What follows belongs to an exercise in optimizing a design on an open flow for small area, a short achievable clock period and few clock cycles; a production flow would make more cautious choices.
RTL that was checked went through simulation tests only; none was proved equivalent to the original.
The series may have gaps, and a smaller design here may also do less where the tests do not look.
Only the layout flow was run in runs 2 to 4 and 6 to 8; the RTL was not checked for function there.
No activity file was given, so power comes from the tool's default toggle rates.

===== flow/run.sh =====
#!/bin/bash
# synth_recipe.tcl (not shown) runs the flow's synth.tcl, then flattens the netlist and writes it again
# the make line also repeats each setting of config.mk as NAME=value (left out here)
make -C /OpenROAD-flow-scripts/flow DESIGN_CONFIG=/design/flow/config.mk WORK_HOME=/design/flow/orfs CLKGATE_MAP_FILE= SYNTH_SCRIPT=/design/flow/synth_recipe.tcl finish

===== flow/config.mk =====
export PLATFORM = sky130hd
export DESIGN_NAME = CHIP
export DESIGN_NICKNAME = CHIP
export VERILOG_FILES = /design/flow/design.v
export SDC_FILE = /design/flow/constraint.sdc
export NUM_CORES = 8
export LEC_CHECK = 0
export CAP_MARGIN = 20
export CORE_MARGIN = 2
export CORE_UTILIZATION = 40
export SETUP_SLACK_MARGIN = 0.3
export SLEW_MARGIN = 20

===== flow/constraint.sdc =====
create_clock -name core_clock -period 11.0 [get_ports {clk}]
set_input_delay 2.2000 -clock core_clock [delete_from_list [all_inputs] [get_ports {clk}]]
set_output_delay 2.2000 -clock core_clock [all_outputs]
set_load 0.01 [all_outputs]

===== flow/design.v =====
module CHIP(clk,
            rst_n,
            mem_wen_D,
            mem_addr_D,
            mem_wdata_D,
            mem_rdata_D,
            mem_addr_I,
            mem_rdata_I);
    input         clk, rst_n ;
    output        mem_wen_D  ;
    output [31:0] mem_addr_D ;
    output [31:0] mem_wdata_D;
    input  [31:0] mem_rdata_D;
    output [31:0] mem_addr_I ;
    input  [31:0] mem_rdata_I;
    reg    [31:0] PC          ;              
    reg    [31:0] PC_nxt      ;              
    wire          regWrite    ;              
    wire   [ 4:0] rs1, rs2, rd;              
    wire   [31:0] rs1_data    ;              
    wire   [31:0] rs2_data    ;              
    wire   [31:0] rd_data     ;              
    reg_file reg0(                           
        .clk(clk),                           
        .rst_n(rst_n),                       
        .wen(regWrite),                      
        .a1(rs1),                            
        .a2(rs2),                            
        .aw(rd),                             
        .d(rd_data),                         
        .q1(rs1_data),                       
        .q2(rs2_data));                      
    wire [6:0] opcode;
    wire [2:0] func3;
    wire [6:0] func7;
    wire [5:0] shamt;
    wire [11:0] imm12, imm_branch, imm_sw;
    wire [19:0] imm20, imm_jal;
    assign mem_addr_I = PC;
    assign opcode = mem_rdata_I[6:0];
    assign func3 = mem_rdata_I[14:12];
    assign func7 = mem_rdata_I[31:25];
    assign rd = mem_rdata_I[11:7];
    assign rs1 = mem_rdata_I[19:15];
    assign rs2 = mem_rdata_I[24:20];
    assign shamt = mem_rdata_I[25:20];
    assign imm12 = mem_rdata_I[31:20];
    assign imm_branch = {mem_rdata_I[31], mem_rdata_I[7], mem_rdata_I[30:25], mem_rdata_I[11:8]};
    assign imm_sw = {mem_rdata_I[31:25], mem_rdata_I[11:7]};
    assign imm20 = mem_rdata_I[31:12];
    assign imm_jal = {mem_rdata_I[31], mem_rdata_I[19:12], mem_rdata_I[20], mem_rdata_I[30:21]};
    reg alu_running, alu_running_nxt;
    wire mulDiv_valid;
    wire mulDiv_ready;
    wire [1:0] mulDiv_mode;
    assign mulDiv_mode = 2'd0;  
    wire [63:0] mulDiv_out;
    mulDiv alu(
        .clk(clk),
        .rst_n(rst_n),
        .valid(mulDiv_valid),
        .ready(mulDiv_ready),
        .mode(mulDiv_mode),   
        .in_A(rs1_data),
        .in_B(rs2_data),
        .out(mulDiv_out)
    );
    parameter auipc = 7'b0010111;
    parameter jal = 7'b1101111;
    parameter jalr = 7'b1100111;
    parameter branch = 7'b1100011;  
    parameter lw = 7'b0000011;
    parameter sw = 7'b0100011;
    parameter i_type = 7'b0010011;  
    parameter arith = 7'b0110011;   
    parameter beq = 3'b000;
    parameter bge = 3'b101;
    parameter addi = 3'b000;
    parameter slti = 3'b010;
    parameter slli = 3'b001;
    parameter srli = 3'b101;
    parameter xor3 = 3'b100;
    parameter add = 7'b0000000;  
    parameter sub = 7'b0100000;
    parameter mul = 7'b0000001;
    assign regWrite = !(opcode == branch)
                      && !(opcode == sw)
                      && !(opcode == mul && alu_running == 1'b0) 
                      && !(opcode == mul && alu_running == 1'b1 && mulDiv_ready == 1'b0);
    assign mem_wen_D = (opcode == sw);
    assign mem_addr_D = (opcode == lw) ? (rs1_data + {{20{imm12[11]}}, imm12}) :
                        (opcode == sw) ? (rs1_data + {{20{imm_sw[11]}}, imm_sw}) : 32'd0;
    assign mem_wdata_D = (opcode == sw) ? rs2_data : 32'd0;
    assign mulDiv_valid = (opcode == arith) && (func7 == mul) && (alu_running == 0);
    assign rd_data  = (opcode == auipc) ? (PC + {imm20, {12'd0}}) :
                      (opcode == jal || opcode == jalr) ? (PC + 4) :
                      (opcode == lw) ? mem_rdata_D :
                      (opcode == i_type) ? ( (func3 == addi) ? (rs1_data + {{20{imm12[11]}}, imm12}) : ((func3 == slti) ? {31'd0, ($signed(rs1_data) < $signed({{20{imm12[11]}}, imm12}))} :
                      ((func3 == slli) ? (rs1_data << shamt) : (rs1_data >> shamt))) ) :
                      (opcode == arith) ? ( (func3 == xor3) ? (rs1_data ^ rs2_data) : ((func7 == add) ? (rs1_data + rs2_data) :
                      ((func7 == sub) ? (rs1_data - rs2_data) : (mulDiv_ready == 1) ? mulDiv_out[31:0] : 32'd0)) ) : 32'd0;
    always @(*) begin
        case(opcode)
            jal : PC_nxt = PC + {{11{imm_jal[19]}}, imm_jal, 1'd0};
            jalr : PC_nxt = (rs1_data + {{20{imm12[11]}}, imm12}) & 32'hfffffffe;
            branch : begin
                case(func3)
                    beq : PC_nxt = (rs1_data == rs2_data) ? (PC + {{19{imm_branch[11]}}, imm_branch, 1'd0}) : (PC + 4);
                    bge : PC_nxt = ($signed(rs1_data) >= $signed(rs2_data)) ? (PC + {{19{imm_branch[11]}}, imm_branch, 1'd0}) : (PC + 4);
                    default : PC_nxt = PC + 4;
                endcase
            end
            arith : begin
                case(func7)
                    mul : PC_nxt = (mulDiv_ready == 1) ? (PC + 4) : PC;
                    default : PC_nxt = PC + 4;
                endcase
            end
            default : PC_nxt = PC + 4;
        endcase
    end
    always @(*) begin
        case(opcode)
            arith : begin
                case(func7)
                    mul : begin
                        case(alu_running)
                            1'b0 : alu_running_nxt = 1'b1;
                            1'b1 : begin
                                case(mulDiv_ready)
                                    1'b0 : alu_running_nxt = 1'b1;
                                    1'b1 : alu_running_nxt = 1'b0;
                                endcase
                            end 
                        endcase
                    end
                    default: alu_running_nxt = 1'b0;
                endcase
            end
            default : alu_running_nxt = 1'b0;
        endcase
    end
    always @(posedge clk or negedge rst_n) begin
        if (!rst_n) begin
            PC <= 32'h00010000;  
            alu_running <= 1'b0;
        end
        else begin
            PC <= PC_nxt;
            alu_running <= alu_running_nxt;
        end
    end
endmodule
module reg_file(clk, rst_n, wen, a1, a2, aw, d, q1, q2);
    parameter BITS = 32;
    parameter word_depth = 32;
    parameter addr_width = 5;  
    input clk, rst_n, wen;  
    input [BITS-1:0] d;
    input [addr_width-1:0] a1, a2, aw;
    output [BITS-1:0] q1, q2;
    reg [BITS-1:0] mem [0:word_depth-1];
    reg [BITS-1:0] mem_nxt [0:word_depth-1];
    integer i;
    assign q1 = mem[a1];
    assign q2 = mem[a2];
    always @(*) begin
        for (i=0; i<word_depth; i=i+1)
            mem_nxt[i] = (wen && (aw == i)) ? d : mem[i];
    end
    always @(posedge clk or negedge rst_n) begin
        if (!rst_n) begin
            mem[0] <= 0;
            for (i=1; i<word_depth; i=i+1) begin
                case(i)
                    32'd2: mem[i] <= 32'hbffffff0;
                    32'd3: mem[i] <= 32'h10008000;
                    default: mem[i] <= 32'h0;
                endcase
            end
        end
        else begin
            mem[0] <= 0;
            for (i=1; i<word_depth; i=i+1)
                mem[i] <= mem_nxt[i];
        end
    end
endmodule
module mulDiv(clk, rst_n, valid, ready, mode, in_A, in_B, out);
    input         clk, rst_n;
    input         valid;
    input  [1:0]  mode;  
    output        ready;
    input  [31:0] in_A, in_B;
    output [63:0] out;
    parameter IDLE = 3'd0;
    parameter MUL  = 3'd1;
    parameter DIV  = 3'd2;
    parameter AND = 3'd3;
    parameter AVG = 3'd4;
    parameter OUT  = 3'd5;
    reg  [ 2:0] state, state_nxt;
    reg  [ 4:0] counter, counter_nxt;
    reg  [63:0] shreg, shreg_nxt;
    reg  [31:0] alu_in, alu_in_nxt;
    reg  [32:0] alu_out;
    assign ready = (state == OUT) ? 1 : 0;
    assign out = (state == OUT) ? shreg : 0;
    always @(*) begin
        case(state)
            IDLE: begin
                if (valid == 0) begin
                    state_nxt = IDLE;
                end
                else begin
                    case(mode)
                        2'd0 : state_nxt = MUL;
                        2'd1 : state_nxt = DIV;
                        2'd2 : state_nxt = AND;
                        2'd3 : state_nxt = AVG;
                    endcase
                end
            end
            MUL : begin
                state_nxt = (counter != 31) ? MUL : OUT;
            end
            DIV : begin
                state_nxt = (counter != 31) ? DIV : OUT;
            end
            AND : state_nxt = OUT;
            AVG : state_nxt = OUT;
            OUT : state_nxt = IDLE;
            default : state_nxt = IDLE;
        endcase
    end
    always @(*) begin
        case(state)
            MUL : counter_nxt = counter + 1;
            DIV : counter_nxt = counter + 1;
            default : counter_nxt = 5'd0;
        endcase
    end
    always @(*) begin
        case(state)
            IDLE: begin
                if (valid) alu_in_nxt = in_B;
                else       alu_in_nxt = 0;
            end
            OUT : alu_in_nxt = 0;
            default: alu_in_nxt = alu_in;
        endcase
    end
    always @(*) begin
        case(state)
            MUL : alu_out = shreg[0] ? alu_in : 0;
            DIV : alu_out = (shreg[62:31] >= alu_in) ? {1'b0, shreg[62:31] - alu_in} : {1'b0, shreg[62:31]};
            AND : alu_out = {1'b0, shreg[31:0] & alu_in};
            AVG : alu_out = (shreg[32:0] + alu_in) >> 1;
            default : alu_out = 0;
        endcase
    end
    always @(*) begin
        case(state)
            IDLE: shreg_nxt = valid ? {32'd0, in_A} : 0;
            MUL : shreg_nxt = {1'b0, shreg[63:1]} + {alu_out[31:0], 31'd0};
            DIV : shreg_nxt = (shreg[62:31] >= alu_in) ? {alu_out[31:0], shreg[30:0], 1'b1} : {alu_out[31:0], shreg[30:0], 1'b0};
            AND : shreg_nxt = {32'd0, alu_out[31:0]};
            AVG : shreg_nxt = {32'd0, alu_out[31:0]};
            OUT : shreg_nxt = 0;
            default: shreg_nxt = shreg;
        endcase
    end
    always @(posedge clk or negedge rst_n) begin
        if (!rst_n) begin
            state <= IDLE;
            counter <= 5'd0;
            alu_in <= 32'd0;
            shreg <= 64'd0;
        end
        else begin
            state <= state_nxt;
            counter <= counter_nxt;
            alu_in <= alu_in_nxt;
            shreg <= shreg_nxt;
        end
    end
endmodule

==> metrics.md, run 1 <==
| Metric | Value |
|---|---|
| Status | timing/DRC/antenna clean |
| Actual slew at the worst max-slew pin | 1.41 ns |
| I/O pin cnt | 163 |
| Number of remaining DRC errors | 0 |
| Chip Width | about 450 µm |
| Worst setup timing slack at the placement stage | -0.108 ns |
| Clock network power consumption | 4.84 mW |
| Final setup vio count | 0 |
| Number of nets with antenna violations after routing | 0 |
| Floorplan row count | 164 |
| Number of DRC markers in iteration 0 | 17400 |
| Share of power burned in combinational logic | 0.267 |
| Hold Path End | alu.counter[0]$_DFF_PN0_ |
| Ratio of total power to cell area | 143 nW/µm² |
| Maximum vdd ir drop | 0.205 mV |
| Maximum achievable frequency | 92.8 MHz |
| Initial antenna violation count | 41 |
| Fraction of registers with async set/reset | 1.00 |
| Class of the most critical setup path | in2out |
| Warnings from Yosys | 5 |
| Drt via density | 7.25 |
| Total clock buffers created by CTS | 136 |
| EDFF count, synth | 0 |
| Setup slack of the worst register-to-register path | 2.53 ns |
| Leak | 40.9 nW |
| Post-CTS Setup Repair Bufs | 0 |
| Layer carrying the most global-route usage | met2 |
| Critical Path End | mem_addr_D[31] |
| Final #Nets | 10200 |
Testbench counts for the RTL of run 1, summed over its fixed seeds: cycles 344,195.
## run 1: metrics by stage
step / instance area, µm² / cells / util / power [mW]
CTS: 92800 / 12600 / 0.463 / 13.1
finish: 93000 / 12700 / 0.464 / 13.3
floorplan: 80700 / 9871 / - / 6.69
detailed placement: 88100 / 12400 / 0.440 / 8.33
global placement: 88100 / 12400 / 0.440 / 8.32
global route: 93000 / 12600 / 0.464 / 13.6
## run 1: layout make-up
cell class              instances  area [µm²]
fillers                     19600      107000
inverters                     221         830
well taps                    2656        3320
clock inverters                64         876
clock buffers                 186        3840
diodes                         12        30.0
flip-flops and latches       1128       28300
multi-input cells            7653       49200
repair buffers                740        6670
## run 1: layer usage
layer	vias up	share of wire	wire length [µm]
met5	-	0.0011	525
met1	44300	0.36	178000
met2	8020	0.39	194000
met3	2506	0.15	74900
li1	37000	-	-
met4	45	0.092	45400
## run 1: registers in the layout, indices dropped and copies added, names as in the netlist
register / cells
alu.alu_in: 32
PC: 31
alu.shreg: 64
alu.counter: 5
reg0.mem: 992
alu_running: 1
alu.state: 3
## run 1: worst max-delay path, cell delays in order
cell and delay [ns]:
sky130_fd_sc_hd__clkdlybuf4s50_1 0.46, sky130_fd_sc_hd__buf_4 0.34, sky130_fd_sc_hd__or3b_4 0.48, sky130_fd_sc_hd__nor2_2 0.64, sky130_fd_sc_hd__buf_12 0.31, sky130_fd_sc_hd__a2111oi_0 0.13
sky130_fd_sc_hd__and4_1 0.28, sky130_fd_sc_hd__and2_1 0.28, sky130_fd_sc_hd__inv_1 0.14, sky130_fd_sc_hd__ha_1 0.25, sky130_fd_sc_hd__or4_1 0.64, sky130_fd_sc_hd__or3_1 0.45
sky130_fd_sc_hd__or3_1 0.36, sky130_fd_sc_hd__nor2_1 0.14, sky130_fd_sc_hd__a2111oi_1 0.11, sky130_fd_sc_hd__buf_4 0.16, sky130_fd_sc_hd__o22a_1 0.20, sky130_fd_sc_hd__a21oi_2 0.24
sky130_fd_sc_hd__buf_4 0.16, sky130_fd_sc_hd__clkdlybuf4s50_1 0.55
## run 1: cells by family (layout without fill, tap and decap cells)
group	count (synthesis)	after routing	share of synthesized area
compound gates	3517	3517	0.293
simple gates	3458	3458	0.206
flops	1128	1128	0.350
buf+inv	1090	1211	0.0532
fa+ha+maj	299	299	0.0473
xor+xnor	213	213	0.0231
mux	165	165	0.0273
other cells	1	13	0.0000464
Fig. 1: run 1, nets reached from selected ports
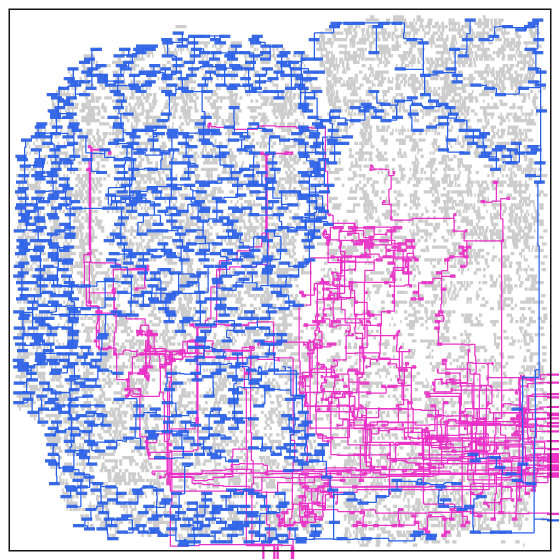
Magenta is `mem_rdata_I`, bits 32, direction input, edge 27 east, 5 south, end cells 512, buffers 60, wire 17300 µm. Blue is `rst_n`, bits 1, direction input, edge east, end cells 1128, buffers 13, wire 10200 µm.

Fig. 2: run 1, critical path on the layout
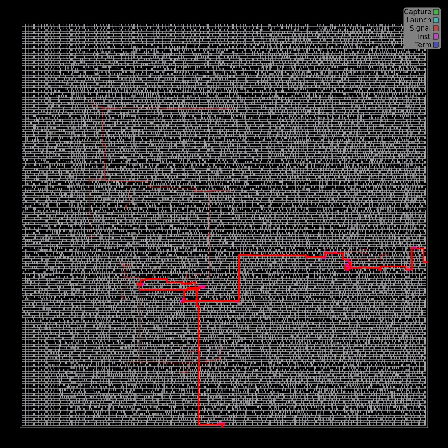
Setup TNS Final: 0 ns
final critical-path setup slack: 0.230 ns
non-filler instance count after layout: 12700
time the worst path needs with I/O delays and setup: 10.77 ns
Final Core Density: 0.464

Fig. 3: run 1, wire density map
Bar = 100 µm. 23 x 23 tiles, from dark purple (low) to yellow (high), scaled to the fullest tile. Values are wire area over tile area, all layers added.
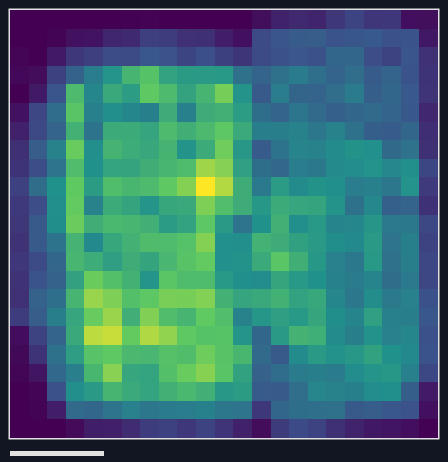
39% of the tiles are over half the peak. The mean over all tiles is 0.45. The densest ninth of the die: centre. The fullest tile reaches 1.1. 5.3% of the tiles are nearly empty.

Fig. 4: run 1, where the registers sit
Bar = 100 µm. Other sequential cells in the stronger grey, the rest of the logic in the fainter grey.
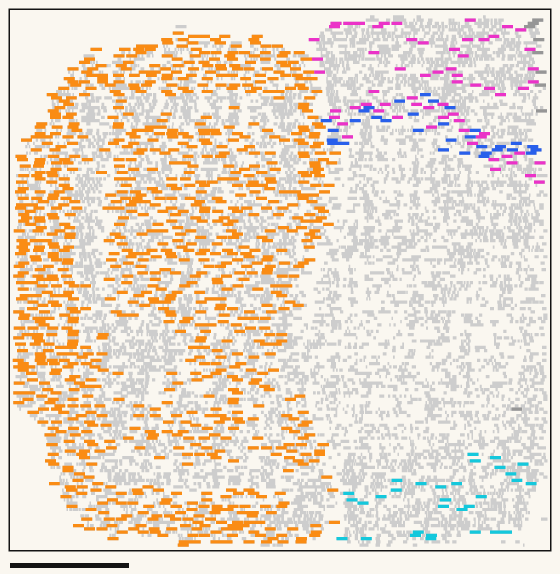

--- run 2 (changed files replaced; the others as in run 1) ---
==> flow/design.v <==
module CHIP(clk,
            rst_n,
            mem_wen_D,
            mem_addr_D,
            mem_wdata_D,
            mem_rdata_D,
            mem_addr_I,
            mem_rdata_I);
    input         clk, rst_n ;
    output        mem_wen_D  ;
    output [31:0] mem_addr_D ;
    output [31:0] mem_wdata_D;
    input  [31:0] mem_rdata_D;
    output [31:0] mem_addr_I ;
    input  [31:0] mem_rdata_I;
    reg  [31:2] pc_f;                
    reg         init;                
    reg         d_valid;
    reg  [31:0] ir;
    reg  [31:2] pc_d;
    reg         e_valid;
    reg  [31:0] e_op1, e_op2, e_aux;
    reg  [4:0]  e_rd;
    reg         e_wr;                
    reg         e_load, e_store, e_branch, e_bge, e_jalr, e_link, e_mul;
    reg         e_sub, e_xor, e_slt, e_sll, e_srl;
    reg         e_pred;              
    reg         e_fwd1, e_fwd2, e_fwd3;
    reg         m_wr, m_load, m_store;
    reg  [4:0]  m_rd;
    reg  [31:0] m_res, m_wdata;
    reg         mu_busy;
    reg  [4:0]  mu_rd;
    reg  [31:0] mu_a, mu_b, mu_p;
    wire        mu_done = mu_busy && (mu_b == 32'd0 || mu_a == 32'd0);
    wire        mu_wb   = mu_done && !m_wr;
    wire        wp_we   = m_wr || mu_wb;
    wire [4:0]  wp_addr = m_wr ? m_rd : mu_rd;
    wire [31:0] wp_data = m_wr ? (m_load ? mem_rdata_D : m_res) : mu_p;
    wire [31:0] rf [0:31];
    assign rf[0] = 32'd0;
    genvar g;
    generate
        for (g = 1; g < 32; g = g + 1) begin : R
            reg [31:0] q;
            assign rf[g] = q;
            if (g == 2 || g == 3) begin : S
                always @(posedge clk or negedge rst_n) begin
                    if (!rst_n)
                        q <= (g == 2) ? 32'hbffffff0 : 32'h10008000;
                    else if (wp_we && wp_addr == g)
                        q <= wp_data;
                end
            end else begin : N
                always @(posedge clk) begin
                    if (init || (wp_we && wp_addr == g))
                        q <= init ? 32'd0 : wp_data;
                end
            end
        end
    endgenerate
    wire [6:0] op  = ir[6:0];
    wire [4:0] rd  = ir[11:7];
    wire [2:0] f3  = ir[14:12];
    wire [4:0] rs1 = ir[19:15];
    wire [4:0] rs2 = ir[24:20];
    wire d_auipc  = (op[6:4] == 3'b001) &&  op[2];
    wire d_opimm  = (op[6:4] == 3'b001) && !op[2];
    wire d_load   = (op[6:4] == 3'b000);
    wire d_store  = (op[6:4] == 3'b010);
    wire d_opreg  = (op[6:4] == 3'b011);
    wire d_branch = (op[6:4] == 3'b110) && (op[3:2] == 2'b00);
    wire d_jalr   = (op[6:4] == 3'b110) && (op[3:2] == 2'b01);
    wire d_jal    = (op[6:4] == 3'b110) && op[3];
    wire d_mul    = d_opreg && ir[25] && (f3 != 3'b100);
    wire d_use1 = !d_auipc && !d_jal;
    wire d_use2 = d_opreg || d_branch || d_store;
    wire d_wr   = !d_branch && !d_store && (rd != 5'd0);
    wire [31:0] imm_i = {{20{ir[31]}}, ir[31:20]};
    wire [31:0] imm_s = {{20{ir[31]}}, ir[31:25], ir[11:7]};
    wire [31:0] imm_b = {{19{ir[31]}}, ir[31], ir[7], ir[30:25], ir[11:8], 1'b0};
    wire [31:0] imm_u = {ir[31:12], 12'd0};
    wire [31:0] imm_j = {{11{ir[31]}}, ir[31], ir[19:12], ir[20], ir[30:21], 1'b0};
    wire [31:0] rd1 = rf[rs1];
    wire [31:0] rd2 = rf[rs2];
    wire [31:0] v1  = (wp_we && wp_addr == rs1 && rs1 != 5'd0) ? wp_data : rd1;
    wire [31:0] v2  = (wp_we && wp_addr == rs2 && rs2 != 5'd0) ? wp_data : rd2;
    wire e_hit1 = e_valid && e_wr && (e_rd == rs1);
    wire e_hit2 = e_valid && e_wr && (e_rd == rs2);
    wire e_hitd = e_valid && e_wr && (e_rd == rd);
    wire m_hit1 = mu_busy && !mu_wb && (mu_rd == rs1);
    wire m_hit2 = mu_busy && !mu_wb && (mu_rd == rs2);
    wire m_hitd = mu_busy && !mu_wb && (mu_rd == rd);
    wire e_slow = e_load || e_mul;        
    wire d_stall = d_valid && (
        (e_slow && ((d_use1 && e_hit1) || (d_use2 && e_hit2))) ||
        (e_mul && e_valid && e_wr && d_wr && e_hitd) ||
        (d_use1 && m_hit1) || (d_use2 && m_hit2) || (d_wr && m_hitd) ||
        (d_mul && d_wr && ((e_valid && e_mul && e_wr) || (mu_busy && !mu_wb))));
    wire [31:0] d_tgt_imm = d_jal ? imm_j : imm_b;
    wire [31:2] d_tgt = pc_d + d_tgt_imm[31:2];
    wire [31:2] d_pc4 = pc_d + 30'd1;
    wire d_jalr_pred = d_jalr && (ir[31:21] == 11'd0) && !e_hit1;
    wire d_pred = d_jal || (d_branch && ir[31]) || d_jalr_pred;
    wire d_go = d_valid && !d_stall;
    wire d_redirect = d_go && d_pred;
    wire [31:2] d_target = d_jalr_pred ? v1[31:2] : d_tgt;
    wire [31:0] a  = e_fwd1 ? m_res : e_op1;
    wire [31:0] b  = e_fwd2 ? m_res : e_op2;
    wire [31:0] sd = e_fwd3 ? m_res : e_aux;
    wire [31:0] b_inv = e_sub ? ~b : b;
    wire [32:0] sum_x = {1'b0, a} + {1'b0, b_inv} + {32'd0, e_sub};
    wire [31:0] sum   = sum_x[31:0];
    wire        lt    = (a[31] != b[31]) ? a[31] : sum[31];    
    wire        eq    = (a == b);
    wire [31:0] sll   = a << b[4:0];
    wire [31:0] srl   = a >> b[4:0];
    wire [31:0] e_res = e_link ? sd :
                        e_xor  ? (a ^ b) :
                        e_slt  ? {31'd0, lt} :
                        e_sll  ? sll :
                        e_srl  ? srl : sum;
    wire br_taken = e_bge ? !lt : eq;
    wire e_mis_br   = e_branch && (br_taken != e_pred);
    wire e_mis_jalr = e_jalr && !(e_pred && !a[0]);
    wire e_redirect = e_valid && (e_mis_br || e_mis_jalr);
    wire [31:2] e_target = e_jalr ? sum[31:2] : sd[31:2];
    assign mem_addr_I = {pc_f, 2'b00};
    always @(posedge clk or negedge rst_n) begin
        if (!rst_n) begin
            pc_f    <= 30'h00004000;
            d_valid <= 1'b0;
            init    <= 1'b1;
        end else begin
            init <= 1'b0;
            if (e_redirect) begin
                pc_f    <= e_target;
                d_valid <= 1'b0;
            end else if (d_redirect) begin
                pc_f    <= d_target;
                d_valid <= 1'b0;
            end else if (!d_stall) begin
                pc_f    <= pc_f + 30'd1;
                d_valid <= 1'b1;
            end
        end
    end
    always @(posedge clk) begin
        if (!d_stall) begin
            ir   <= mem_rdata_I;
            pc_d <= pc_f;
        end
    end
    always @(posedge clk or negedge rst_n) begin
        if (!rst_n) e_valid <= 1'b0;
        else        e_valid <= d_go && !e_redirect;
    end
    always @(posedge clk) begin
        e_op1 <= d_auipc ? {pc_d, 2'b00} : v1;
        e_op2 <= (d_opreg || d_branch) ? v2 :
                 d_store ? imm_s :
                 d_auipc ? imm_u : imm_i;
        e_aux <= d_store ? v2 :
                 (d_branch && !ir[31]) ? {d_tgt, 2'b00} : {d_pc4, 2'b00};
        e_rd     <= rd;
        e_wr     <= d_wr;
        e_load   <= d_load;
        e_store  <= d_store;
        e_branch <= d_branch;
        e_bge    <= f3[0];
        e_jalr   <= d_jalr;
        e_link   <= d_jal || d_jalr;
        e_mul    <= d_mul;
        e_sub    <= (d_opreg && ir[30]) || d_branch || (d_opimm && f3 == 3'b010);
        e_xor    <= d_opreg && f3 == 3'b100;
        e_slt    <= d_opimm && f3 == 3'b010;
        e_sll    <= d_opimm && f3 == 3'b001;
        e_srl    <= d_opimm && f3 == 3'b101;
        e_pred   <= (d_branch && ir[31]) || d_jalr_pred;
        e_fwd1   <= e_hit1 && d_use1 && !d_auipc;
        e_fwd2   <= e_hit2 && (d_opreg || d_branch);
        e_fwd3   <= e_hit2 && d_store;
    end
    wire e_go = e_valid && !e_mul;
    always @(posedge clk or negedge rst_n) begin
        if (!rst_n) begin
            m_wr    <= 1'b0;
            m_load  <= 1'b0;
            m_store <= 1'b0;
        end else begin
            m_wr    <= e_go && e_wr;
            m_load  <= e_go && e_load;
            m_store <= e_go && e_store;
        end
    end
    always @(posedge clk) begin
        m_rd    <= e_rd;
        m_res   <= e_res;
        m_wdata <= sd;
    end
    assign mem_wen_D   = m_store;
    assign mem_addr_D  = m_res;
    assign mem_wdata_D = m_wdata;
    wire mu_issue = e_valid && e_mul && e_wr;
    wire [31:0] pp0 = mu_b[0] ? mu_a : 32'd0;
    wire [31:0] pp1 = mu_b[1] ? {mu_a[30:0], 1'b0} : 32'd0;
    wire [31:0] pp2 = mu_b[2] ? {mu_a[29:0], 2'b0} : 32'd0;
    wire [31:0] pp3 = mu_b[3] ? {mu_a[28:0], 3'b0} : 32'd0;
    always @(posedge clk or negedge rst_n) begin
        if (!rst_n) mu_busy <= 1'b0;
        else if (mu_issue) mu_busy <= 1'b1;
        else if (mu_wb) mu_busy <= 1'b0;
    end
    always @(posedge clk) begin
        if (mu_issue) begin
            mu_a  <= a;
            mu_b  <= b;
            mu_p  <= 32'd0;
            mu_rd <= e_rd;
        end else if (!mu_done) begin
            mu_a <= {mu_a[27:0], 4'd0};
            mu_b <= {4'd0, mu_b[31:4]};
            mu_p <= mu_p + pp0 + pp1 + pp2 + pp3;
        end
    end
endmodule
Fig. 5: run 2, where the registers sit
Bar = 100 µm. Other sequential cells in the stronger grey, the rest of the logic in the fainter grey.
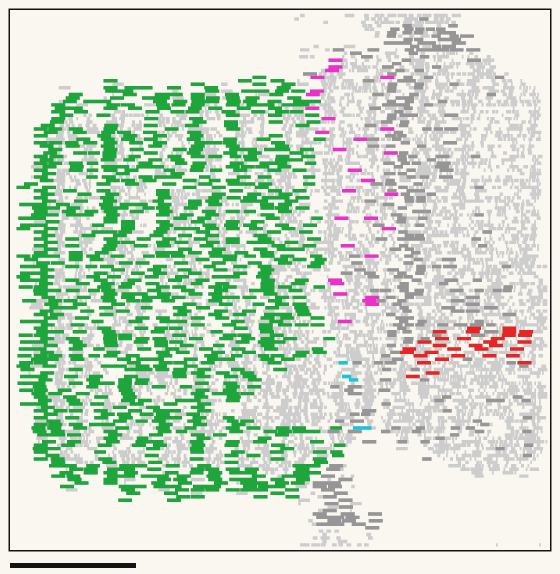
Green is `R.q`, sequential cells 992. Magenta is `pc_d`, sequential cells 30. Cyan is `e_rd`, sequential cells 5. Red is `mu_a`, sequential cells 32.

Fig. 6: run 2, critical path on the layout
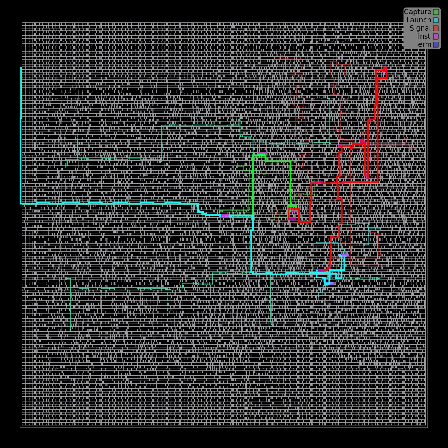
Final Core Density: 0.461
final critical-path setup slack: 4.69 ns

==> metrics.md, run 2 <==
| Metric | Value |
|---|---|
| Actual slew at the worst max-slew pin | 1.36 ns |
| Initial antenna violation count | 20 |
| Fraction of registers with async set/reset | 0.0733 |
| I/O pin cnt | approximately 160 |
| Slowest cell on crit path | sky130_fd_sc_hd__mux2i_1 |
| Global-route met1 utilization | 0.444 |
| Flip-flop count of the largest register after layout | 992 |
| Total Power Consumption | 24.6 mW |
| Clock tree root driver cell | sky130_fd_sc_hd__clkbuf_16 |
| Maximum achievable frequency | roughly 160 MHz |
| Hold Path End | m_rd[3]$_DFF_P_ |
| Highest routed metal layer | met5 |
| Synth cell types | slightly above 90 |
| Final setup vio count | 0 |
| Ratio of total power to cell area | 300 nW/µm² |
| Fraction of post-synthesis cell area in the top cell type by area | 0.443 |
| Cell types with the highest counts after synthesis | 1057 x sky130_fd_sc_hd__edfxtp_1, 726 x sky130_fd_sc_hd__nand2_1, 643 x sky130_fd_sc_hd__a22oi_1 |
| Area added between synthesis and finish | 14.7% |
| Number of nets with antenna violations after routing | 0 |
| Class of the most critical setup path | reg2reg |
| Number of DRC markers in iteration 0 | 12600 |
| Number of cells on the worst hold path | 0 |
| Floorplan row count | 155 |
| Maximum cell stage delay along the critical path | 1.00 ns |
| Leak | 30.5 nW |
| Number of remaining DRC errors | 0 |
| Time the worst path needs with I/O delays and setup | around 6.3 ns |
| Setup slack of the worst register-to-register path | 4.69 ns |
| Chip Width | 427 µm |
| Post-CTS Setup Repair Bufs | 0 |
| Clock network power consumption | 5.31 mW |
| Total clock buffers created by CTS | between 150 and 200 |
| Met3 Resource Use GR | 0.166 |
| Share of power burned in combinational logic | 0.404 |
| Cell area after technology mapping | 71700 µm² |
| Multi-input gate area | 31000 µm² |
| Post-DP HPWL | 213000 µm |
| Drt via density | 7.02 |
| Maximum number of pins on one net before global-route repair | 94 |
| Status | timing/DRC/antenna clean |
| Sequential cell area | 38700 µm² |
| Layer carrying the most global-route usage | met2 |
| Setup TNS Final | 0 ns |
| Final #Nets | between 6000 and 7000 |
| Filler Cell Count | 16200 |
| Met3 wirelength from detailed routing | 56600 µm |
Fig. 7: run 2, nets reached from selected ports
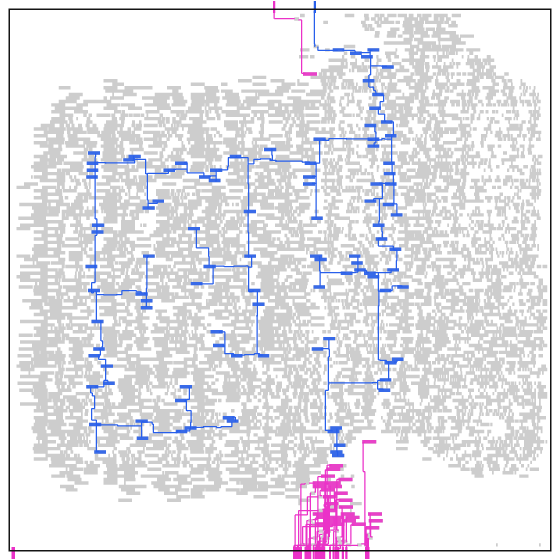
Blue is `rst_n`, bits 1, direction input, edge north, end cells 101, buffers 2, wire 2000 µm. Magenta is `mem_rdata_I`, bits 32, direction input, edge 31 south, 1 north, end cells 30, buffers 30, wire 1420 µm.

==> run 2: cell count changes after synthesis, moves of 367 or more <==
cell	before	now
sky130_fd_sc_hd__and3_1	536	42
sky130_fd_sc_hd__clkbuf_1	732	352
sky130_fd_sc_hd__dfrtp_1	1098	70
sky130_fd_sc_hd__edfxtp_1	0	1057
sky130_fd_sc_hd__nand2_1	1202	726
sky130_fd_sc_hd__nor2_1	753	386
sky130_fd_sc_hd__o21ai_0	921	370
==> run 2: area by class of cell <==
| cell class | instances | share of cell area |
|---|---|---|
| multi-input combinational | 4479 | 0.377 |
| tap | 2355 | 0.0359 |
| clock buffer | 202 | 0.0513 |
| sequential | 1377 | 0.471 |
| clock inverter | 80 | 0.0117 |
| inverter | 254 | 0.0116 |
| timing repair buffer | 394 | 0.0408 |
| antenna | 21 | 0.000639 |
==> run 2: per-stage QoR <==
step / instances / cell area (µm²) / setup slack (ns)
after floorplan: 6563 / 71700 / 6.11
after global placement: 8859 / 76900 / 4.98
after detailed placement: 8859 / 76900 / 4.95
after CTS: 9141 / 82100 / 4.92
after global routing: 9145 / 82100 / 4.62
final: 9162 / 82200 / 4.69
==> run 2: worst max-delay path, delay by kind of cell (launching register included) <==
family / cells / cell delay (ns)
AO/OA/AOI/OAI: 5 / 1.95
multiplexers: 3 / 1.69
buffers and inverters: 2 / 0.92
AND/OR/NAND/NOR: 3 / 0.71
adder cells (fa/ha/maj): 1 / 0.55
flip-flops: 1 / 0.31
==> run 2: cells by family after synthesis <==
logic type	after synthesis	share of synthesized area
AO/OA/AOI/OAI	2047	0.200
AND/OR/NAND/NOR	1731	0.110
flip-flops	1377	0.540
buffers and inverters	707	0.0386
multiplexers	285	0.0414
XOR/XNOR	230	0.0285
adder cells (fa/ha/maj)	183	0.0414
other	1	0.0000523
==> run 2: worst max-delay path by stage <==
stage,startpoint,endpoint,slack [ns],cells past startpoint
CTS,e_fwd1$_DFF_P_,pc_f[2]$_DFFE_PN0P_,4.92,15
finish,e_fwd1$_DFF_P_,pc_f[2]$_DFFE_PN0P_,4.69,14
global placement,e_fwd1$_DFF_P_,pc_f[3]$_DFFE_PN0P_,4.98,15
detailed placement,e_fwd1$_DFF_P_,pc_f[2]$_DFFE_PN0P_,4.95,15
floorplan,mu_b[0]$_DFFE_PP_,mu_p[31]$_SDFFE_PP0N_,6.11,23
global route,e_fwd1$_DFF_P_,pc_f[2]$_DFFE_PN0P_,4.62,15
Fig. 8: run 2, wire density map
Bar = 100 µm. 21 x 21 tiles, from dark purple (low) to yellow (high), scaled to the fullest tile. Values are wire area over tile area, all layers added.
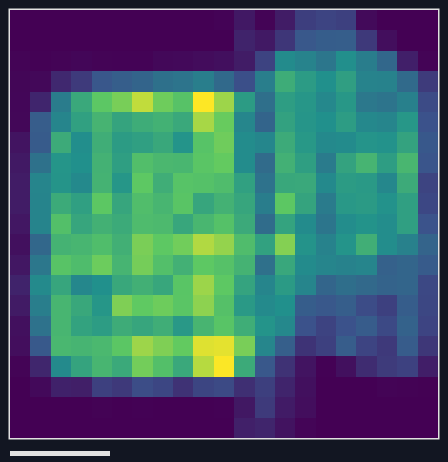

--- run 3 (changed files replaced; the others as in run 2) ---
==> flow/design.v <==
module CHIP(clk,
            rst_n,
            mem_wen_D,
            mem_addr_D,
            mem_wdata_D,
            mem_rdata_D,
            mem_addr_I,
            mem_rdata_I);
    input         clk, rst_n ;
    output        mem_wen_D  ;
    output [31:0] mem_addr_D ;
    output [31:0] mem_wdata_D;
    input  [31:0] mem_rdata_D;
    output [31:0] mem_addr_I ;
    input  [31:0] mem_rdata_I;
    reg  [31:2] pc_f;                
    reg         init;                
    reg         d_valid;
    reg  [31:0] ir;
    reg  [31:2] pc_d;
    reg         e_valid;
    reg  [31:0] e_op1;               
    reg  [31:0] e_op2;               
    reg  [31:0] e_aux;               
    reg  [4:0]  e_rd;
    reg  [4:0]  e_sh;
    reg         e_wr;                
    reg         e_load, e_store, e_branch, e_bge, e_jalr, e_link, e_mul;
    reg         e_sub, e_xor, e_slt, e_sll, e_srl;
    reg         e_pred;              
    reg         m_wr, m_load, m_store;
    reg  [4:0]  m_rd;
    reg  [31:0] m_res, m_wdata;
    reg         mu_busy, mu_fin;
    reg  [4:0]  mu_rd;
    reg  [31:0] mu_a, mu_b, mu_s, mu_c;
    wire        mu_last = (mu_b == 32'd0) || (mu_a == 32'd0);
    wire        mu_wb   = mu_busy && mu_fin && !m_wr;
    wire        wp_we   = m_wr || mu_wb;
    wire [4:0]  wp_addr = m_wr ? m_rd : mu_rd;
    wire [31:0] wp_data = m_wr ? (m_load ? mem_rdata_D : m_res) : mu_s;
    wire [31:0] wd_clr = wp_data & {32{~init}};
    wire [31:0] wd_set = wp_data | {32{init}};
    wire [31:0] rf [0:31];
    assign rf[0] = 32'd0;
    genvar g;
    generate
        for (g = 1; g < 32; g = g + 1) begin : R
            localparam [31:0] RV = (g == 2) ? 32'hbffffff0 :
                                   (g == 3) ? 32'h10008000 : 32'd0;
            reg [31:0] q;
            assign rf[g] = q;
            always @(posedge clk) begin
                if (init || (wp_we && wp_addr == g))
                    q <= (wd_set & RV) | (wd_clr & ~RV);
            end
        end
    endgenerate
    wire [6:0] op  = ir[6:0];
    wire [4:0] rd  = ir[11:7];
    wire [2:0] f3  = ir[14:12];
    wire [4:0] rs1 = ir[19:15];
    wire [4:0] rs2 = ir[24:20];
    wire d_auipc  = (op[6:4] == 3'b001) &&  op[2];
    wire d_opimm  = (op[6:4] == 3'b001) && !op[2];
    wire d_load   = (op[6:4] == 3'b000);
    wire d_store  = (op[6:4] == 3'b010);
    wire d_opreg  = (op[6:4] == 3'b011);
    wire d_branch = (op[6:4] == 3'b110) && (op[3:2] == 2'b00);
    wire d_jalr   = (op[6:4] == 3'b110) && (op[3:2] == 2'b01);
    wire d_jal    = (op[6:4] == 3'b110) && op[3];
    wire d_mul    = d_opreg && ir[25] && (f3 != 3'b100);
    wire d_sub    = (d_opreg && ir[30]) || d_branch || (d_opimm && f3 == 3'b010);
    wire d_use1 = !d_auipc && !d_jal;
    wire d_use2 = d_opreg || d_branch || d_store;
    wire d_wr   = !d_branch && !d_store && (rd != 5'd0);
    wire [31:0] imm_i = {{20{ir[31]}}, ir[31:20]};
    wire [31:0] imm_s = {{20{ir[31]}}, ir[31:25], ir[11:7]};
    wire [31:0] imm_b = {{19{ir[31]}}, ir[31], ir[7], ir[30:25], ir[11:8], 1'b0};
    wire [31:0] imm_u = {ir[31:12], 12'd0};
    wire [31:0] imm_j = {{11{ir[31]}}, ir[31], ir[19:12], ir[20], ir[30:21], 1'b0};
    wire [31:0] v1 = (wp_we && wp_addr == rs1) ? wp_data : rf[rs1];
    wire [31:0] v2 = (wp_we && wp_addr == rs2) ? wp_data : rf[rs2];
    wire e_hit1 = e_valid && e_wr && (e_rd == rs1);
    wire e_hit2 = e_valid && e_wr && (e_rd == rs2);
    wire e_hitd = e_valid && e_wr && (e_rd == rd);
    wire m_wait = mu_busy && !mu_wb;
    wire m_hit1 = m_wait && (mu_rd == rs1);
    wire m_hit2 = m_wait && (mu_rd == rs2);
    wire m_hitd = m_wait && (mu_rd == rd);
    wire e_slow = e_load || e_mul;        
    wire d_stall = d_valid && (
        (e_slow && ((d_use1 && e_hit1) || (d_use2 && e_hit2))) ||
        (e_mul && d_wr && e_hitd) ||
        (d_use1 && m_hit1) || (d_use2 && m_hit2) || (d_wr && m_hitd) ||
        (d_mul && d_wr && ((e_valid && e_mul && e_wr) || m_wait)));
    wire [31:0] d_tgt_imm = d_jal ? imm_j : imm_b;
    wire [31:2] d_tgt = pc_d + d_tgt_imm[31:2];
    wire [31:2] d_pc4 = pc_d + 30'd1;
    wire d_jalr_pred = d_jalr && (ir[31:21] == 11'd0) && !e_hit1;
    wire d_pred = d_jal || (d_branch && ir[31]) || d_jalr_pred;
    wire d_go = d_valid && !d_stall;
    wire d_redirect = d_go && d_pred;
    wire [31:2] d_target = d_jalr_pred ? v1[31:2] : d_tgt;
    wire [31:0] a = e_op1;
    wire [31:0] b = e_op2;
    wire [32:0] sum_c = {a, 1'b1} + {b, e_sub};
    wire [31:0] sum = sum_c[32:1];
    wire        b31 = b[31] ^ e_sub;
    wire        lt  = (a[31] != b31) ? a[31] : sum[31];    
    wire        eq  = &(a ^ b);                            
    wire [31:0] sll = a << e_sh;
    wire [31:0] srl = a >> e_sh;
    wire [31:0] e_res = e_link ? e_aux :
                        e_xor  ? (a ^ b) :
                        e_slt  ? {31'd0, lt} :
                        e_sll  ? sll :
                        e_srl  ? srl : sum;
    wire br_taken   = e_bge ? !lt : eq;
    wire e_mis_br   = e_branch && (br_taken != e_pred);
    wire e_mis_jalr = e_jalr && !(e_pred && !a[0]);
    wire e_redirect = e_valid && (e_mis_br || e_mis_jalr);
    wire [31:2] e_target = e_jalr ? sum[31:2] : e_aux[31:2];
    assign mem_addr_I = {pc_f, 2'b00};
    always @(posedge clk or negedge rst_n) begin
        if (!rst_n) begin
            pc_f    <= 30'h00004000;
            d_valid <= 1'b0;
            init    <= 1'b1;
        end else begin
            init <= 1'b0;
            if (e_redirect) begin
                pc_f    <= e_target;
                d_valid <= 1'b0;
            end else if (d_redirect) begin
                pc_f    <= d_target;
                d_valid <= 1'b0;
            end else if (!d_stall) begin
                pc_f    <= pc_f + 30'd1;
                d_valid <= 1'b1;
            end
        end
    end
    always @(posedge clk) begin
        if (!d_stall) begin
            ir   <= mem_rdata_I;
            pc_d <= pc_f;
        end
    end
    wire [31:0] f1 = e_hit1 ? e_res : v1;
    wire [31:0] f2 = e_hit2 ? e_res : v2;
    always @(posedge clk or negedge rst_n) begin
        if (!rst_n) e_valid <= 1'b0;
        else        e_valid <= d_go && !e_redirect;
    end
    always @(posedge clk) begin
        e_op1 <= d_auipc ? {pc_d, 2'b00} : f1;
        e_op2 <= ((d_opreg || d_branch) ? f2 :
                  d_store ? imm_s :
                  d_auipc ? imm_u : imm_i) ^ {32{d_sub}};
        e_aux <= d_store ? f2 :
                 (d_branch && !ir[31]) ? {d_tgt, 2'b00} : {d_pc4, 2'b00};
        e_sh     <= ir[24:20];
        e_rd     <= rd;
        e_wr     <= d_wr;
        e_load   <= d_load;
        e_store  <= d_store;
        e_branch <= d_branch;
        e_bge    <= f3[0];
        e_jalr   <= d_jalr;
        e_link   <= d_jal || d_jalr;
        e_mul    <= d_mul;
        e_sub    <= d_sub;
        e_xor    <= d_opreg && f3 == 3'b100;
        e_slt    <= d_opimm && f3 == 3'b010;
        e_sll    <= d_opimm && f3 == 3'b001;
        e_srl    <= d_opimm && f3 == 3'b101;
        e_pred   <= (d_branch && ir[31]) || d_jalr_pred;
    end
    wire e_go = e_valid && !e_mul;
    always @(posedge clk or negedge rst_n) begin
        if (!rst_n) begin
            m_wr    <= 1'b0;
            m_load  <= 1'b0;
            m_store <= 1'b0;
        end else begin
            m_wr    <= e_go && e_wr;
            m_load  <= e_go && e_load;
            m_store <= e_go && e_store;
        end
    end
    always @(posedge clk) begin
        m_rd    <= e_rd;
        m_res   <= e_res;
        m_wdata <= e_aux;
    end
    assign mem_wen_D   = m_store;
    assign mem_addr_D  = m_res;
    assign mem_wdata_D = m_wdata;
    wire mu_issue = e_valid && e_mul && e_wr;
    wire [31:0] pp0 = mu_b[0] ? mu_a : 32'd0;
    wire [31:0] pp1 = mu_b[1] ? {mu_a[30:0], 1'b0} : 32'd0;
    wire [31:0] pp2 = mu_b[2] ? {mu_a[29:0], 2'b0} : 32'd0;
    wire [31:0] pp3 = mu_b[3] ? {mu_a[28:0], 3'b0} : 32'd0;
    wire [31:0] s1 = mu_s ^ mu_c ^ pp0;
    wire [31:0] c1 = {((mu_s & mu_c) | (mu_s & pp0) | (mu_c & pp0)), 1'b0};
    wire [31:0] s2 = pp1 ^ pp2 ^ pp3;
    wire [31:0] c2 = {((pp1 & pp2) | (pp1 & pp3) | (pp2 & pp3)), 1'b0};
    wire [31:0] s3 = s1 ^ c1 ^ s2;
    wire [31:0] c3 = {((s1 & c1) | (s1 & s2) | (c1 & s2)), 1'b0};
    wire [31:0] s4 = s3 ^ c3 ^ c2;
    wire [31:0] c4 = {((s3 & c3) | (s3 & c2) | (c3 & c2)), 1'b0};
    always @(posedge clk or negedge rst_n) begin
        if (!rst_n)        mu_busy <= 1'b0;
        else if (mu_issue) mu_busy <= 1'b1;
        else if (mu_wb)    mu_busy <= 1'b0;
    end
    always @(posedge clk) begin
        if (mu_issue) begin
            mu_a   <= a;
            mu_b   <= b;
            mu_s   <= 32'd0;
            mu_c   <= 32'd0;
            mu_fin <= 1'b0;
            mu_rd  <= e_rd;
        end else if (!mu_last) begin
            mu_a <= {mu_a[27:0], 4'd0};
            mu_b <= {4'd0, mu_b[31:4]};
            mu_s <= s4;
            mu_c <= c4;
        end else if (!mu_fin) begin
            mu_s   <= mu_s + mu_c;
            mu_fin <= 1'b1;
        end
    end
endmodule
==> flow/config.mk <==
export PLATFORM = sky130hd
export DESIGN_NAME = CHIP
export DESIGN_NICKNAME = CHIP
export VERILOG_FILES = /design/flow/design.v
export SDC_FILE = /design/flow/constraint.sdc
export NUM_CORES = 8
export LEC_CHECK = 0
export CAP_MARGIN = 20
export CORE_MARGIN = 2
export CORE_UTILIZATION = 55
export SETUP_SLACK_MARGIN = 5
export SLEW_MARGIN = 20
Fig. 9: run 3, wire density map
Bar = 100 µm. 37 x 37 tiles, from dark purple (low) to yellow (high), scaled to the fullest tile. Values are wire area over tile area, all layers added.
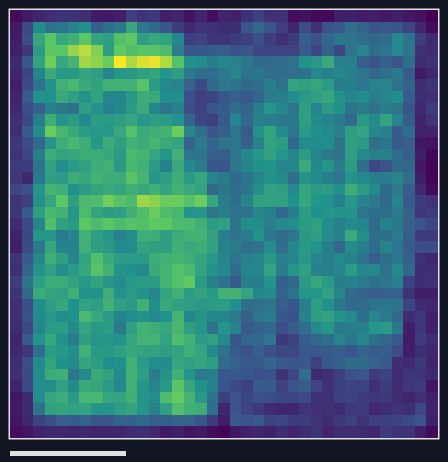
The fullest tile reaches 1.2. The emptiest ninth of the die: south-east. 36% of the tiles are over half the peak.

Fig. 10: run 3, clock wires, drivers and flops
Bar = 100 µm.
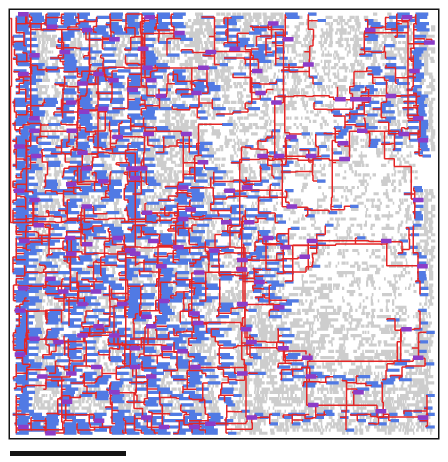
Blue is flip-flops, count 1409. Purple is clock drivers, count 150. Red is clock wires, length 17300 µm.
There are 151 routed clock nets.

Fig. 11: run 3, critical path on the layout
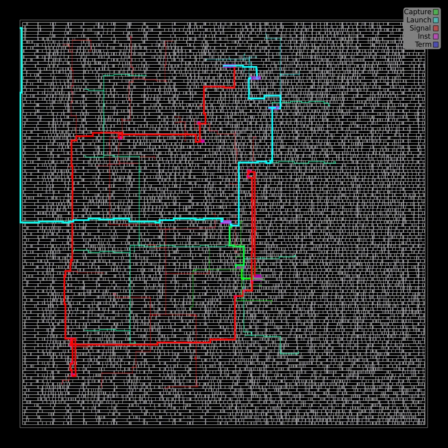
Final Core Density: 0.626
non-filler instance count after layout: 8647

==> metrics.md, run 3 <==
| Metric | Value |
|---|---|
| Status | timing/DRC/antenna clean |
| Fraction of post-synthesis cell area in the top cell type by area | 0.458 |
| Number of placed cells counting well taps | 8352 |
| Drt via density | 7.63 |
| Synth cell types | 93 |
| Maximum vdd ir drop | 0.188 mV |
| Total clock buffers created by CTS | 150 |
| Time the worst path needs with I/O delays and setup | roughly 5.5 ns |
| Initial antenna violation count | 33 |
| I/O pin cnt | ~160 |
| Chip Width | 369 µm |
| Number of DRC markers in iteration 0 | 13000 |
| Warnings from Yosys | 1 |
| Sequential cell area | slightly below 40000 µm² |
| Fraction of registers with async set/reset | 0.0263 |
| Flip-flop count of the largest register after layout | 992 |
| Cell area after technology mapping | roughly 73000 µm² |
| Floorplan row count | 134 |
| Maximum cell stage delay along the critical path | around 1.1 ns |
| Maximum number of pins on one net before global-route repair | between 80 and 90 |
| Category of cells accounting for the largest share of critical-path delay | simple AND/OR/NAND/NOR gates |
| Cell area after placement | 77900 µm² |
| Actual slew at the worst max-slew pin | 1.31 ns |
| Final setup vio count | 0 |
| Layout Cell Area excl Fill | 83300 µm² |
| Post-CTS Setup Repair Bufs | 0 |
| Number of buffer and inverter stages on the critical path | 1 |
| Most used cell along the critical path | sky130_fd_sc_hd__a21oi_1 |
| Number of remaining DRC errors | 0 |
-- run 3: cell count changes after synthesis, sizes merged, moves of 60 or more --
cell / before / now
a221oi: 141 / 38
mux2i: 215 / 135
a22oi: 643 / 900
o21ai: 374 / 245
xnor2: 170 / 110
edfxtp: 1057 / 1121
and2: 44 / 128
mux4: 0 / 60
a21oi: 266 / 331
a22o: 135 / 24
-- run 3: worst paths after layout --
check,from,endpoint,slack [ns],cells after the start
setup / recovery,ir[23]$_DFFE_PN_,e_op2[2]$_DFF_P_,5.45,12
hold / removal,e_aux[7]$_DFF_P_,m_wdata[7]$_DFF_P_,0.37,0
setup reg to reg,ir[23]$_DFFE_PN_,e_op2[2]$_DFF_P_,5.45,12
hold reg to reg,e_aux[7]$_DFF_P_,m_wdata[7]$_DFF_P_,0.37,0
max in group asynchronous,rst_n,m_wr$_DFF_PN0_,9.01,2
min in group asynchronous,rst_n,pc_f[20]$_DFFE_PN0P_,1.48,2
-- run 3: logic make-up (layout without fill, tap and decap cells) --
family	count (synthesis)	in the layout	synth area share
AOI/OAI and AO/OA	2030	2030	0.193
and+or+nand+nor	1953	1953	0.123
muxes	217	217	0.0406
xor gates and xnor gates	164	164	0.0196
other	1	19	0.0000511
adders and majority gates	212	212	0.0481
buffers and inverters	676	875	0.0358
DFF	1409	1409	0.539
-- run 3: power groups by stage --
stage | Combinational [mW] | Clock [mW] | Sequential, mW
floorplan | 4.47 | 0 | 8.49
global placement | 7.68 | 0 | 9.30
detailed placement | 7.75 | 0 | 9.31
CTS | 7.80 | 5.52 | 9.23
global route | 8.52 | 5.72 | 9.39
finish | 8.19 | 5.56 | 9.34
-- run 3: through the flow --
stage,worst slack [ns],hold WS [ns]
2_1_floorplan,6.54,0.326
3_3_place_gp,5.65,0.369
3_5_place_dp,5.58,0.365
4_1_cts,5.71,0.371
5_1_grt,5.44,0.388
6_report,5.45,0.374
-- run 3: cell type report --
cell class,instances,area share
flip-flops and latches,1409,0.476
well taps,1768,0.0266
repair buffers,376,0.0388
diodes,16,0.000481
inverters,221,0.00999
clock buffers,182,0.0479
multi-input cells,4579,0.384
clock inverters,96,0.0163
-- run 3: metal layers --
metal	up-vias	wire, µm	track usage
met2	6690	144000	0.721
met4	40	36700	0.395
li1	25600	-	-
met1	31500	115000	0.606
met3	2114	58700	0.225
met5	-	719	0.0246
Fig. 12: run 3, where the registers sit
Bar = 100 µm. Other sequential cells in the stronger grey, the rest of the logic in the fainter grey.
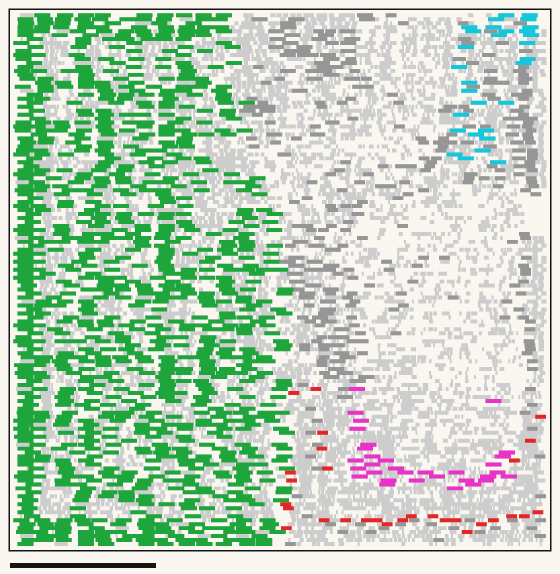

==> inputs of run 4 (changes only) <==
==> flow/flow/run.sh (new file) <==
#!/bin/bash
set -o pipefail
bash standard.sh CORE_UTILIZATION=55 SETUP_SLACK_MARGIN=7.5 finish > orfs_flow.log 2>&1
==> flow/standard.sh (new file) <==
#!/bin/bash
# synth_recipe.tcl (not shown) runs the flow's synth.tcl, then flattens the netlist and writes it again
# the make line also repeats each setting of config.mk as NAME=value (left out here)
make -C /OpenROAD-flow-scripts/flow DESIGN_CONFIG=/design/flow/config.mk WORK_HOME=/design/flow/orfs CLKGATE_MAP_FILE= SYNTH_SCRIPT=/design/flow/synth_recipe.tcl "${@:-finish}"
--- a/flow/config.mk
+++ b/flow/config.mk
@@ -9,4 +9,4 @@
 export CORE_MARGIN = 2
-export CORE_UTILIZATION = 55
-export SETUP_SLACK_MARGIN = 5
+export CORE_UTILIZATION = 40
+export SETUP_SLACK_MARGIN = 0.3
 export SLEW_MARGIN = 20
removed: flow/run.sh
Fig. 13: run 4, where the registers sit
Bar = 100 µm. Other sequential cells in the stronger grey, the rest of the logic in the fainter grey.
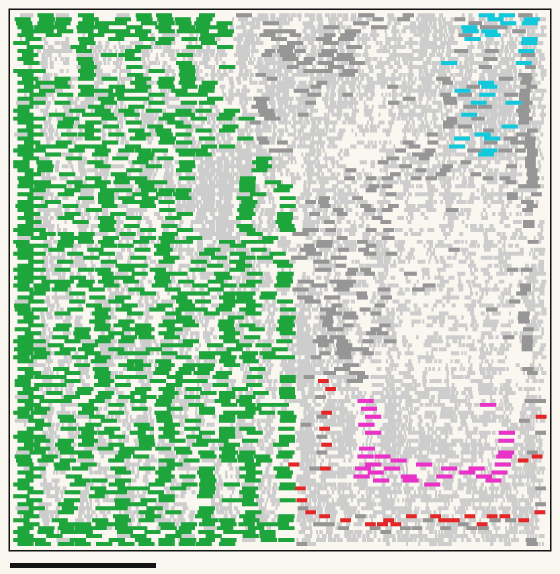
Magenta is `mu_a`, sequential cells 32, where south-east. Green is `R.q`, sequential cells 992. Cyan is `pc_d`, sequential cells 30, where north-east. Red is `mu_c`, sequential cells 29.

Fig. 14: run 4, critical path on the layout
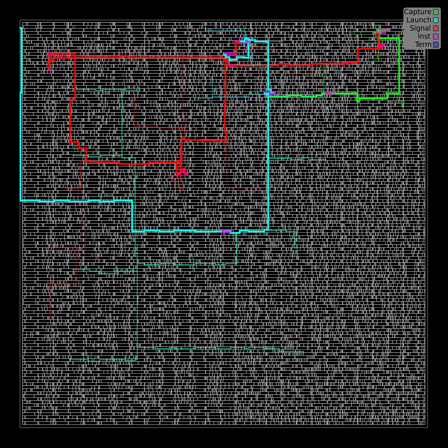
non-filler instance count after layout: 8901
final critical-path setup slack: 6.97 ns

==> metrics.md, run 4 <==
| Metric | Value |
|---|---|
| I/O pin cnt | 163 |
| Filler Cell Count | between 10000 and 15000 |
| Critical Path End | pc_f[27]$_DFFE_PN0P_ |
| Warnings from Yosys | 1 |
| Arithmetic-cell share of the synthesized area counting full adders, half adders and majority gates | 0.0481 |
| Hold Path End | m_wdata[15]$_DFF_P_ |
| Leak | 33.6 nW |
| Status | timing/DRC/antenna clean |
| Register with the most flip-flops | R.q |
| Fraction of post-synthesis cell area in the top cell type by area | 0.458 |
| Total clock buffers created by CTS | 150 |
| Synth cell types | 93 |
| Critical Path Source | ir[16]$_DFFE_PN_ |
| Number of remaining DRC errors | 0 |
| Cell area after technology mapping | 73400 µm² |
| Number of buffer and inverter stages on the critical path | 2 |
| Chip Width | 369 µm |
| FF-to-FF Start | ir[16]$_DFFE_PN_ |
| Area added between synthesis and finish | 20.8% |
| Initial antenna violation count | 28 |
| Number of DRC markers in iteration 0 | 13800 |
| Most used cell along the critical path | sky130_fd_sc_hd__buf_4 |
| Fraction of registers with async set/reset | 0.0263 |
| Category of cells accounting for the largest share of critical-path delay | compound AO/OA/AOI/OAI gates |
| Layout Cell Area excl Fill | 88700 µm² |
| Number of nets with antenna violations after routing | 0 |
| Cell area after placement | 77800 µm² |
| Multi-input gate area | around 35000 µm² |
| Synth Area in Compound Gates | 0.193 |
| Floorplan row count | around 130 |
| Sequential cell area | 39800 µm² |
| Drt via density | 7.66 |
| Slowest cell on crit path | sky130_fd_sc_hd__a22oi_1 |
| Maximum number of pins on one net before global-route repair | slightly above 90 |
| Cells traversed along the worst timing path | buf_4 > nand3b_1 > nor2_4 > buf_4 > a222oi_1 > nand3_1 > nor3_1 > nand2_1 > a22oi_1 > nor2_1 > a21oi_1 > o221ai_1 > mux2_4 |
| Time the worst path needs with I/O delays and setup | roughly 4.0 ns |
Fig. 15: run 4, wire density map
Bar = 100 µm. 37 x 37 tiles, from dark purple (low) to yellow (high), scaled to the fullest tile. Values are wire area over tile area, all layers added.
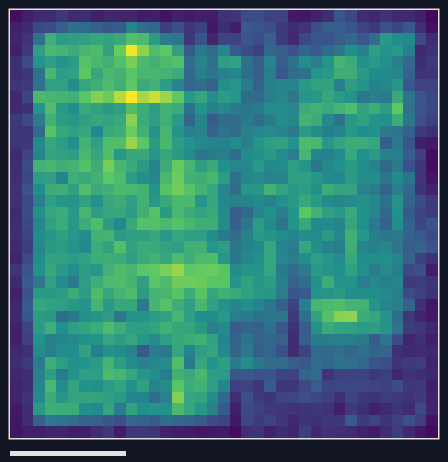
The emptiest ninth of the die: south-east. The fullest tile reaches 1.2. 43% of the tiles are over half the peak. The mean over all tiles is 0.52.

==> run 4: cell types whose count changed in the layout (fill, tap and decap cells not counted), moves of 34 or more <==
cell	change
sky130_fd_sc_hd__o21ai_1	+40
sky130_fd_sc_hd__buf_2	+51
sky130_fd_sc_hd__clkdlybuf4s50_1	-96
sky130_fd_sc_hd__nand2_1	-34
sky130_fd_sc_hd__buf_6	+101
sky130_fd_sc_hd__a21oi_2	+52
sky130_fd_sc_hd__nor2_1	-36
sky130_fd_sc_hd__buf_4	+132
sky130_fd_sc_hd__buf_12	+40
sky130_fd_sc_hd__o21ai_0	-71
sky130_fd_sc_hd__a21oi_1	-70
sky130_fd_sc_hd__dfxtp_1	-59
sky130_fd_sc_hd__dfxtp_2	+43
==> run 4: area by class of cell <==
| cell class | count | share of cell area |
|---|---|---|
| Antenna cell | 15 | 0.000423 |
| Timing Repair Buffer | 631 | 0.0675 |
| Clock inverter | 93 | 0.0110 |
| Multi-Input combinational cell | 4580 | 0.392 |
| Sequential cell | 1409 | 0.448 |
| Inverter | 221 | 0.00969 |
| Clock buffer | 184 | 0.0458 |
| Tap cell | 1768 | 0.0249 |
==> run 4: cells by family (layout without fill, tap and decap cells) <==
group                    after synthesis  after routing
buffers and inverters                676           1129
AO/OA/AOI/OAI                       2030           2031
other                                  1             18
adder cells (fa/ha/maj)              212            212
AND/OR/NAND/NOR                     1953           1953
XOR/XNOR                             164            164
flip-flops                          1409           1409
multiplexers                         217            217
==> run 4: through the flow <==
stage	instances	util	power, mW
after floorplan	6664	-	13.0
after global placement	8337	0.585	17.0
after detailed placement	8337	0.585	17.1
after CTS	8815	0.651	23.2
after global routing	8889	0.667	25.0
final	8901	0.667	24.5
==> run 4: power breakdown <==
part,leakage [nW],internal (mW),switching [mW],total (mW)
clock,2.47,2.91,2.33,5.24
sequential,14.0,7.69,1.63,9.32
combinational,17.1,3.63,6.29,9.92
==> run 4: routing by layer <==
layer / GRT usage / vias to the layer above / share of wire
li1: - / 26200 / -
met1: 0.623 / 32600 / 0.32
met2: 0.733 / 6981 / 0.40
met3: 0.234 / 2325 / 0.17
met4: 0.412 / 24 / 0.11
met5: 0.0214 / - / 0.0011
==> run 4: timing repair <==
action,in CTS,in global routing
resized for setup,971,319
endpoints found under the setup margin,994,741
hold buffers,0,0
gates cloned,6,3
buffers inserted,195,64
pin swaps,129,112
Fig. 16: run 4, nets reached from selected ports
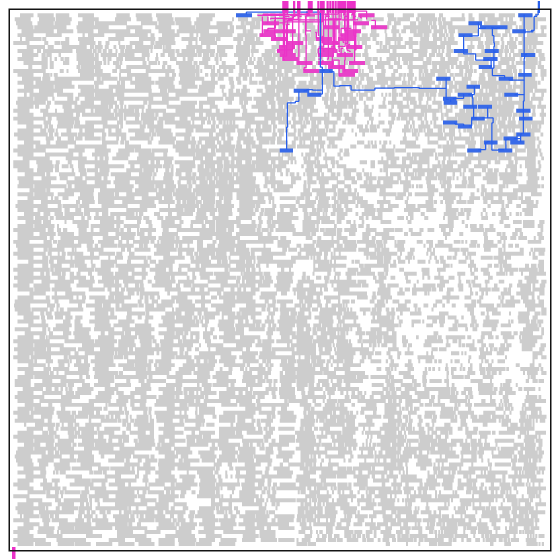

==> inputs of run 5 (changes only) <==
--- a/flow/design.v
+++ b/flow/design.v
@@ -25,6 +25,7 @@
     reg  [4:0]  e_rd;
-    reg  [4:0]  e_sh;
     reg         e_wr;                
     reg         e_load, e_store, e_branch, e_bge, e_jalr, e_link, e_mul;
-    reg         e_sub, e_xor, e_slt, e_sll, e_srl;
+    reg         e_sub, e_add, e_xor, e_slt;
+    reg  [3:0]  e_sl1, e_sl2, e_sr1, e_sr2;    
+    reg  [1:0]  e_sl3, e_sr3;
     reg         e_pred;              
@@ -33,6 +34,5 @@
     reg  [31:0] m_res, m_wdata;
-    reg         mu_busy, mu_fin;
+    reg         mu_busy, mu_fin, mu_last;
     reg  [4:0]  mu_rd;
     reg  [31:0] mu_a, mu_b, mu_s, mu_c;
-    wire        mu_last = (mu_b == 32'd0) || (mu_a == 32'd0);
     wire        mu_wb   = mu_busy && mu_fin && !m_wr;
@@ -63,2 +63,3 @@
     wire [4:0] rs2 = ir[24:20];
+    wire [4:0] sh  = ir[24:20];
     wire d_auipc  = (op[6:4] == 3'b001) &&  op[2];
@@ -72,3 +73,8 @@
     wire d_mul    = d_opreg && ir[25] && (f3 != 3'b100);
-    wire d_sub    = (d_opreg && ir[30]) || d_branch || (d_opimm && f3 == 3'b010);
+    wire d_xor    = d_opreg && (f3 == 3'b100);
+    wire d_slt    = d_opimm && (f3 == 3'b010);
+    wire d_sll    = d_opimm && (f3 == 3'b001);
+    wire d_srl    = d_opimm && (f3 == 3'b101);
+    wire d_sub    = (d_opreg && ir[30]) || d_branch || d_slt;
+    wire d_add    = !d_xor && !d_slt && !d_sll && !d_srl && !d_jal && !d_jalr;
     wire d_use1 = !d_auipc && !d_jal;
@@ -99,3 +105,5 @@
     wire [31:2] d_pc4 = pc_d + 30'd1;
-    wire d_jalr_pred = d_jalr && (ir[31:21] == 11'd0) && !e_hit1;
+    wire x1_busy = (e_valid && e_wr && e_rd == 5'd1) ||
+                   (wp_we && wp_addr == 5'd1) || (mu_busy && mu_rd == 5'd1);
+    wire d_jalr_pred = d_jalr && (rs1 == 5'd1) && (ir[31:21] == 11'd0) && !x1_busy;
     wire d_pred = d_jal || (d_branch && ir[31]) || d_jalr_pred;
@@ -103,3 +111,3 @@
     wire d_redirect = d_go && d_pred;
-    wire [31:2] d_target = d_jalr_pred ? v1[31:2] : d_tgt;
+    wire [31:2] d_target = d_jalr_pred ? rf[1][31:2] : d_tgt;
     wire [31:0] a = e_op1;
@@ -108,12 +116,29 @@
     wire [31:0] sum = sum_c[32:1];
-    wire        b31 = b[31] ^ e_sub;
-    wire        lt  = (a[31] != b31) ? a[31] : sum[31];    
-    wire        eq  = &(a ^ b);                            
-    wire [31:0] sll = a << e_sh;
-    wire [31:0] srl = a >> e_sh;
-    wire [31:0] e_res = e_link ? e_aux :
-                        e_xor  ? (a ^ b) :
-                        e_slt  ? {31'd0, lt} :
-                        e_sll  ? sll :
-                        e_srl  ? srl : sum;
+    wire [31:0] bt = ~b;
+    reg  [31:0] t_lt, t_eq;
+    integer k, w;
+    always @(*) begin
+        t_lt = ~a & bt;
+        t_lt[31] = a[31] & ~bt[31];
+        t_eq = ~(a ^ bt);
+        for (w = 1; w < 32; w = w * 2)
+            for (k = 2 * w - 1; k < 32; k = k + 2 * w) begin
+                t_lt[k] = t_lt[k] | (t_eq[k] & t_lt[k - w]);
+                t_eq[k] = t_eq[k] & t_eq[k - w];
+            end
+    end
+    wire lt = t_lt[31];
+    wire eq = t_eq[31];
+    wire [31:0] l1 = ({32{e_sl1[0]}} & a) | ({32{e_sl1[1]}} & {a[30:0], 1'b0}) |
+                     ({32{e_sl1[2]}} & {a[29:0], 2'b0}) | ({32{e_sl1[3]}} & {a[28:0], 3'b0});
+    wire [31:0] l2 = ({32{e_sl2[0]}} & l1) | ({32{e_sl2[1]}} & {l1[27:0], 4'b0}) |
+                     ({32{e_sl2[2]}} & {l1[23:0], 8'b0}) | ({32{e_sl2[3]}} & {l1[19:0], 12'b0});
+    wire [31:0] l3 = ({32{e_sl3[0]}} & l2) | ({32{e_sl3[1]}} & {l2[15:0], 16'b0});
+    wire [31:0] r1 = ({32{e_sr1[0]}} & a) | ({32{e_sr1[1]}} & {1'b0, a[31:1]}) |
+                     ({32{e_sr1[2]}} & {2'b0, a[31:2]}) | ({32{e_sr1[3]}} & {3'b0, a[31:3]});
+    wire [31:0] r2 = ({32{e_sr2[0]}} & r1) | ({32{e_sr2[1]}} & {4'b0, r1[31:4]}) |
+                     ({32{e_sr2[2]}} & {8'b0, r1[31:8]}) | ({32{e_sr2[3]}} & {12'b0, r1[31:12]});
+    wire [31:0] r3 = ({32{e_sr3[0]}} & r2) | ({32{e_sr3[1]}} & {16'b0, r2[31:16]});
+    wire [31:0] e_res = ({32{e_add}} & sum) | ({32{e_xor}} & (a ^ b)) |
+                        {31'd0, e_slt & lt} | ({32{e_link}} & e_aux) | l3 | r3;
     wire br_taken   = e_bge ? !lt : eq;
@@ -126,3 +151,2 @@
         if (!rst_n) begin
-            pc_f    <= 30'h00004000;
             d_valid <= 1'b0;
@@ -131,13 +155,17 @@
             init <= 1'b0;
-            if (e_redirect) begin
-                pc_f    <= e_target;
+            if (init || e_redirect || d_redirect)
                 d_valid <= 1'b0;
-            end else if (d_redirect) begin
-                pc_f    <= d_target;
-                d_valid <= 1'b0;
-            end else if (!d_stall) begin
-                pc_f    <= pc_f + 30'd1;
+            else if (!d_stall)
                 d_valid <= 1'b1;
-            end
-        end
+        end
+    end
+    always @(posedge clk) begin
+        if (init)
+            pc_f <= 30'h00004000;
+        else if (e_redirect)
+            pc_f <= e_target;
+        else if (d_redirect)
+            pc_f <= d_target;
+        else if (!d_stall)
+            pc_f <= pc_f + 30'd1;
     end
@@ -162,3 +190,2 @@
                  (d_branch && !ir[31]) ? {d_tgt, 2'b00} : {d_pc4, 2'b00};
-        e_sh     <= ir[24:20];
         e_rd     <= rd;
@@ -173,6 +200,11 @@
         e_sub    <= d_sub;
-        e_xor    <= d_opreg && f3 == 3'b100;
-        e_slt    <= d_opimm && f3 == 3'b010;
-        e_sll    <= d_opimm && f3 == 3'b001;
-        e_srl    <= d_opimm && f3 == 3'b101;
+        e_add    <= d_add;
+        e_xor    <= d_xor;
+        e_slt    <= d_slt;
+        e_sl1    <= {4{d_sll}} & (4'b0001 << sh[1:0]);
+        e_sl2    <= 4'b0001 << sh[3:2];
+        e_sl3    <= sh[4] ? 2'b10 : 2'b01;
+        e_sr1    <= {4{d_srl}} & (4'b0001 << sh[1:0]);
+        e_sr2    <= 4'b0001 << sh[3:2];
+        e_sr3    <= sh[4] ? 2'b10 : 2'b01;
         e_pred   <= (d_branch && ir[31]) || d_jalr_pred;
@@ -219,16 +251,18 @@
         if (mu_issue) begin
-            mu_a   <= a;
-            mu_b   <= b;
-            mu_s   <= 32'd0;
-            mu_c   <= 32'd0;
-            mu_fin <= 1'b0;
-            mu_rd  <= e_rd;
+            mu_a    <= a;
+            mu_b    <= b;
+            mu_s    <= 32'd0;
+            mu_c    <= 32'd0;
+            mu_fin  <= 1'b0;
+            mu_last <= (a == 32'd0) || (b == 32'd0);
+            mu_rd   <= e_rd;
         end else if (!mu_last) begin
-            mu_a <= {mu_a[27:0], 4'd0};
-            mu_b <= {4'd0, mu_b[31:4]};
-            mu_s <= s4;
-            mu_c <= c4;
+            mu_a    <= {mu_a[27:0], 4'd0};
+            mu_b    <= {4'd0, mu_b[31:4]};
+            mu_s    <= s4;
+            mu_c    <= c4;
+            mu_last <= (mu_a[27:0] == 28'd0) || (mu_b[31:4] == 28'd0);
         end else if (!mu_fin) begin
-            mu_s   <= mu_s + mu_c;
-            mu_fin <= 1'b1;
+            mu_s    <= mu_s + mu_c;
+            mu_fin  <= 1'b1;
         end
Fig. 17: run 5, nets reached from selected ports
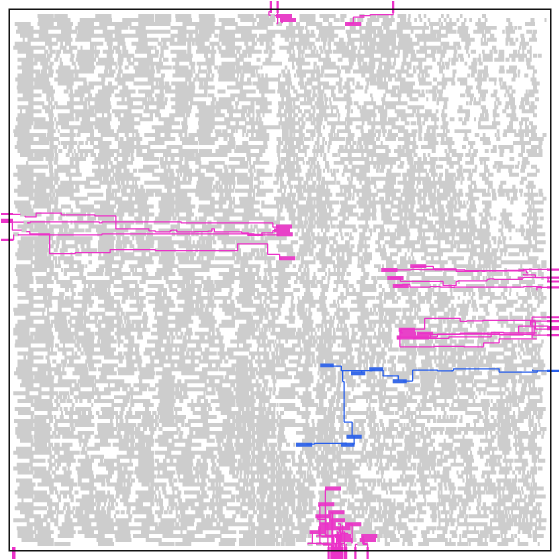
Blue is `rst_n`, bits 1, direction input, edge east, end cells 7, buffers 1, wire 259 µm. Magenta is `mem_rdata_I`, bits 32, direction input, edge 16 south, 9 east, 4 west, 3 north, end cells 30, buffers 30, wire 2320 µm.

Fig. 18: run 5, critical path on the layout
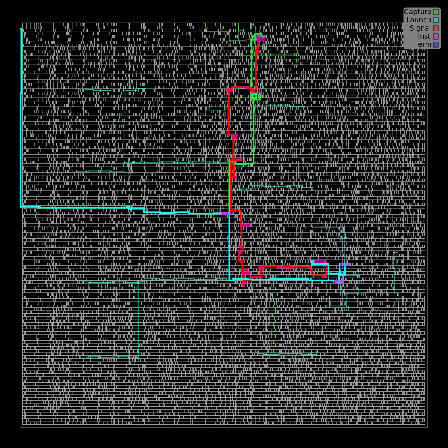
Final Core Density: 0.669
time the worst path needs with I/O delays and setup: 3.75 ns
final critical-path setup slack: 7.25 ns
non-filler instance count after layout: 9034

Fig. 19: run 5, wire density map
Bar = 100 µm. 37 x 37 tiles, from dark purple (low) to yellow (high), scaled to the fullest tile. Values are wire area over tile area, all layers added.
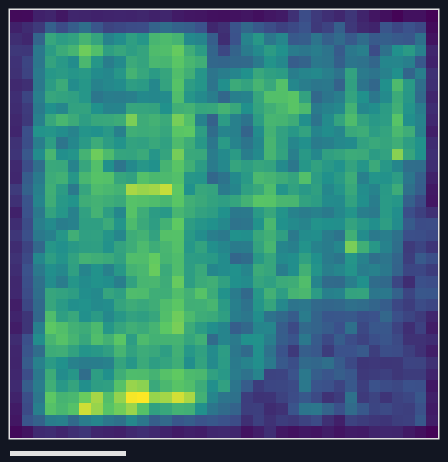
The emptiest ninth of the die: south-east. The mean over all tiles is 0.54. The fullest tile reaches 1.2. 0.20% of the tiles are nearly empty.

==> metrics.md, run 5 <==
| Metric | Value |
|---|---|
| Status | timing/DRC/antenna clean |
| Flip-flop count of the largest register after layout | 992 |
| Actual slew at the worst max-slew pin | 1.20 ns |
| Post-CTS Hold Fix Bufs | 0 |
| Number of remaining DRC errors | 0 |
| Total clock buffers created by CTS | 150 |
| Leak | between 30 and 40 nW |
| Clock tree root driver cell | sky130_fd_sc_hd__clkbuf_16 |
| Final #Nets | between 7000 and 8000 |
| Clock sink count | between 1000 and 1500 |
| Most common cell after layout, fill and taps aside | sky130_fd_sc_hd__edfxtp_1 |
| Crit. path cell count | 19 |
| Filler Cell Count | 10100 |
| Final setup vio count | 0 |
| Slowest cell on crit path | sky130_fd_sc_hd__edfxtp_1 |
| Internal Dissipation | 12.4 mW |
| Cell area after placement | 77800 µm² |
| Cells traversed along the worst timing path | buf_6 > nand2_4 > nor2_4 > and2_4 > buf_6 > nand2_2 > nand2_2 > inv_2 > fa_2 > nor2b_2 > o31a_1 > o221ai_4 > buf_6 > a21oi_4 > a21oi_4 > o41ai_2 > xor2_1 > o32ai_1 > o32ai_1 |
| Warnings from Yosys | 1 |
| Highest fanout seen on the critical path | 4 |
| Share of total power in the clock network | 0.266 |
| Category of cells accounting for the largest share of critical-path delay | compound AO/OA/AOI/OAI gates |
| Cell depth of the worst flop-to-flop path | 19 |
| Worst Hold Margin | 0.389 ns |
| Cell area after technology mapping | 73600 µm² |
| Post-DP HPWL | 226000 µm |
| Number of DRC markers in iteration 0 | 15700 |
| Detailed Route WL | 378000 µm |
| Power dissipated by switching net loads | 7.50 mW |
| Switch share | 0.377 |
| Class of the most critical setup path | reg2reg |
| Synth cell types | 110 |
| Most used cell along the critical path | sky130_fd_sc_hd__buf_6 |
| Maximum achievable frequency | around 270 MHz |
| Setup TNS Final | 0 ns |
| Register with the most flip-flops | R.q |
| I/O pin cnt | 163 |
| Fraction of post-synthesis cell area in the top cell type by area | 0.457 |
| EDFF count, synth | 1121 |
| Number of buffer and inverter stages on the critical path | 4 |
| Number of cells on the worst hold path | 0 |
| Fraction of registers with async set/reset | 0.00494 |
| Number of nets with antenna violations after routing | 0 |
| Maximum vdd ir drop | 0.179 mV |
| Worst setup timing slack at the placement stage | 5.70 ns |
| Drt via density | 7.75 |
| Maximum cell stage delay along the critical path | 0.38 ns |
| Share of power burned in combinational logic | 0.329 |
| Number of placed cells counting well taps | 8439 |
| Floorplan row count | between 100 and 150 |
Testbench counts for the RTL of run 5, summed over its fixed seeds: cycles 217,804.
[run 5: per-layer routing]
layer / share of wire / global-route usage / vias up
li1: - / - / 26700
met1: 0.31 / 0.620 / 33200
met2: 0.40 / 0.743 / 7617
met3: 0.17 / 0.254 / 2509
met4: 0.11 / 0.444 / 38
met5: 0.0012 / 0.00734 / -
[run 5: repair_timing]
| item | CTS | global route |
|---|---|---|
| gates resized for setup | 1010 | 328 |
| endpoints found under the setup margin | 1402 | 660 |
| setup buffers | 208 | 88 |
| gates cloned | 3 | 4 |
| endpoints found under the hold margin | 0 | 0 |
| pin swaps | 81 | 114 |
[run 5: cell type report]
type	count	area [µm²]	share of cell area
Clock inverter	98	1060	0.0119
Tap cell	1768	2210	0.0248
Inverter	250	1030	0.0115
Antenna cell	16	40.0	0.000450
Timing Repair Buffer	675	6380	0.0716
Sequential cell	1418	39900	0.448
Multi-Input combinational cell	4631	34400	0.387
Clock buffer	178	4010	0.0450
[run 5: path summary, 6_finish.rpt]
kind	start	end	slack, ns
worst max register to register	ir[6]$_DFFE_PN_	pc_f[30]$_SDFFE_PP0P_	7.25
min in group asynchronous	rst_n	m_load$_DFF_PN0_	1.80
worst min-delay path	e_aux[30]$_DFF_P_	m_wdata[30]$_DFF_P_	0.39
max in group asynchronous	rst_n	m_wr$_DFF_PN0_	8.64
worst max-delay path	ir[6]$_DFFE_PN_	pc_f[30]$_SDFFE_PP0P_	7.25
worst min register to register	e_aux[30]$_DFF_P_	m_wdata[30]$_DFF_P_	0.39
[run 5: cell families (layout without fill, tap and decap cells)]
group / Yosys count / count (layout) / share of synthesized area
buffers and inverters: 756 / 1201 / 0.0398
adders and majority gates: 244 / 244 / 0.0534
DFF: 1418 / 1418 / 0.538
other: 1 / 19 / 0.0000509
and+or+nand+nor: 1928 / 1928 / 0.123
muxes: 111 / 111 / 0.0153
AOI/OAI and AO/OA: 2173 / 2173 / 0.209
xor gates and xnor gates: 172 / 172 / 0.0206
[run 5: power groups by stage]
stage | clock network, mW | registers [mW] | logic [mW]
3_3_place_gp | 0 | 8.10 | 5.34
6_report | 5.29 | 8.05 | 6.54
5_1_grt | 5.45 | 8.10 | 6.84
4_1_cts | 5.25 | 8.00 | 5.91
2_1_floorplan | 0 | 7.66 | 3.26
3_5_place_dp | 0 | 8.12 | 5.41
Fig. 20: run 5, clock wires, drivers and flops
Bar = 100 µm.
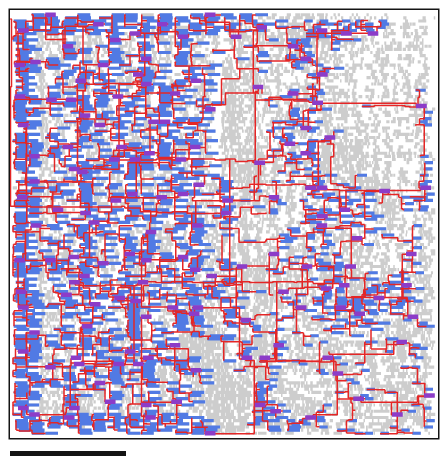

==> inputs of run 6 (changes only) <==
--- a/flow/design.v
+++ b/flow/design.v
@@ -20,2 +20,3 @@
     reg  [31:2] pc_d;
+    reg         d_fp;                
     reg         e_valid;
@@ -26,3 +27,3 @@
     reg         e_wr;                
-    reg         e_load, e_store, e_branch, e_bge, e_jalr, e_link, e_mul;
+    reg         e_load, e_store, e_branch, e_bge, e_jal, e_jalr, e_link, e_mul;
     reg         e_sub, e_add, e_xor, e_slt;
@@ -40,5 +41,5 @@
     wire [4:0]  wp_addr = m_wr ? m_rd : mu_rd;
-    wire [31:0] wp_data = m_wr ? (m_load ? mem_rdata_D : m_res) : mu_s;
-    wire [31:0] wd_clr = wp_data & {32{~init}};
-    wire [31:0] wd_set = wp_data | {32{init}};
+    wire [31:0] wp_data = ({32{m_wr &  m_load}} & mem_rdata_D) |
+                          ({32{m_wr & ~m_load}} & m_res) |
+                          ({32{mu_wb}} & mu_s);
     wire [31:0] rf [0:31];
@@ -54,3 +55,3 @@
                 if (init || (wp_we && wp_addr == g))
-                    q <= (wd_set & RV) | (wd_clr & ~RV);
+                    q <= (RV == 32'd0) ? wp_data : (wp_data | (RV & {32{init}}));
             end
@@ -78,3 +79,3 @@
     wire d_sub    = (d_opreg && ir[30]) || d_branch || d_slt;
-    wire d_add    = !d_xor && !d_slt && !d_sll && !d_srl && !d_jal && !d_jalr;
+    wire d_add    = !d_xor && !d_slt && !d_sll && !d_srl && !d_jalr;
     wire d_use1 = !d_auipc && !d_jal;
@@ -102,12 +103,6 @@
         (d_mul && d_wr && ((e_valid && e_mul && e_wr) || m_wait)));
-    wire [31:0] d_tgt_imm = d_jal ? imm_j : imm_b;
+    wire [31:0] d_tgt_imm = ir[3] ? imm_j : imm_b;
     wire [31:2] d_tgt = pc_d + d_tgt_imm[31:2];
     wire [31:2] d_pc4 = pc_d + 30'd1;
-    wire x1_busy = (e_valid && e_wr && e_rd == 5'd1) ||
-                   (wp_we && wp_addr == 5'd1) || (mu_busy && mu_rd == 5'd1);
-    wire d_jalr_pred = d_jalr && (rs1 == 5'd1) && (ir[31:21] == 11'd0) && !x1_busy;
-    wire d_pred = d_jal || (d_branch && ir[31]) || d_jalr_pred;
     wire d_go = d_valid && !d_stall;
-    wire d_redirect = d_go && d_pred;
-    wire [31:2] d_target = d_jalr_pred ? rf[1][31:2] : d_tgt;
     wire [31:0] a = e_op1;
@@ -146,5 +141,28 @@
     wire e_mis_jalr = e_jalr && !(e_pred && !a[0]);
-    wire e_redirect = e_valid && (e_mis_br || e_mis_jalr);
+    wire e_mis_jal  = e_jal && !e_pred;
+    wire e_redirect = e_valid && (e_mis_br || e_mis_jalr || e_mis_jal);
     wire [31:2] e_target = e_jalr ? sum[31:2] : e_aux[31:2];
     assign mem_addr_I = {pc_f, 2'b00};
+    wire [31:0] fi = mem_rdata_I;
+    wire f_jal  = (fi[6:2] == 5'b11011);
+    wire f_bwd  = (fi[6:2] == 5'b11000) && fi[31];
+    wire x1_busy = (d_valid && d_wr && rd == 5'd1) ||
+                   (e_valid && e_wr && e_rd == 5'd1) ||
+                   (m_wr && m_rd == 5'd1) || (mu_busy && mu_rd == 5'd1);
+    wire f_ret  = (fi[6:2] == 5'b11001) && (fi[19:15] == 5'd1) &&
+                  (fi[31:21] == 11'd0) && !x1_busy;
+    wire [11:2] f_lo_j = pc_f[11:2] + {fi[20], fi[30:22]};
+    wire [11:2] f_lo_b = pc_f[11:2] + {fi[7], fi[30:25], fi[11:9]};
+    wire f_take = f_jal || f_bwd || f_ret;
+    wire [31:2] pc_f1  = pc_f + 30'd1;
+    wire [31:2] pc_seq = ({30{f_jal}} & {pc_f[31:12], f_lo_j}) |
+                         ({30{f_bwd}} & {pc_f[31:12], f_lo_b}) |
+                         ({30{f_ret}} & rf[1][31:2]) |
+                         ({30{~f_take}} & pc_f1);
+    wire        use_seq = !init && !e_redirect && !d_redirect && !d_stall;
+    wire [10:0] d_lo  = {1'b0, pc_d[11:2]} + {1'b0, d_tgt_imm[11:2]};
+    wire        d_sg  = ir[31];
+    wire        d_far = (d_jal && (ir[19:12] != {8{d_sg}})) || (d_lo[10] != d_sg);
+    wire        d_mis = d_fp && (d_jal || d_branch) && d_far;
+    wire        d_redirect = d_go && d_mis;
     always @(posedge clk or negedge rst_n) begin
@@ -161,12 +179,7 @@
     end
-    always @(posedge clk) begin
-        if (init)
-            pc_f <= 30'h00004000;
-        else if (e_redirect)
-            pc_f <= e_target;
-        else if (d_redirect)
-            pc_f <= d_target;
-        else if (!d_stall)
-            pc_f <= pc_f + 30'd1;
-    end
+    wire [31:2] pc_other = init ? 30'h00004000 :
+                           e_redirect ? e_target :
+                           d_redirect ? d_pc4 : pc_f;
+    always @(posedge clk)
+        pc_f <= ({30{use_seq}} & pc_seq) | ({30{~use_seq}} & pc_other);
     always @(posedge clk) begin
@@ -175,6 +188,15 @@
             pc_d <= pc_f;
-        end
-    end
-    wire [31:0] f1 = e_hit1 ? e_res : v1;
-    wire [31:0] f2 = e_hit2 ? e_res : v2;
+            d_fp <= f_take;
+        end
+    end
+    wire        byp1 = e_hit1 && d_use1;
+    wire        byp2 = e_hit2 && (d_opreg || d_branch);
+    wire        byp3 = e_hit2 && d_store;
+    wire [31:0] op1_n = d_auipc ? {pc_d, 2'b00} : d_jal ? {d_pc4, 2'b00} : v1;
+    wire [31:0] op2_n = ((d_opreg || d_branch) ? v2 :
+                         d_store ? imm_s :
+                         d_auipc ? imm_u :
+                         d_jal ? 32'd0 : imm_i) ^ {32{d_sub}};
+    wire [31:0] aux_n = d_store ? v2 :
+                        (d_jal || (d_branch && !ir[31])) ? {d_tgt, 2'b00} : {d_pc4, 2'b00};
     always @(posedge clk or negedge rst_n) begin
@@ -184,8 +206,5 @@
     always @(posedge clk) begin
-        e_op1 <= d_auipc ? {pc_d, 2'b00} : f1;
-        e_op2 <= ((d_opreg || d_branch) ? f2 :
-                  d_store ? imm_s :
-                  d_auipc ? imm_u : imm_i) ^ {32{d_sub}};
-        e_aux <= d_store ? f2 :
-                 (d_branch && !ir[31]) ? {d_tgt, 2'b00} : {d_pc4, 2'b00};
+        e_op1 <= byp1 ? e_res : op1_n;
+        e_op2 <= byp2 ? (e_res ^ {32{d_sub}}) : op2_n;
+        e_aux <= byp3 ? e_res : aux_n;
         e_rd     <= rd;
@@ -196,4 +215,5 @@
         e_bge    <= f3[0];
+        e_jal    <= d_jal;
         e_jalr   <= d_jalr;
-        e_link   <= d_jal || d_jalr;
+        e_link   <= d_jalr;
         e_mul    <= d_mul;
@@ -209,3 +229,3 @@
         e_sr3    <= sh[4] ? 2'b10 : 2'b01;
-        e_pred   <= (d_branch && ir[31]) || d_jalr_pred;
+        e_pred   <= d_fp && !d_mis;
     end
==> flow/flow/run.sh (replaced) <==
#!/bin/bash
# The standard ORFS layout (standard.sh), with its timing repair aimed
# well below the clock period (a repair target only: the design is still
# constrained and signed off at the design's period) and plain buffers on the
# ports. ORFS writes each step's log under orfs/logs; make's output goes to
# orfs_flow.log.
set -o pipefail
bash standard.sh CORE_UTILIZATION=55 SETUP_SLACK_MARGIN=7.5 \
    "BUFFER_PORTS_ARGS=-buffer_cell sky130_fd_sc_hd__buf_4" \
    finish > orfs_flow.log 2>&1
Fig. 21: run 6, clock wires, drivers and flops
Bar = 100 µm.
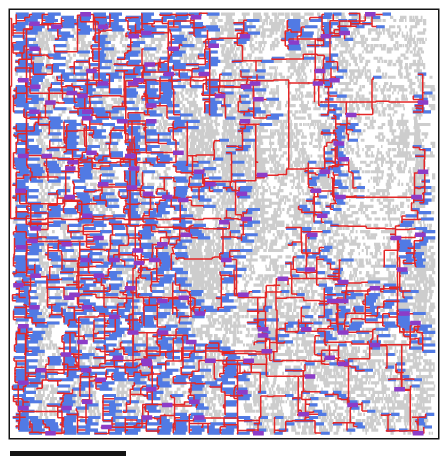
Red is clock wires, length 17400 µm. Blue is flip-flops, count 1419. Purple is clock drivers, count 151.
There are 152 routed clock nets. Position of the flops: widely spread.

Fig. 22: run 6, critical path on the layout
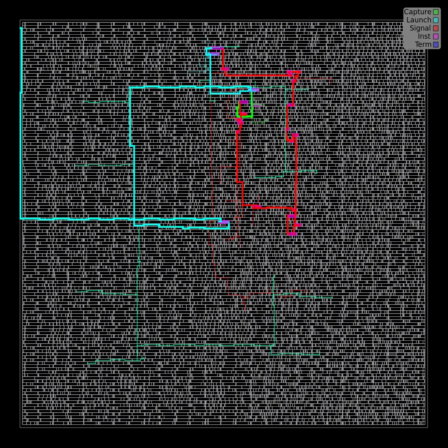
final critical-path setup slack: 6.93 ns
Final Core Density: 0.677
time the worst path needs with I/O delays and setup: 4.07 ns
non-filler instance count after layout: 8850

==> metrics.md, run 6 <==
| Metric | Value |
|---|---|
| Status | timing/DRC/antenna clean |
| Detailed Route WL | 388000 µm |
| Crit. path cell count | 18 |
| Worst setup timing slack at the placement stage | 5.53 ns |
| Final #Nets | 7258 |
| Sequential cell area | about 40000 µm² |
| Highest fanout seen on the critical path | 13 |
| Fraction of registers with async set/reset | 0.00493 |
| Hold Path End | m_wdata[5]$_DFF_P_ |
| Layout Cell Area excl Fill | 90000 µm² |
| Multi-input gate area | between 30000 and 40000 µm² |
| Class of the most critical setup path | reg2reg |
| Register with the most flip-flops | R.q |
| Number of nets with antenna violations after routing | 0 |
| Post-DP HPWL | 223000 µm |
| Maximum cell stage delay along the critical path | ~0.42 ns |
| Maximum number of pins on one net before global-route repair | 72 |
| RSZ-0062 raised after global routing | yes |
| Flip-flop count of the largest register after layout | 992 |
| Category of cells accounting for the largest share of critical-path delay | compound AO/OA/AOI/OAI gates |
| Warnings from Yosys | 1 |
| Initial antenna violation count | 27 |
| Cell types with the highest counts after synthesis | 1122 x sky130_fd_sc_hd__edfxtp_1, 639 x sky130_fd_sc_hd__a22oi_1, 459 x sky130_fd_sc_hd__nand2_1 |
| Setup slack of the worst register-to-register path | between 6 and 7 ns |
| Number of buffer and inverter stages on the critical path | 5 |
| Ratio of total power to cell area | 225 nW/µm² |
| Total clock buffers created by CTS | 151 |
| Total Power Consumption | approximately 20 mW |
| Number of placed cells counting well taps | 8193 |
| Drt via density | 7.99 |
| Cell area after placement | 77600 µm² |
| Floorplan row count | roughly 130 |
| Port Buffer Count | 158 |
| I/O pin cnt | 163 |
| Critical Path Source | ir[24]$_DFFE_PP_ |
| Setup TNS Final | 0 ns |
| Endpoint of the worst register-to-register path | pc_f[9]$_DFF_P_ |
| Fraction of post-synthesis cell area in the top cell type by area | 0.459 |
| Most common cell after layout, fill and taps aside | sky130_fd_sc_hd__edfxtp_1 |
| Maximum vdd ir drop | 0.154 mV |
| FF-to-FF Start | ir[24]$_DFFE_PP_ |
| Slowest cell on crit path | sky130_fd_sc_hd__edfxtp_1 |
| Clock sink count | about 1400 |
| Leak | 33.6 nW |
| Cells traversed along the worst timing path | buf_12 > mux2_2 > ha_1 > nor2b_2 > o31a_1 > o21ba_4 > o31a_1 > or2_4 > o21ai_4 > nor4_4 > buf_12 > nor3_4 > nand2_4 > buf_12 > buf_4 > nand2b_4 > buf_8 > o22ai_2 |
| Number of DRC markers in iteration 0 | 15400 |
| Cell area after technology mapping | about 73000 µm² |
| Worst Hold Margin | 0.376 ns |
| Startpoint of the worst hold path | e_aux[5]$_DFF_P_ |
| Maximum achievable frequency | 246 MHz |
| Final setup vio count | 0 |
| Most used cell along the critical path | sky130_fd_sc_hd__buf_12 |
| Synth cell types | 84 |
| Number of remaining DRC errors | 0 |
| Cell depth of the worst flop-to-flop path | 18 |
| Area added between synthesis and finish | 22.5% |
| Critical Path End | pc_f[9]$_DFF_P_ |
| Chip Width | 369 µm |
Fig. 23: run 6, nets reached from selected ports
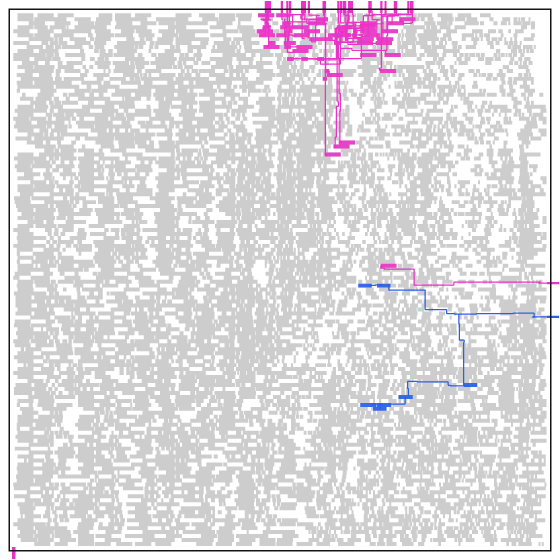
Magenta is `mem_rdata_I`, bits 32, direction input, edge 29 north, 2 south, 1 east, end cells 58, buffers 31, wire 1680 µm. Blue is `rst_n`, bits 1, direction input, edge east, end cells 7, buffers 1, wire 283 µm.

==> run 6: cell families (layout without fill, tap and decap cells) <==
kind of cell             Yosys count  after routing  synth area share
adder cells (fa/ha/maj)          258            258            0.0561
flip-flops                      1419           1419             0.540
AND/OR/NAND/NOR                 1559           1561             0.103
AO/OA/AOI/OAI                   2245           2256             0.221
buffers and inverters            764           1250            0.0396
XOR/XNOR                         190            190            0.0227
other                              1             27         0.0000511
multiplexers                     121            121            0.0167
==> run 6: worst register-to-register path: stages (launching register included) <==
cell	delay, ns
sky130_fd_sc_hd__edfxtp_1	0.42
sky130_fd_sc_hd__buf_12	0.20
sky130_fd_sc_hd__mux2_2	0.28
sky130_fd_sc_hd__ha_1	0.33
sky130_fd_sc_hd__nor2b_2	0.18
sky130_fd_sc_hd__o31a_1	0.27
sky130_fd_sc_hd__o21ba_4	0.21
sky130_fd_sc_hd__o31a_1	0.31
sky130_fd_sc_hd__or2_4	0.28
sky130_fd_sc_hd__o21ai_4	0.23
sky130_fd_sc_hd__nor4_4	0.08
sky130_fd_sc_hd__buf_12	0.14
sky130_fd_sc_hd__nor3_4	0.20
sky130_fd_sc_hd__nand2_4	0.10
sky130_fd_sc_hd__buf_12	0.15
sky130_fd_sc_hd__buf_4	0.14
sky130_fd_sc_hd__nand2b_4	0.15
sky130_fd_sc_hd__buf_8	0.17
sky130_fd_sc_hd__o22ai_2	0.09
==> run 6: what timing repair did <==
item / 4_1_cts / 5_1_grt
gates resized for setup: 601 / 365
buffers inserted: 215 / 97
hold buffers: 0 / 0
hold endpoints to repair: 0 / 0
setup endpoints to repair: 1643 / 252
cloned: 20 / 18
pin swaps: 110 / 137
==> run 6: layout make-up <==
cell class,count,share of cell area
Multi-Input combinational cell,4389,0.384
Clock buffer,190,0.0452
Sequential cell,1419,0.444
Timing Repair Buffer,704,0.0797
Antenna cell,24,0.000668
Clock inverter,87,0.0103
Timing Repair inverter,1,0.0000695
Tap cell,1768,0.0246
Inverter,268,0.0118
==> run 6: where the power goes <==
group          internal [mW]  switching, mW
registers               7.12          0.912
clock network           2.89           2.33
logic                   2.50           4.51
total                   12.5           7.75
==> run 6: metal layers <==
layer	wire length, µm	up-vias	track usage
met5	1890	-	0.0442
met4	45500	54	0.434
met3	68900	2657	0.259
met2	151000	7740	0.746
met1	121000	33800	0.629
li1	-	26500	-
Fig. 24: run 6, wire density map
Bar = 100 µm. 37 x 37 tiles, from dark purple (low) to yellow (high), scaled to the fullest tile. Values are wire area over tile area, all layers added.
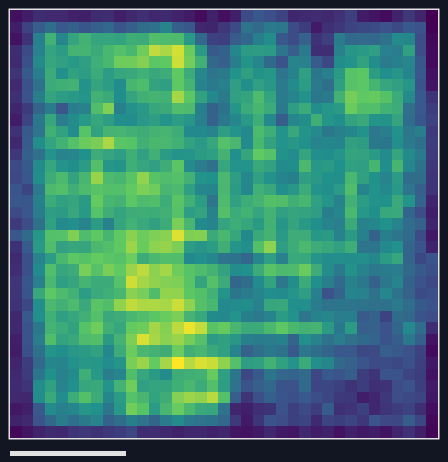

==> inputs of run 7 (changes only) <==
--- a/flow/design.v
+++ b/flow/design.v
@@ -21,2 +21,5 @@
     reg         d_fp;                
+    reg  [11:2] d_lo;                
+    reg         d_lc;                
+    reg         d_far;               
     reg         e_valid;
@@ -103,4 +106,5 @@
         (d_mul && d_wr && ((e_valid && e_mul && e_wr) || m_wait)));
-    wire [31:0] d_tgt_imm = ir[3] ? imm_j : imm_b;
-    wire [31:2] d_tgt = pc_d + d_tgt_imm[31:2];
+    wire [31:12] d_tgt_hi = pc_d[31:12] + {{12{ir[31]}}, (ir[3] ? ir[19:12] : {8{ir[31]}})} +
+                            {19'd0, d_lc};
+    wire [31:2] d_tgt = {d_tgt_hi, d_lo};
     wire [31:2] d_pc4 = pc_d + 30'd1;
@@ -153,8 +157,10 @@
                   (fi[31:21] == 11'd0) && !x1_busy;
-    wire [11:2] f_lo_j = pc_f[11:2] + {fi[20], fi[30:22]};
-    wire [11:2] f_lo_b = pc_f[11:2] + {fi[7], fi[30:25], fi[11:9]};
+    wire [12:2] f_lo_j = {1'b0, pc_f[11:2]} + {1'b0, fi[20], fi[30:22]};
+    wire [12:2] f_lo_b = {1'b0, pc_f[11:2]} + {1'b0, fi[7], fi[30:25], fi[11:9]};
+    wire        f_far  = fi[2] ? ((fi[19:12] != {8{fi[31]}}) || (f_lo_j[12] != fi[31]))
+                               : (f_lo_b[12] != fi[31]);
     wire f_take = f_jal || f_bwd || f_ret;
     wire [31:2] pc_f1  = pc_f + 30'd1;
-    wire [31:2] pc_seq = ({30{f_jal}} & {pc_f[31:12], f_lo_j}) |
-                         ({30{f_bwd}} & {pc_f[31:12], f_lo_b}) |
+    wire [31:2] pc_seq = ({30{f_jal}} & {pc_f[31:12], f_lo_j[11:2]}) |
+                         ({30{f_bwd}} & {pc_f[31:12], f_lo_b[11:2]}) |
                          ({30{f_ret}} & rf[1][31:2]) |
@@ -162,5 +168,2 @@
     wire        use_seq = !init && !e_redirect && !d_redirect && !d_stall;
-    wire [10:0] d_lo  = {1'b0, pc_d[11:2]} + {1'b0, d_tgt_imm[11:2]};
-    wire        d_sg  = ir[31];
-    wire        d_far = (d_jal && (ir[19:12] != {8{d_sg}})) || (d_lo[10] != d_sg);
     wire        d_mis = d_fp && (d_jal || d_branch) && d_far;
@@ -188,3 +191,6 @@
             pc_d <= pc_f;
-            d_fp <= f_take;
+            d_fp  <= f_take;
+            d_lo  <= fi[2] ? f_lo_j[11:2] : f_lo_b[11:2];
+            d_lc  <= fi[2] ? f_lo_j[12] : f_lo_b[12];
+            d_far <= f_far;
         end
@@ -199,4 +205,5 @@
                          d_jal ? 32'd0 : imm_i) ^ {32{d_sub}};
+    wire        d_ptaken = d_fp && !d_mis;
     wire [31:0] aux_n = d_store ? v2 :
-                        (d_jal || (d_branch && !ir[31])) ? {d_tgt, 2'b00} : {d_pc4, 2'b00};
+                        (d_jal || (d_branch && !d_ptaken)) ? {d_tgt, 2'b00} : {d_pc4, 2'b00};
     always @(posedge clk or negedge rst_n) begin
@@ -229,3 +236,3 @@
         e_sr3    <= sh[4] ? 2'b10 : 2'b01;
-        e_pred   <= d_fp && !d_mis;
+        e_pred   <= d_ptaken;
     end
Fig. 25: run 7, wire density map
Bar = 100 µm. 37 x 37 tiles, from dark purple (low) to yellow (high), scaled to the fullest tile. Values are wire area over tile area, all layers added.
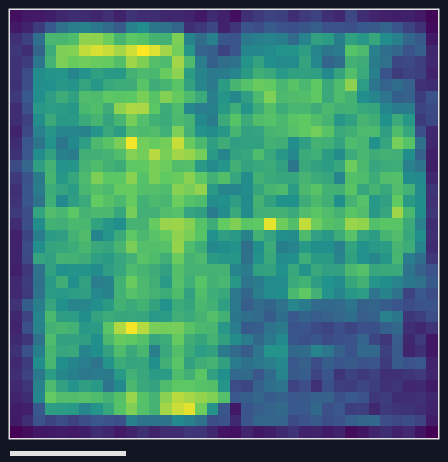
The mean over all tiles is 0.59. 53% of the tiles are over half the peak. 0.20% of the tiles are nearly empty.

Fig. 26: run 7, where the registers sit
Bar = 100 µm. Other sequential cells in the stronger grey, the rest of the logic in the fainter grey.
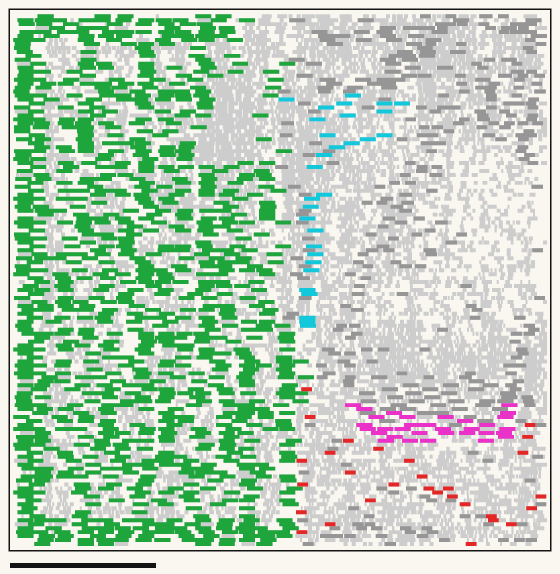
Red is `mu_c`, sequential cells 29. Cyan is `pc_d`, sequential cells 30. Green is `R.q`, sequential cells 992. Magenta is `mu_a`, sequential cells 32, where south-east.
Another 348 sequential cells are not coloured.

Fig. 27: run 7, critical path on the layout
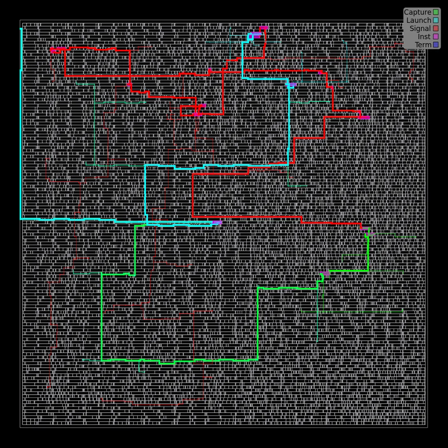
final critical-path setup slack: 6.91 ns
Final Core Density: 0.681

==> metrics.md, run 7 <==
| Metric | Value |
|---|---|
| Category of cells accounting for the largest share of critical-path delay | simple AND/OR/NAND/NOR gates |
| Final setup vio count | 0 |
| Maximum vdd ir drop | roughly 0.22 mV |
| Cell types with the highest counts after synthesis | 1134 x sky130_fd_sc_hd__edfxtp_1, 725 x sky130_fd_sc_hd__a22oi_1, 545 x sky130_fd_sc_hd__nand2_1 |
| Synth cell types | 88 |
| Fraction of post-synthesis cell area in the top cell type by area | 0.462 |
| Actual slew at the worst max-slew pin | 1.60 ns |
| Detailed Route WL | 398000 µm |
| Fraction of registers with async set/reset | 0.00489 |
| Slowest cell on crit path | sky130_fd_sc_hd__xnor2_4 |
| Most common cell after layout, fill and taps aside | sky130_fd_sc_hd__edfxtp_1 |
| Class of the most critical setup path | reg2reg |
| Most used cell along the critical path | sky130_fd_sc_hd__buf_6 |
| Maximum number of pins on one net before global-route repair | 83 |
| Number of DRC markers in iteration 0 | 16000 |
| Worst Hold Margin | 0.391 ns |
| Setup TNS Final | 0 ns |
| Max-Cap Viols | 1 |
| Initial antenna violation count | 31 |
| Power dissipated by switching net loads | around 8.5 mW |
| Maximum achievable frequency | around 240 MHz |
| Time the worst path needs with I/O delays and setup | 4.09 ns |
| Layout check failures | capacitance limit, slew limit |
| Total combinational power | 7.70 mW |
| Number of remaining DRC errors | 0 |
| Number of buffer and inverter stages on the critical path | 3 |
| Met3 wirelength from detailed routing | about 76000 µm |
| Maximum cell stage delay along the critical path | approximately 0.63 ns |
| Highest fanout seen on the critical path | 26 |
| Status | failed layout checks |
| Detailed route wirelength on metal2 | about 150000 µm |
| Total clock buffers created by CTS | approximately 150 |
| Internal Dissipation | between 10 and 15 mW |
| Highest routed metal layer | met5 |
| Share of total power in the clock network | 0.242 |
| Clock network power consumption | 5.19 mW |
| Sum of routed wire segments on met1 | 119000 µm |
| Drt via density | 8.01 |
| Met3 Resource Use GR | 0.312 |
| RSZ-0062 raised after global routing | yes |
| Global-route met1 utilization | 0.638 |
| Switch share | 0.396 |
| Chip Width | 370 µm |
| Sequential cell power | approximately 8.6 mW |
| Sequential group share of total power | 0.400 |
| Register with the most flip-flops | R.q |
| Number of nets with antenna violations after routing | 0 |
| Cells traversed along the worst timing path | buf_12 > or3_4 > nor2_4 > buf_6 > buf_6 > a222oi_1 > nand3_1 > nor4_4 > nor2_2 > a21oi_2 > o21ai_0 > o21ai_1 > xnor2_4 |
| Floorplan row count | 134 |
| Slew Limit Fails | 2 |
| Cell area after technology mapping | 73700 µm² |
| Total Power Consumption | 21.5 mW |
| EDFF count, synth | 1134 |
| Met2 demand-to-capacity share in global routing | 0.761 |
| I/O pin cnt | 163 |
| Area added between synthesis and finish | 23.1% |
| Share of power burned in combinational logic | 0.358 |
==> run 7: changes by cell type after synthesis, sizes merged, moves of 16 or more <==
| cell | previous run | this run |
|---|---|---|
| clkbuf | 418 | 402 |
| buf | 78 | 100 |
| nand2 | 461 | 545 |
| nor2 | 339 | 296 |
| a221oi | 254 | 209 |
| nor3 | 74 | 91 |
| a22o | 240 | 201 |
| and3 | 51 | 32 |
| a31o | 22 | 2 |
| a22oi | 639 | 725 |
==> run 7: per-stage QoR <==
step           cell area, µm²  cells  utilization  setup slack [ns]
4_1_cts                 87900   8784        0.660              7.15
6_report                90700   8932        0.681              6.91
5_1_grt                 90700   8919        0.680              7.03
3_3_place_gp            78100   8242        0.586              5.45
2_1_floorplan           74500   6604            -              6.58
3_5_place_dp            78100   8244        0.586              5.34
==> run 7: kinds of logic (layout without fill, tap and decap cells) <==
group	after synthesis	after routing	share of synthesized area
fa+ha+maj	250	250	0.0547
compound gates	2243	2254	0.219
mux	120	120	0.0167
flops	1431	1431	0.543
xor+xnor	192	192	0.0228
simple gates	1591	1595	0.104
buf+inv	774	1301	0.0404
other cells	1	21	0.0000509
==> run 7: final timing paths <==
path / from / endpoint / slack, ns / depth (start not counted)
max: ir[23]$_DFFE_PP_ / e_op2[9]$_DFF_P_ / 6.91 / 13
min: e_aux[4]$_DFF_P_ / m_wdata[4]$_DFF_P_ / 0.39 / 0
max reg2reg: ir[23]$_DFFE_PP_ / e_op2[9]$_DFF_P_ / 6.91 / 13
min reg2reg: e_aux[4]$_DFF_P_ / m_wdata[4]$_DFF_P_ / 0.39 / 0
max in group asynchronous: rst_n / init$_DFF_PN1_ / 9.59 / 1
min in group asynchronous: rst_n / d_valid$_DFFE_PN0P_ / 1.18 / 1
==> run 7: area by class of cell <==
class / instances / area, µm²
fill: 9848 / 42600
sequential: 1431 / 40300
clock buffer: 187 / 4080
multi-input combinational: 4414 / 34600
inverter: 272 / 1080
clock inverter: 86 / 836
antenna: 18 / 45.0
timing repair buffer: 756 / 7540
tap: 1768 / 2210
==> run 7: repair_timing <==
item | in CTS | in global routing
gates resized for setup | 683 | 343
cloned | 22 | 11
endpoints found under the setup margin | 1081 | 569
setup buffers | 245 | 113
hold buffers | 0 | 0
pin swaps | 116 | 117
Fig. 28: run 7, nets reached from selected ports
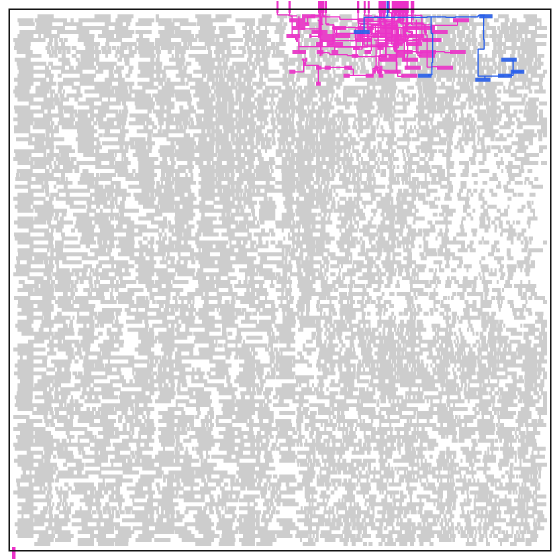

==> inputs of run 8 (changes only) <==
--- a/flow/design.v
+++ b/flow/design.v
@@ -21,2 +21,3 @@
     reg         d_fp;                
+    reg  [31:1] d_s1, d_s2;          
     reg  [11:2] d_lo;                
@@ -91,4 +92,14 @@
     wire [31:0] imm_j = {{11{ir[31]}}, ir[31], ir[19:12], ir[20], ir[30:21], 1'b0};
-    wire [31:0] v1 = (wp_we && wp_addr == rs1) ? wp_data : rf[rs1];
-    wire [31:0] v2 = (wp_we && wp_addr == rs2) ? wp_data : rf[rs2];
+    reg  [31:0] rv1, rv2;
+    integer n;
+    always @(*) begin
+        rv1 = 32'd0;
+        rv2 = 32'd0;
+        for (n = 1; n < 32; n = n + 1) begin
+            rv1 = rv1 | ({32{d_s1[n]}} & rf[n]);
+            rv2 = rv2 | ({32{d_s2[n]}} & rf[n]);
+        end
+    end
+    wire [31:0] v1 = (wp_we && wp_addr == rs1) ? wp_data : rv1;
+    wire [31:0] v2 = (wp_we && wp_addr == rs2) ? wp_data : rv2;
     wire e_hit1 = e_valid && e_wr && (e_rd == rs1);
@@ -150,4 +161,2 @@
     wire [31:0] fi = mem_rdata_I;
-    wire f_jal  = (fi[6:2] == 5'b11011);
-    wire f_bwd  = (fi[6:2] == 5'b11000) && fi[31];
     wire x1_busy = (d_valid && d_wr && rd == 5'd1) ||
@@ -155,16 +164,13 @@
                    (m_wr && m_rd == 5'd1) || (mu_busy && mu_rd == 5'd1);
-    wire f_ret  = (fi[6:2] == 5'b11001) && (fi[19:15] == 5'd1) &&
-                  (fi[31:21] == 11'd0) && !x1_busy;
-    wire [12:2] f_lo_j = {1'b0, pc_f[11:2]} + {1'b0, fi[20], fi[30:22]};
-    wire [12:2] f_lo_b = {1'b0, pc_f[11:2]} + {1'b0, fi[7], fi[30:25], fi[11:9]};
-    wire        f_far  = fi[2] ? ((fi[19:12] != {8{fi[31]}}) || (f_lo_j[12] != fi[31]))
-                               : (f_lo_b[12] != fi[31]);
-    wire f_take = f_jal || f_bwd || f_ret;
-    wire [31:2] pc_f1  = pc_f + 30'd1;
-    wire [31:2] pc_seq = ({30{f_jal}} & {pc_f[31:12], f_lo_j[11:2]}) |
-                         ({30{f_bwd}} & {pc_f[31:12], f_lo_b[11:2]}) |
-                         ({30{f_ret}} & rf[1][31:2]) |
-                         ({30{~f_take}} & pc_f1);
-    wire        use_seq = !init && !e_redirect && !d_redirect && !d_stall;
-    wire        d_mis = d_fp && (d_jal || d_branch) && d_far;
+    wire [31:2] pc_seq_n;
+    wire        f_take, f_lc, f_far;
+    wire [11:2] f_lo;
+    wire [31:2] pc_other;
+    wire        use_seq;
+    fetch_pred fp(.fi(fi), .pc_f(pc_f), .x1(rf[1][31:2]), .x1_busy(x1_busy),
+                  .use_seq(use_seq), .pc_other(pc_other), .pc_next(pc_seq_n),
+                  .take(f_take), .lo(f_lo), .lc(f_lc), .far(f_far));
+    assign      use_seq = !init && !e_redirect && !d_redirect && !d_stall;
+    wire        d_mis = d_fp && (((d_jal || d_branch) && d_far) ||
+                                 (d_jalr && (ir[31:21] != 11'd0)));
     wire        d_redirect = d_go && d_mis;
@@ -182,3 +188,3 @@
     end
-    wire [31:2] pc_other = init ? 30'h00004000 :
+    assign      pc_other = init ? 30'h00004000 :
                            e_redirect ? e_target :
@@ -186,3 +192,3 @@
     always @(posedge clk)
-        pc_f <= ({30{use_seq}} & pc_seq) | ({30{~use_seq}} & pc_other);
+        pc_f <= pc_seq_n;
     always @(posedge clk) begin
@@ -192,4 +198,6 @@
             d_fp  <= f_take;
-            d_lo  <= fi[2] ? f_lo_j[11:2] : f_lo_b[11:2];
-            d_lc  <= fi[2] ? f_lo_j[12] : f_lo_b[12];
+            d_s1  <= 31'd1 << (fi[19:15] - 5'd1);
+            d_s2  <= 31'd1 << (fi[24:20] - 5'd1);
+            d_lo  <= f_lo;
+            d_lc  <= f_lc;
             d_far <= f_far;
@@ -297 +305,25 @@
 endmodule
+module fetch_pred(fi, pc_f, x1, x1_busy, use_seq, pc_other, pc_next, take, lo, lc, far);
+    input  [31:0] fi;
+    input  [31:2] pc_f, x1, pc_other;
+    input         x1_busy, use_seq;
+    output [31:2] pc_next;
+    output        take, lc, far;
+    output [11:2] lo;
+    wire jal = (fi[6:2] == 5'b11011);
+    wire bwd = (fi[6:2] == 5'b11000) && fi[31];
+    wire ret = (fi[6:2] == 5'b11001) && (fi[19:15] == 5'd1) && !x1_busy;
+    wire [12:2] lo_j = {1'b0, pc_f[11:2]} + {1'b0, fi[20], fi[30:22]};
+    wire [12:2] lo_b = {1'b0, pc_f[11:2]} + {1'b0, fi[7], fi[30:25], fi[11:9]};
+    assign far  = fi[2] ? ((fi[19:12] != {8{fi[31]}}) || (lo_j[12] != fi[31]))
+                        : (lo_b[12] != fi[31]);
+    assign take = jal || bwd || ret;
+    assign lo   = fi[2] ? lo_j[11:2] : lo_b[11:2];
+    assign lc   = fi[2] ? lo_j[12] : lo_b[12];
+    wire [31:2] pc_f1 = pc_f + 30'd1;
+    wire [31:2] seq = ({30{jal}} & {pc_f[31:12], lo_j[11:2]}) |
+                      ({30{bwd}} & {pc_f[31:12], lo_b[11:2]}) |
+                      ({30{ret}} & x1) |
+                      ({30{~take}} & pc_f1);
+    assign pc_next = ({30{use_seq}} & seq) | ({30{~use_seq}} & pc_other);
+endmodule
==> flow/flow/run.sh (replaced) <==
#!/bin/bash
# The standard ORFS layout (standard.sh) with: hierarchical synthesis
# (each module mapped on its own, then flattened, as the standard synthesis
# does), timing repair aimed well below the clock period (a repair target
# only: the design is still constrained and signed off at the design's
# period), larger slew/capacitance margins, plain buffers on the ports, larger
# clock-tree sink clusters, and extra antenna-repair rounds after detailed
# routing (flow/post_drt.tcl). ORFS writes each step's log under orfs/logs;
# make's output goes to orfs_flow.log.
set -o pipefail
HERE=$(pwd)
bash standard.sh CORE_UTILIZATION=55 SETUP_SLACK_MARGIN=7.5 \
    SYNTH_HIERARCHICAL=1 SLEW_MARGIN=35 CAP_MARGIN=35 \
    CTS_CLUSTER_SIZE=22 CTS_CLUSTER_DIAMETER=80 \
    "BUFFER_PORTS_ARGS=-buffer_cell sky130_fd_sc_hd__buf_4" \
    POST_DETAIL_ROUTE_TCL=$HERE/flow/post_drt.tcl \
    finish > orfs_flow.log 2>&1
==> flow/flow/post_drt.tcl (new file) <==
# Sourced by ORFS at the end of detailed routing (POST_DETAIL_ROUTE_TCL):
# keep repairing antennas and re-routing while violations remain, for a few
# more rounds than ORFS's own loop.
set my_antenna_rounds 0
while { [check_antennas] && $my_antenna_rounds < 6 } {
  repair_antennas
  detailed_route {*}$all_args
  incr my_antenna_rounds
}
puts "post_drt: extra antenna rounds $my_antenna_rounds"
Fig. 29: run 8, nets reached from selected ports
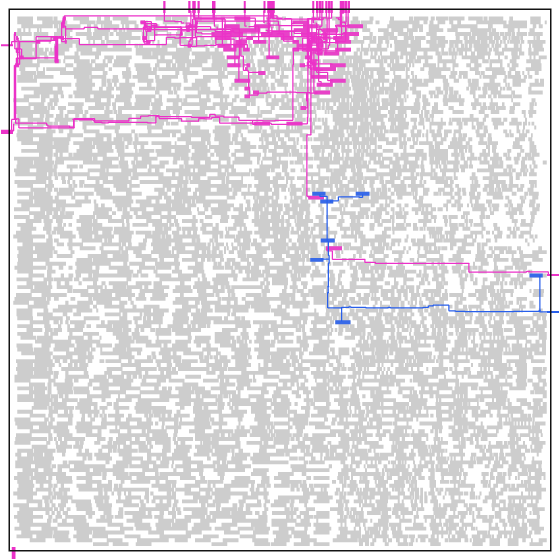
Blue is `rst_n`, bits 1, direction input, edge east, end cells 7, buffers 1, wire 320 µm. Magenta is `mem_rdata_I`, bits 32, direction input, edge 26 north, 3 west, 2 south, 1 east, end cells 98, buffers 30, wire 3730 µm.

Fig. 30: run 8, clock wires, drivers and flops
Bar = 100 µm.
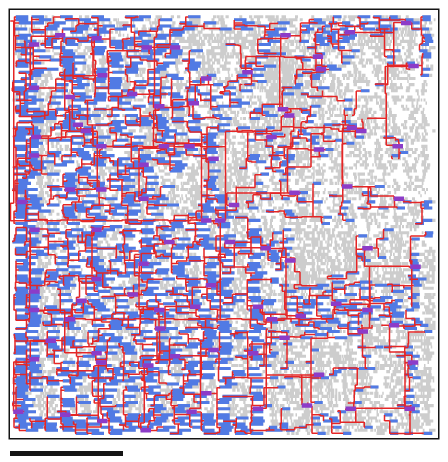
Blue is flip-flops, count 1493. Purple is clock drivers, count 92. Red is clock wires, length 17100 µm.
There are 93 routed clock nets. Position of the flops: widely spread.

Fig. 31: run 8, where the registers sit
Bar = 100 µm. Other sequential cells in the stronger grey, the rest of the logic in the fainter grey.
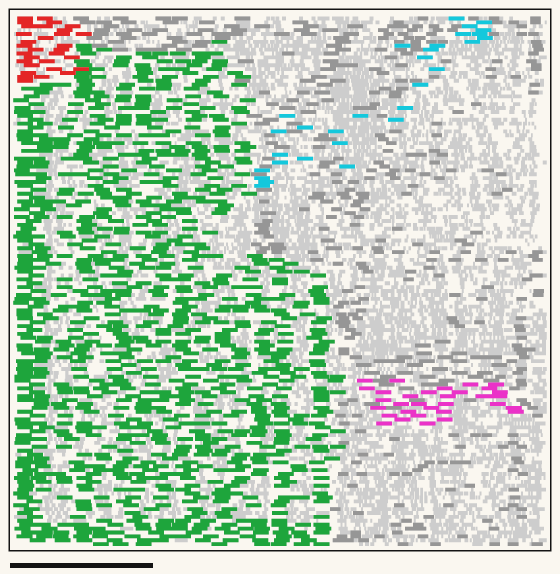
Green is `R.q`, sequential cells 992. Red is `d_s1`, sequential cells 31, where north-west. Magenta is `mu_a`, sequential cells 32, where south-east. Cyan is `pc_d`, sequential cells 30.

==> metrics.md, run 8 <==
| Metric | Value |
|---|---|
| Category of cells accounting for the largest share of critical-path delay | compound AO/OA/AOI/OAI gates |
| Initial antenna violation count | 42 |
| Maximum number of pins on one net before global-route repair | 73 |
| Met3 Resource Use GR | 0.277 |
| Highest fanout seen on the critical path | 33 |
| Met2 demand-to-capacity share in global routing | 0.751 |
| Fraction of registers with async set/reset | 0.00469 |
| Number of cells on the worst hold path | 0 |
| Highest routed metal layer | met5 |
| Post-CTS Hold Fix Bufs | 0 |
| Total clock buffers created by CTS | 92 |
| Endpoint of the worst register-to-register path | e_op1[30]$_DFF_P_ |
| Number of buffer and inverter stages on the critical path | 2 |
| RSZ-0062 raised after global routing | yes |
| Crit. path cell count | 8 |
| Setup TNS Final | 0 ns |
| Leak | 33.5 nW |
| Final setup vio count | 0 |
| Multi-input gate area | 34200 µm² |
| Number of nets with antenna violations after routing | 0 |
| Status | timing/DRC/antenna clean |
| Layer carrying the most global-route usage | met2 |
| Sequential cell area | between 40000 and 50000 µm² |
| Detailed route wirelength on metal2 | 157000 µm |
| Final Core Density | 0.647 |
| Drt via density | 8.12 |
| Slowest cell on crit path | sky130_fd_sc_hd__o21ai_1 |
| Worst Hold Margin | 0.388 ns |
| Cell area after technology mapping | around 77000 µm² |
| Number of DRC markers in iteration 0 | 15900 |
| Cell depth of the worst flop-to-flop path | 9 |
| Floorplan row count | 136 |
| Cell types with the highest counts after synthesis | 1196 x sky130_fd_sc_hd__edfxtp_1, 619 x sky130_fd_sc_hd__a22oi_1, 493 x sky130_fd_sc_hd__nand2_1 |
| Most common cell after layout, fill and taps aside | sky130_fd_sc_hd__edfxtp_1 |
| Final #Nets | roughly 7300 |
| Startpoint of the worst hold path | e_aux[27]$_DFF_P_ |
| Cell area after placement | approximately 81000 µm² |
| Chip Width | 377 µm |
| Ratio of total power to cell area | about 220 nW/µm² |
| Maximum achievable frequency | around 270 MHz |
| Detailed Route WL | 398000 µm |
| Critical Path Source | mem_rdata_D[30] |
| Met3 wirelength from detailed routing | around 71000 µm |
-- run 8: kinds of logic after synthesis --
kind of cell	after synthesis	synth area share
AO/OA/AOI/OAI	2185	0.211
AND/OR/NAND/NOR	1616	0.106
flip-flops	1493	0.547
buffers and inverters	799	0.0413
adder cells (fa/ha/maj)	250	0.0526
XOR/XNOR	188	0.0216
multiplexers	150	0.0205
other	1	0.0000490
-- run 8: worst register-to-register path, cell delays in order, from the launching register on --
cell and delay (ns):
sky130_fd_sc_hd__edfxtp_1 0.68, sky130_fd_sc_hd__xnor2_1 0.31, sky130_fd_sc_hd__a22oi_1 0.13, sky130_fd_sc_hd__nor3_1 0.33, sky130_fd_sc_hd__nand3_4 0.34, sky130_fd_sc_hd__buf_4 0.42
sky130_fd_sc_hd__o21ai_1 0.57, sky130_fd_sc_hd__a21oi_1 0.40, sky130_fd_sc_hd__a221oi_1 0.32, sky130_fd_sc_hd__nor2_1 0.06
-- run 8: timing repair --
action / 4_1_cts / 5_1_grt
buffers inserted: 154 / 114
endpoints found under the setup margin: 1145 / 553
resized for setup: 410 / 218
hold endpoints to repair: 0 / 0
gates cloned: 21 / 6
pin swaps: 85 / 76
-- run 8: worst max path at each step --
| stage | end |
|---|---|
| 2_1_floorplan | R[6].q[0]$_DFFE_PP_ |
| 3_3_place_gp | pc_f[10]$_DFF_P_ |
| 3_5_place_dp | pc_f[10]$_DFF_P_ |
| 4_1_cts | e_op1[30]$_DFF_P_ |
| 5_1_grt | e_op1[30]$_DFF_P_ |
| 6_report | e_op1[30]$_DFF_P_ |
-- run 8: where the power goes --
part / switching, mW / internal [mW]
clock network: 2.15 / 1.67
logic: 4.90 / 2.73
registers: 1.01 / 7.47
-- run 8: final cells by class --
type | instances | share of cell area
Multi-Input combinational cell | 4404 | 0.384
Sequential cell | 1493 | 0.472
Clock buffer | 103 | 0.0266
Antenna cell | 28 | 0.000786
Inverter | 290 | 0.0131
Timing Repair inverter | 3 | 0.000196
Timing Repair Buffer | 693 | 0.0719
Tap cell | 1794 | 0.0252
Clock inverter | 44 | 0.00630
-- run 8: metrics by stage --
step                worst slack [ns]  power [mW]  instances
floorplan                       6.66        11.8       6684
global placement                5.64        14.6       8350
detailed placement              5.61        14.7       8370
CTS                             7.25        19.0       8692
global route                    7.31        20.4       8825
finish                          7.23        19.9       8852

==> notes/layouts.md <==
Pictures saved along the way, in no particular order.

Clock wires, drivers and flops.
Bar = 100 µm.
panel A
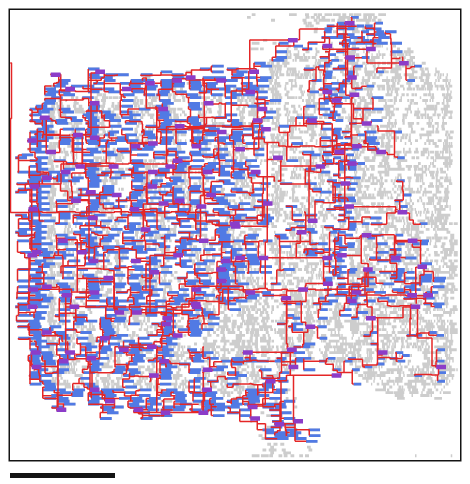
panel B
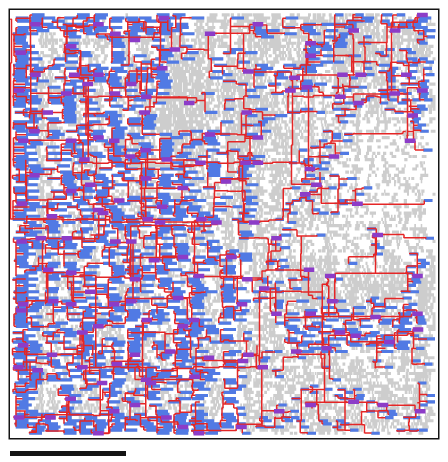
panel C
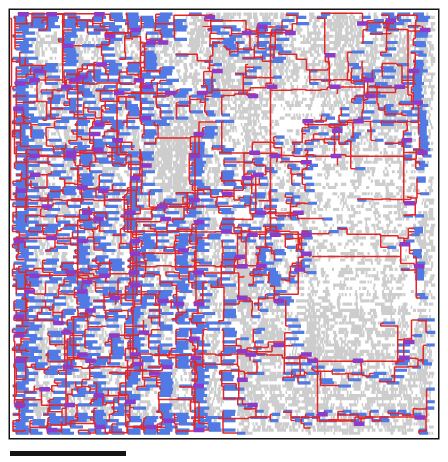
Of these, largest die: panel A
panel B -> run 7
panel A -> run 2
panel C -> run 4

Key to panel C:
Blue is flip-flops, count 1409. Purple is clock drivers, count 150. Red is clock wires, length 17200 µm.
There are 151 routed clock nets.

what the ideal ports hide:
No port has a modelled driver above. Below, the same layouts with a new extraction and two added sets of constraints. Step 1 assumes that a clkbuf_16 drives the clock port and a buf_2 every other input. Step 2 also shifts input and output timing later by t, the mid clock arrival at the registers, as if the neighbouring blocks saw the same clock. Three values: ideal ports, drivers, drivers and shift; two values: the first two.
run | shift t [ns] | setup slack, ns | clock arrival spread, ns | worst register clock-pin slew, ns
run 1 | 0.941 | 0.230 / 0.207 / 0.207 | 0.052 / 0.052 | 0.07 / 0.07
run 2 | 0.901 | 4.688 / 4.688 / 4.688 | 0.060 / 0.059 | 0.07 / 0.07
run 3 | 0.898 | 5.455 / 5.455 / 5.353 | 0.060 / 0.060 | 0.07 / 0.07
run 4 | 0.906 | 6.972 / 6.972 / 6.268 | 0.039 / 0.038 | 0.08 / 0.08
run 5 | 0.901 | 7.248 / 7.248 / 6.442 | 0.047 / 0.047 | 0.07 / 0.07
run 6 | 0.917 | 6.931 / 6.931 / 6.089 | 0.055 / 0.054 | 0.07 / 0.07
run 7 | 0.926 | 6.912 / 6.912 / 6.279 | 0.045 / 0.045 | 0.07 / 0.07
run 8 | 0.855 | 7.229 / 7.285 / 6.441 | 0.053 / 0.053 | 0.10 / 0.10
The setup slack of run 6, which loses most, moves by 0.000 ns with the drivers and by -0.842 ns with both steps.
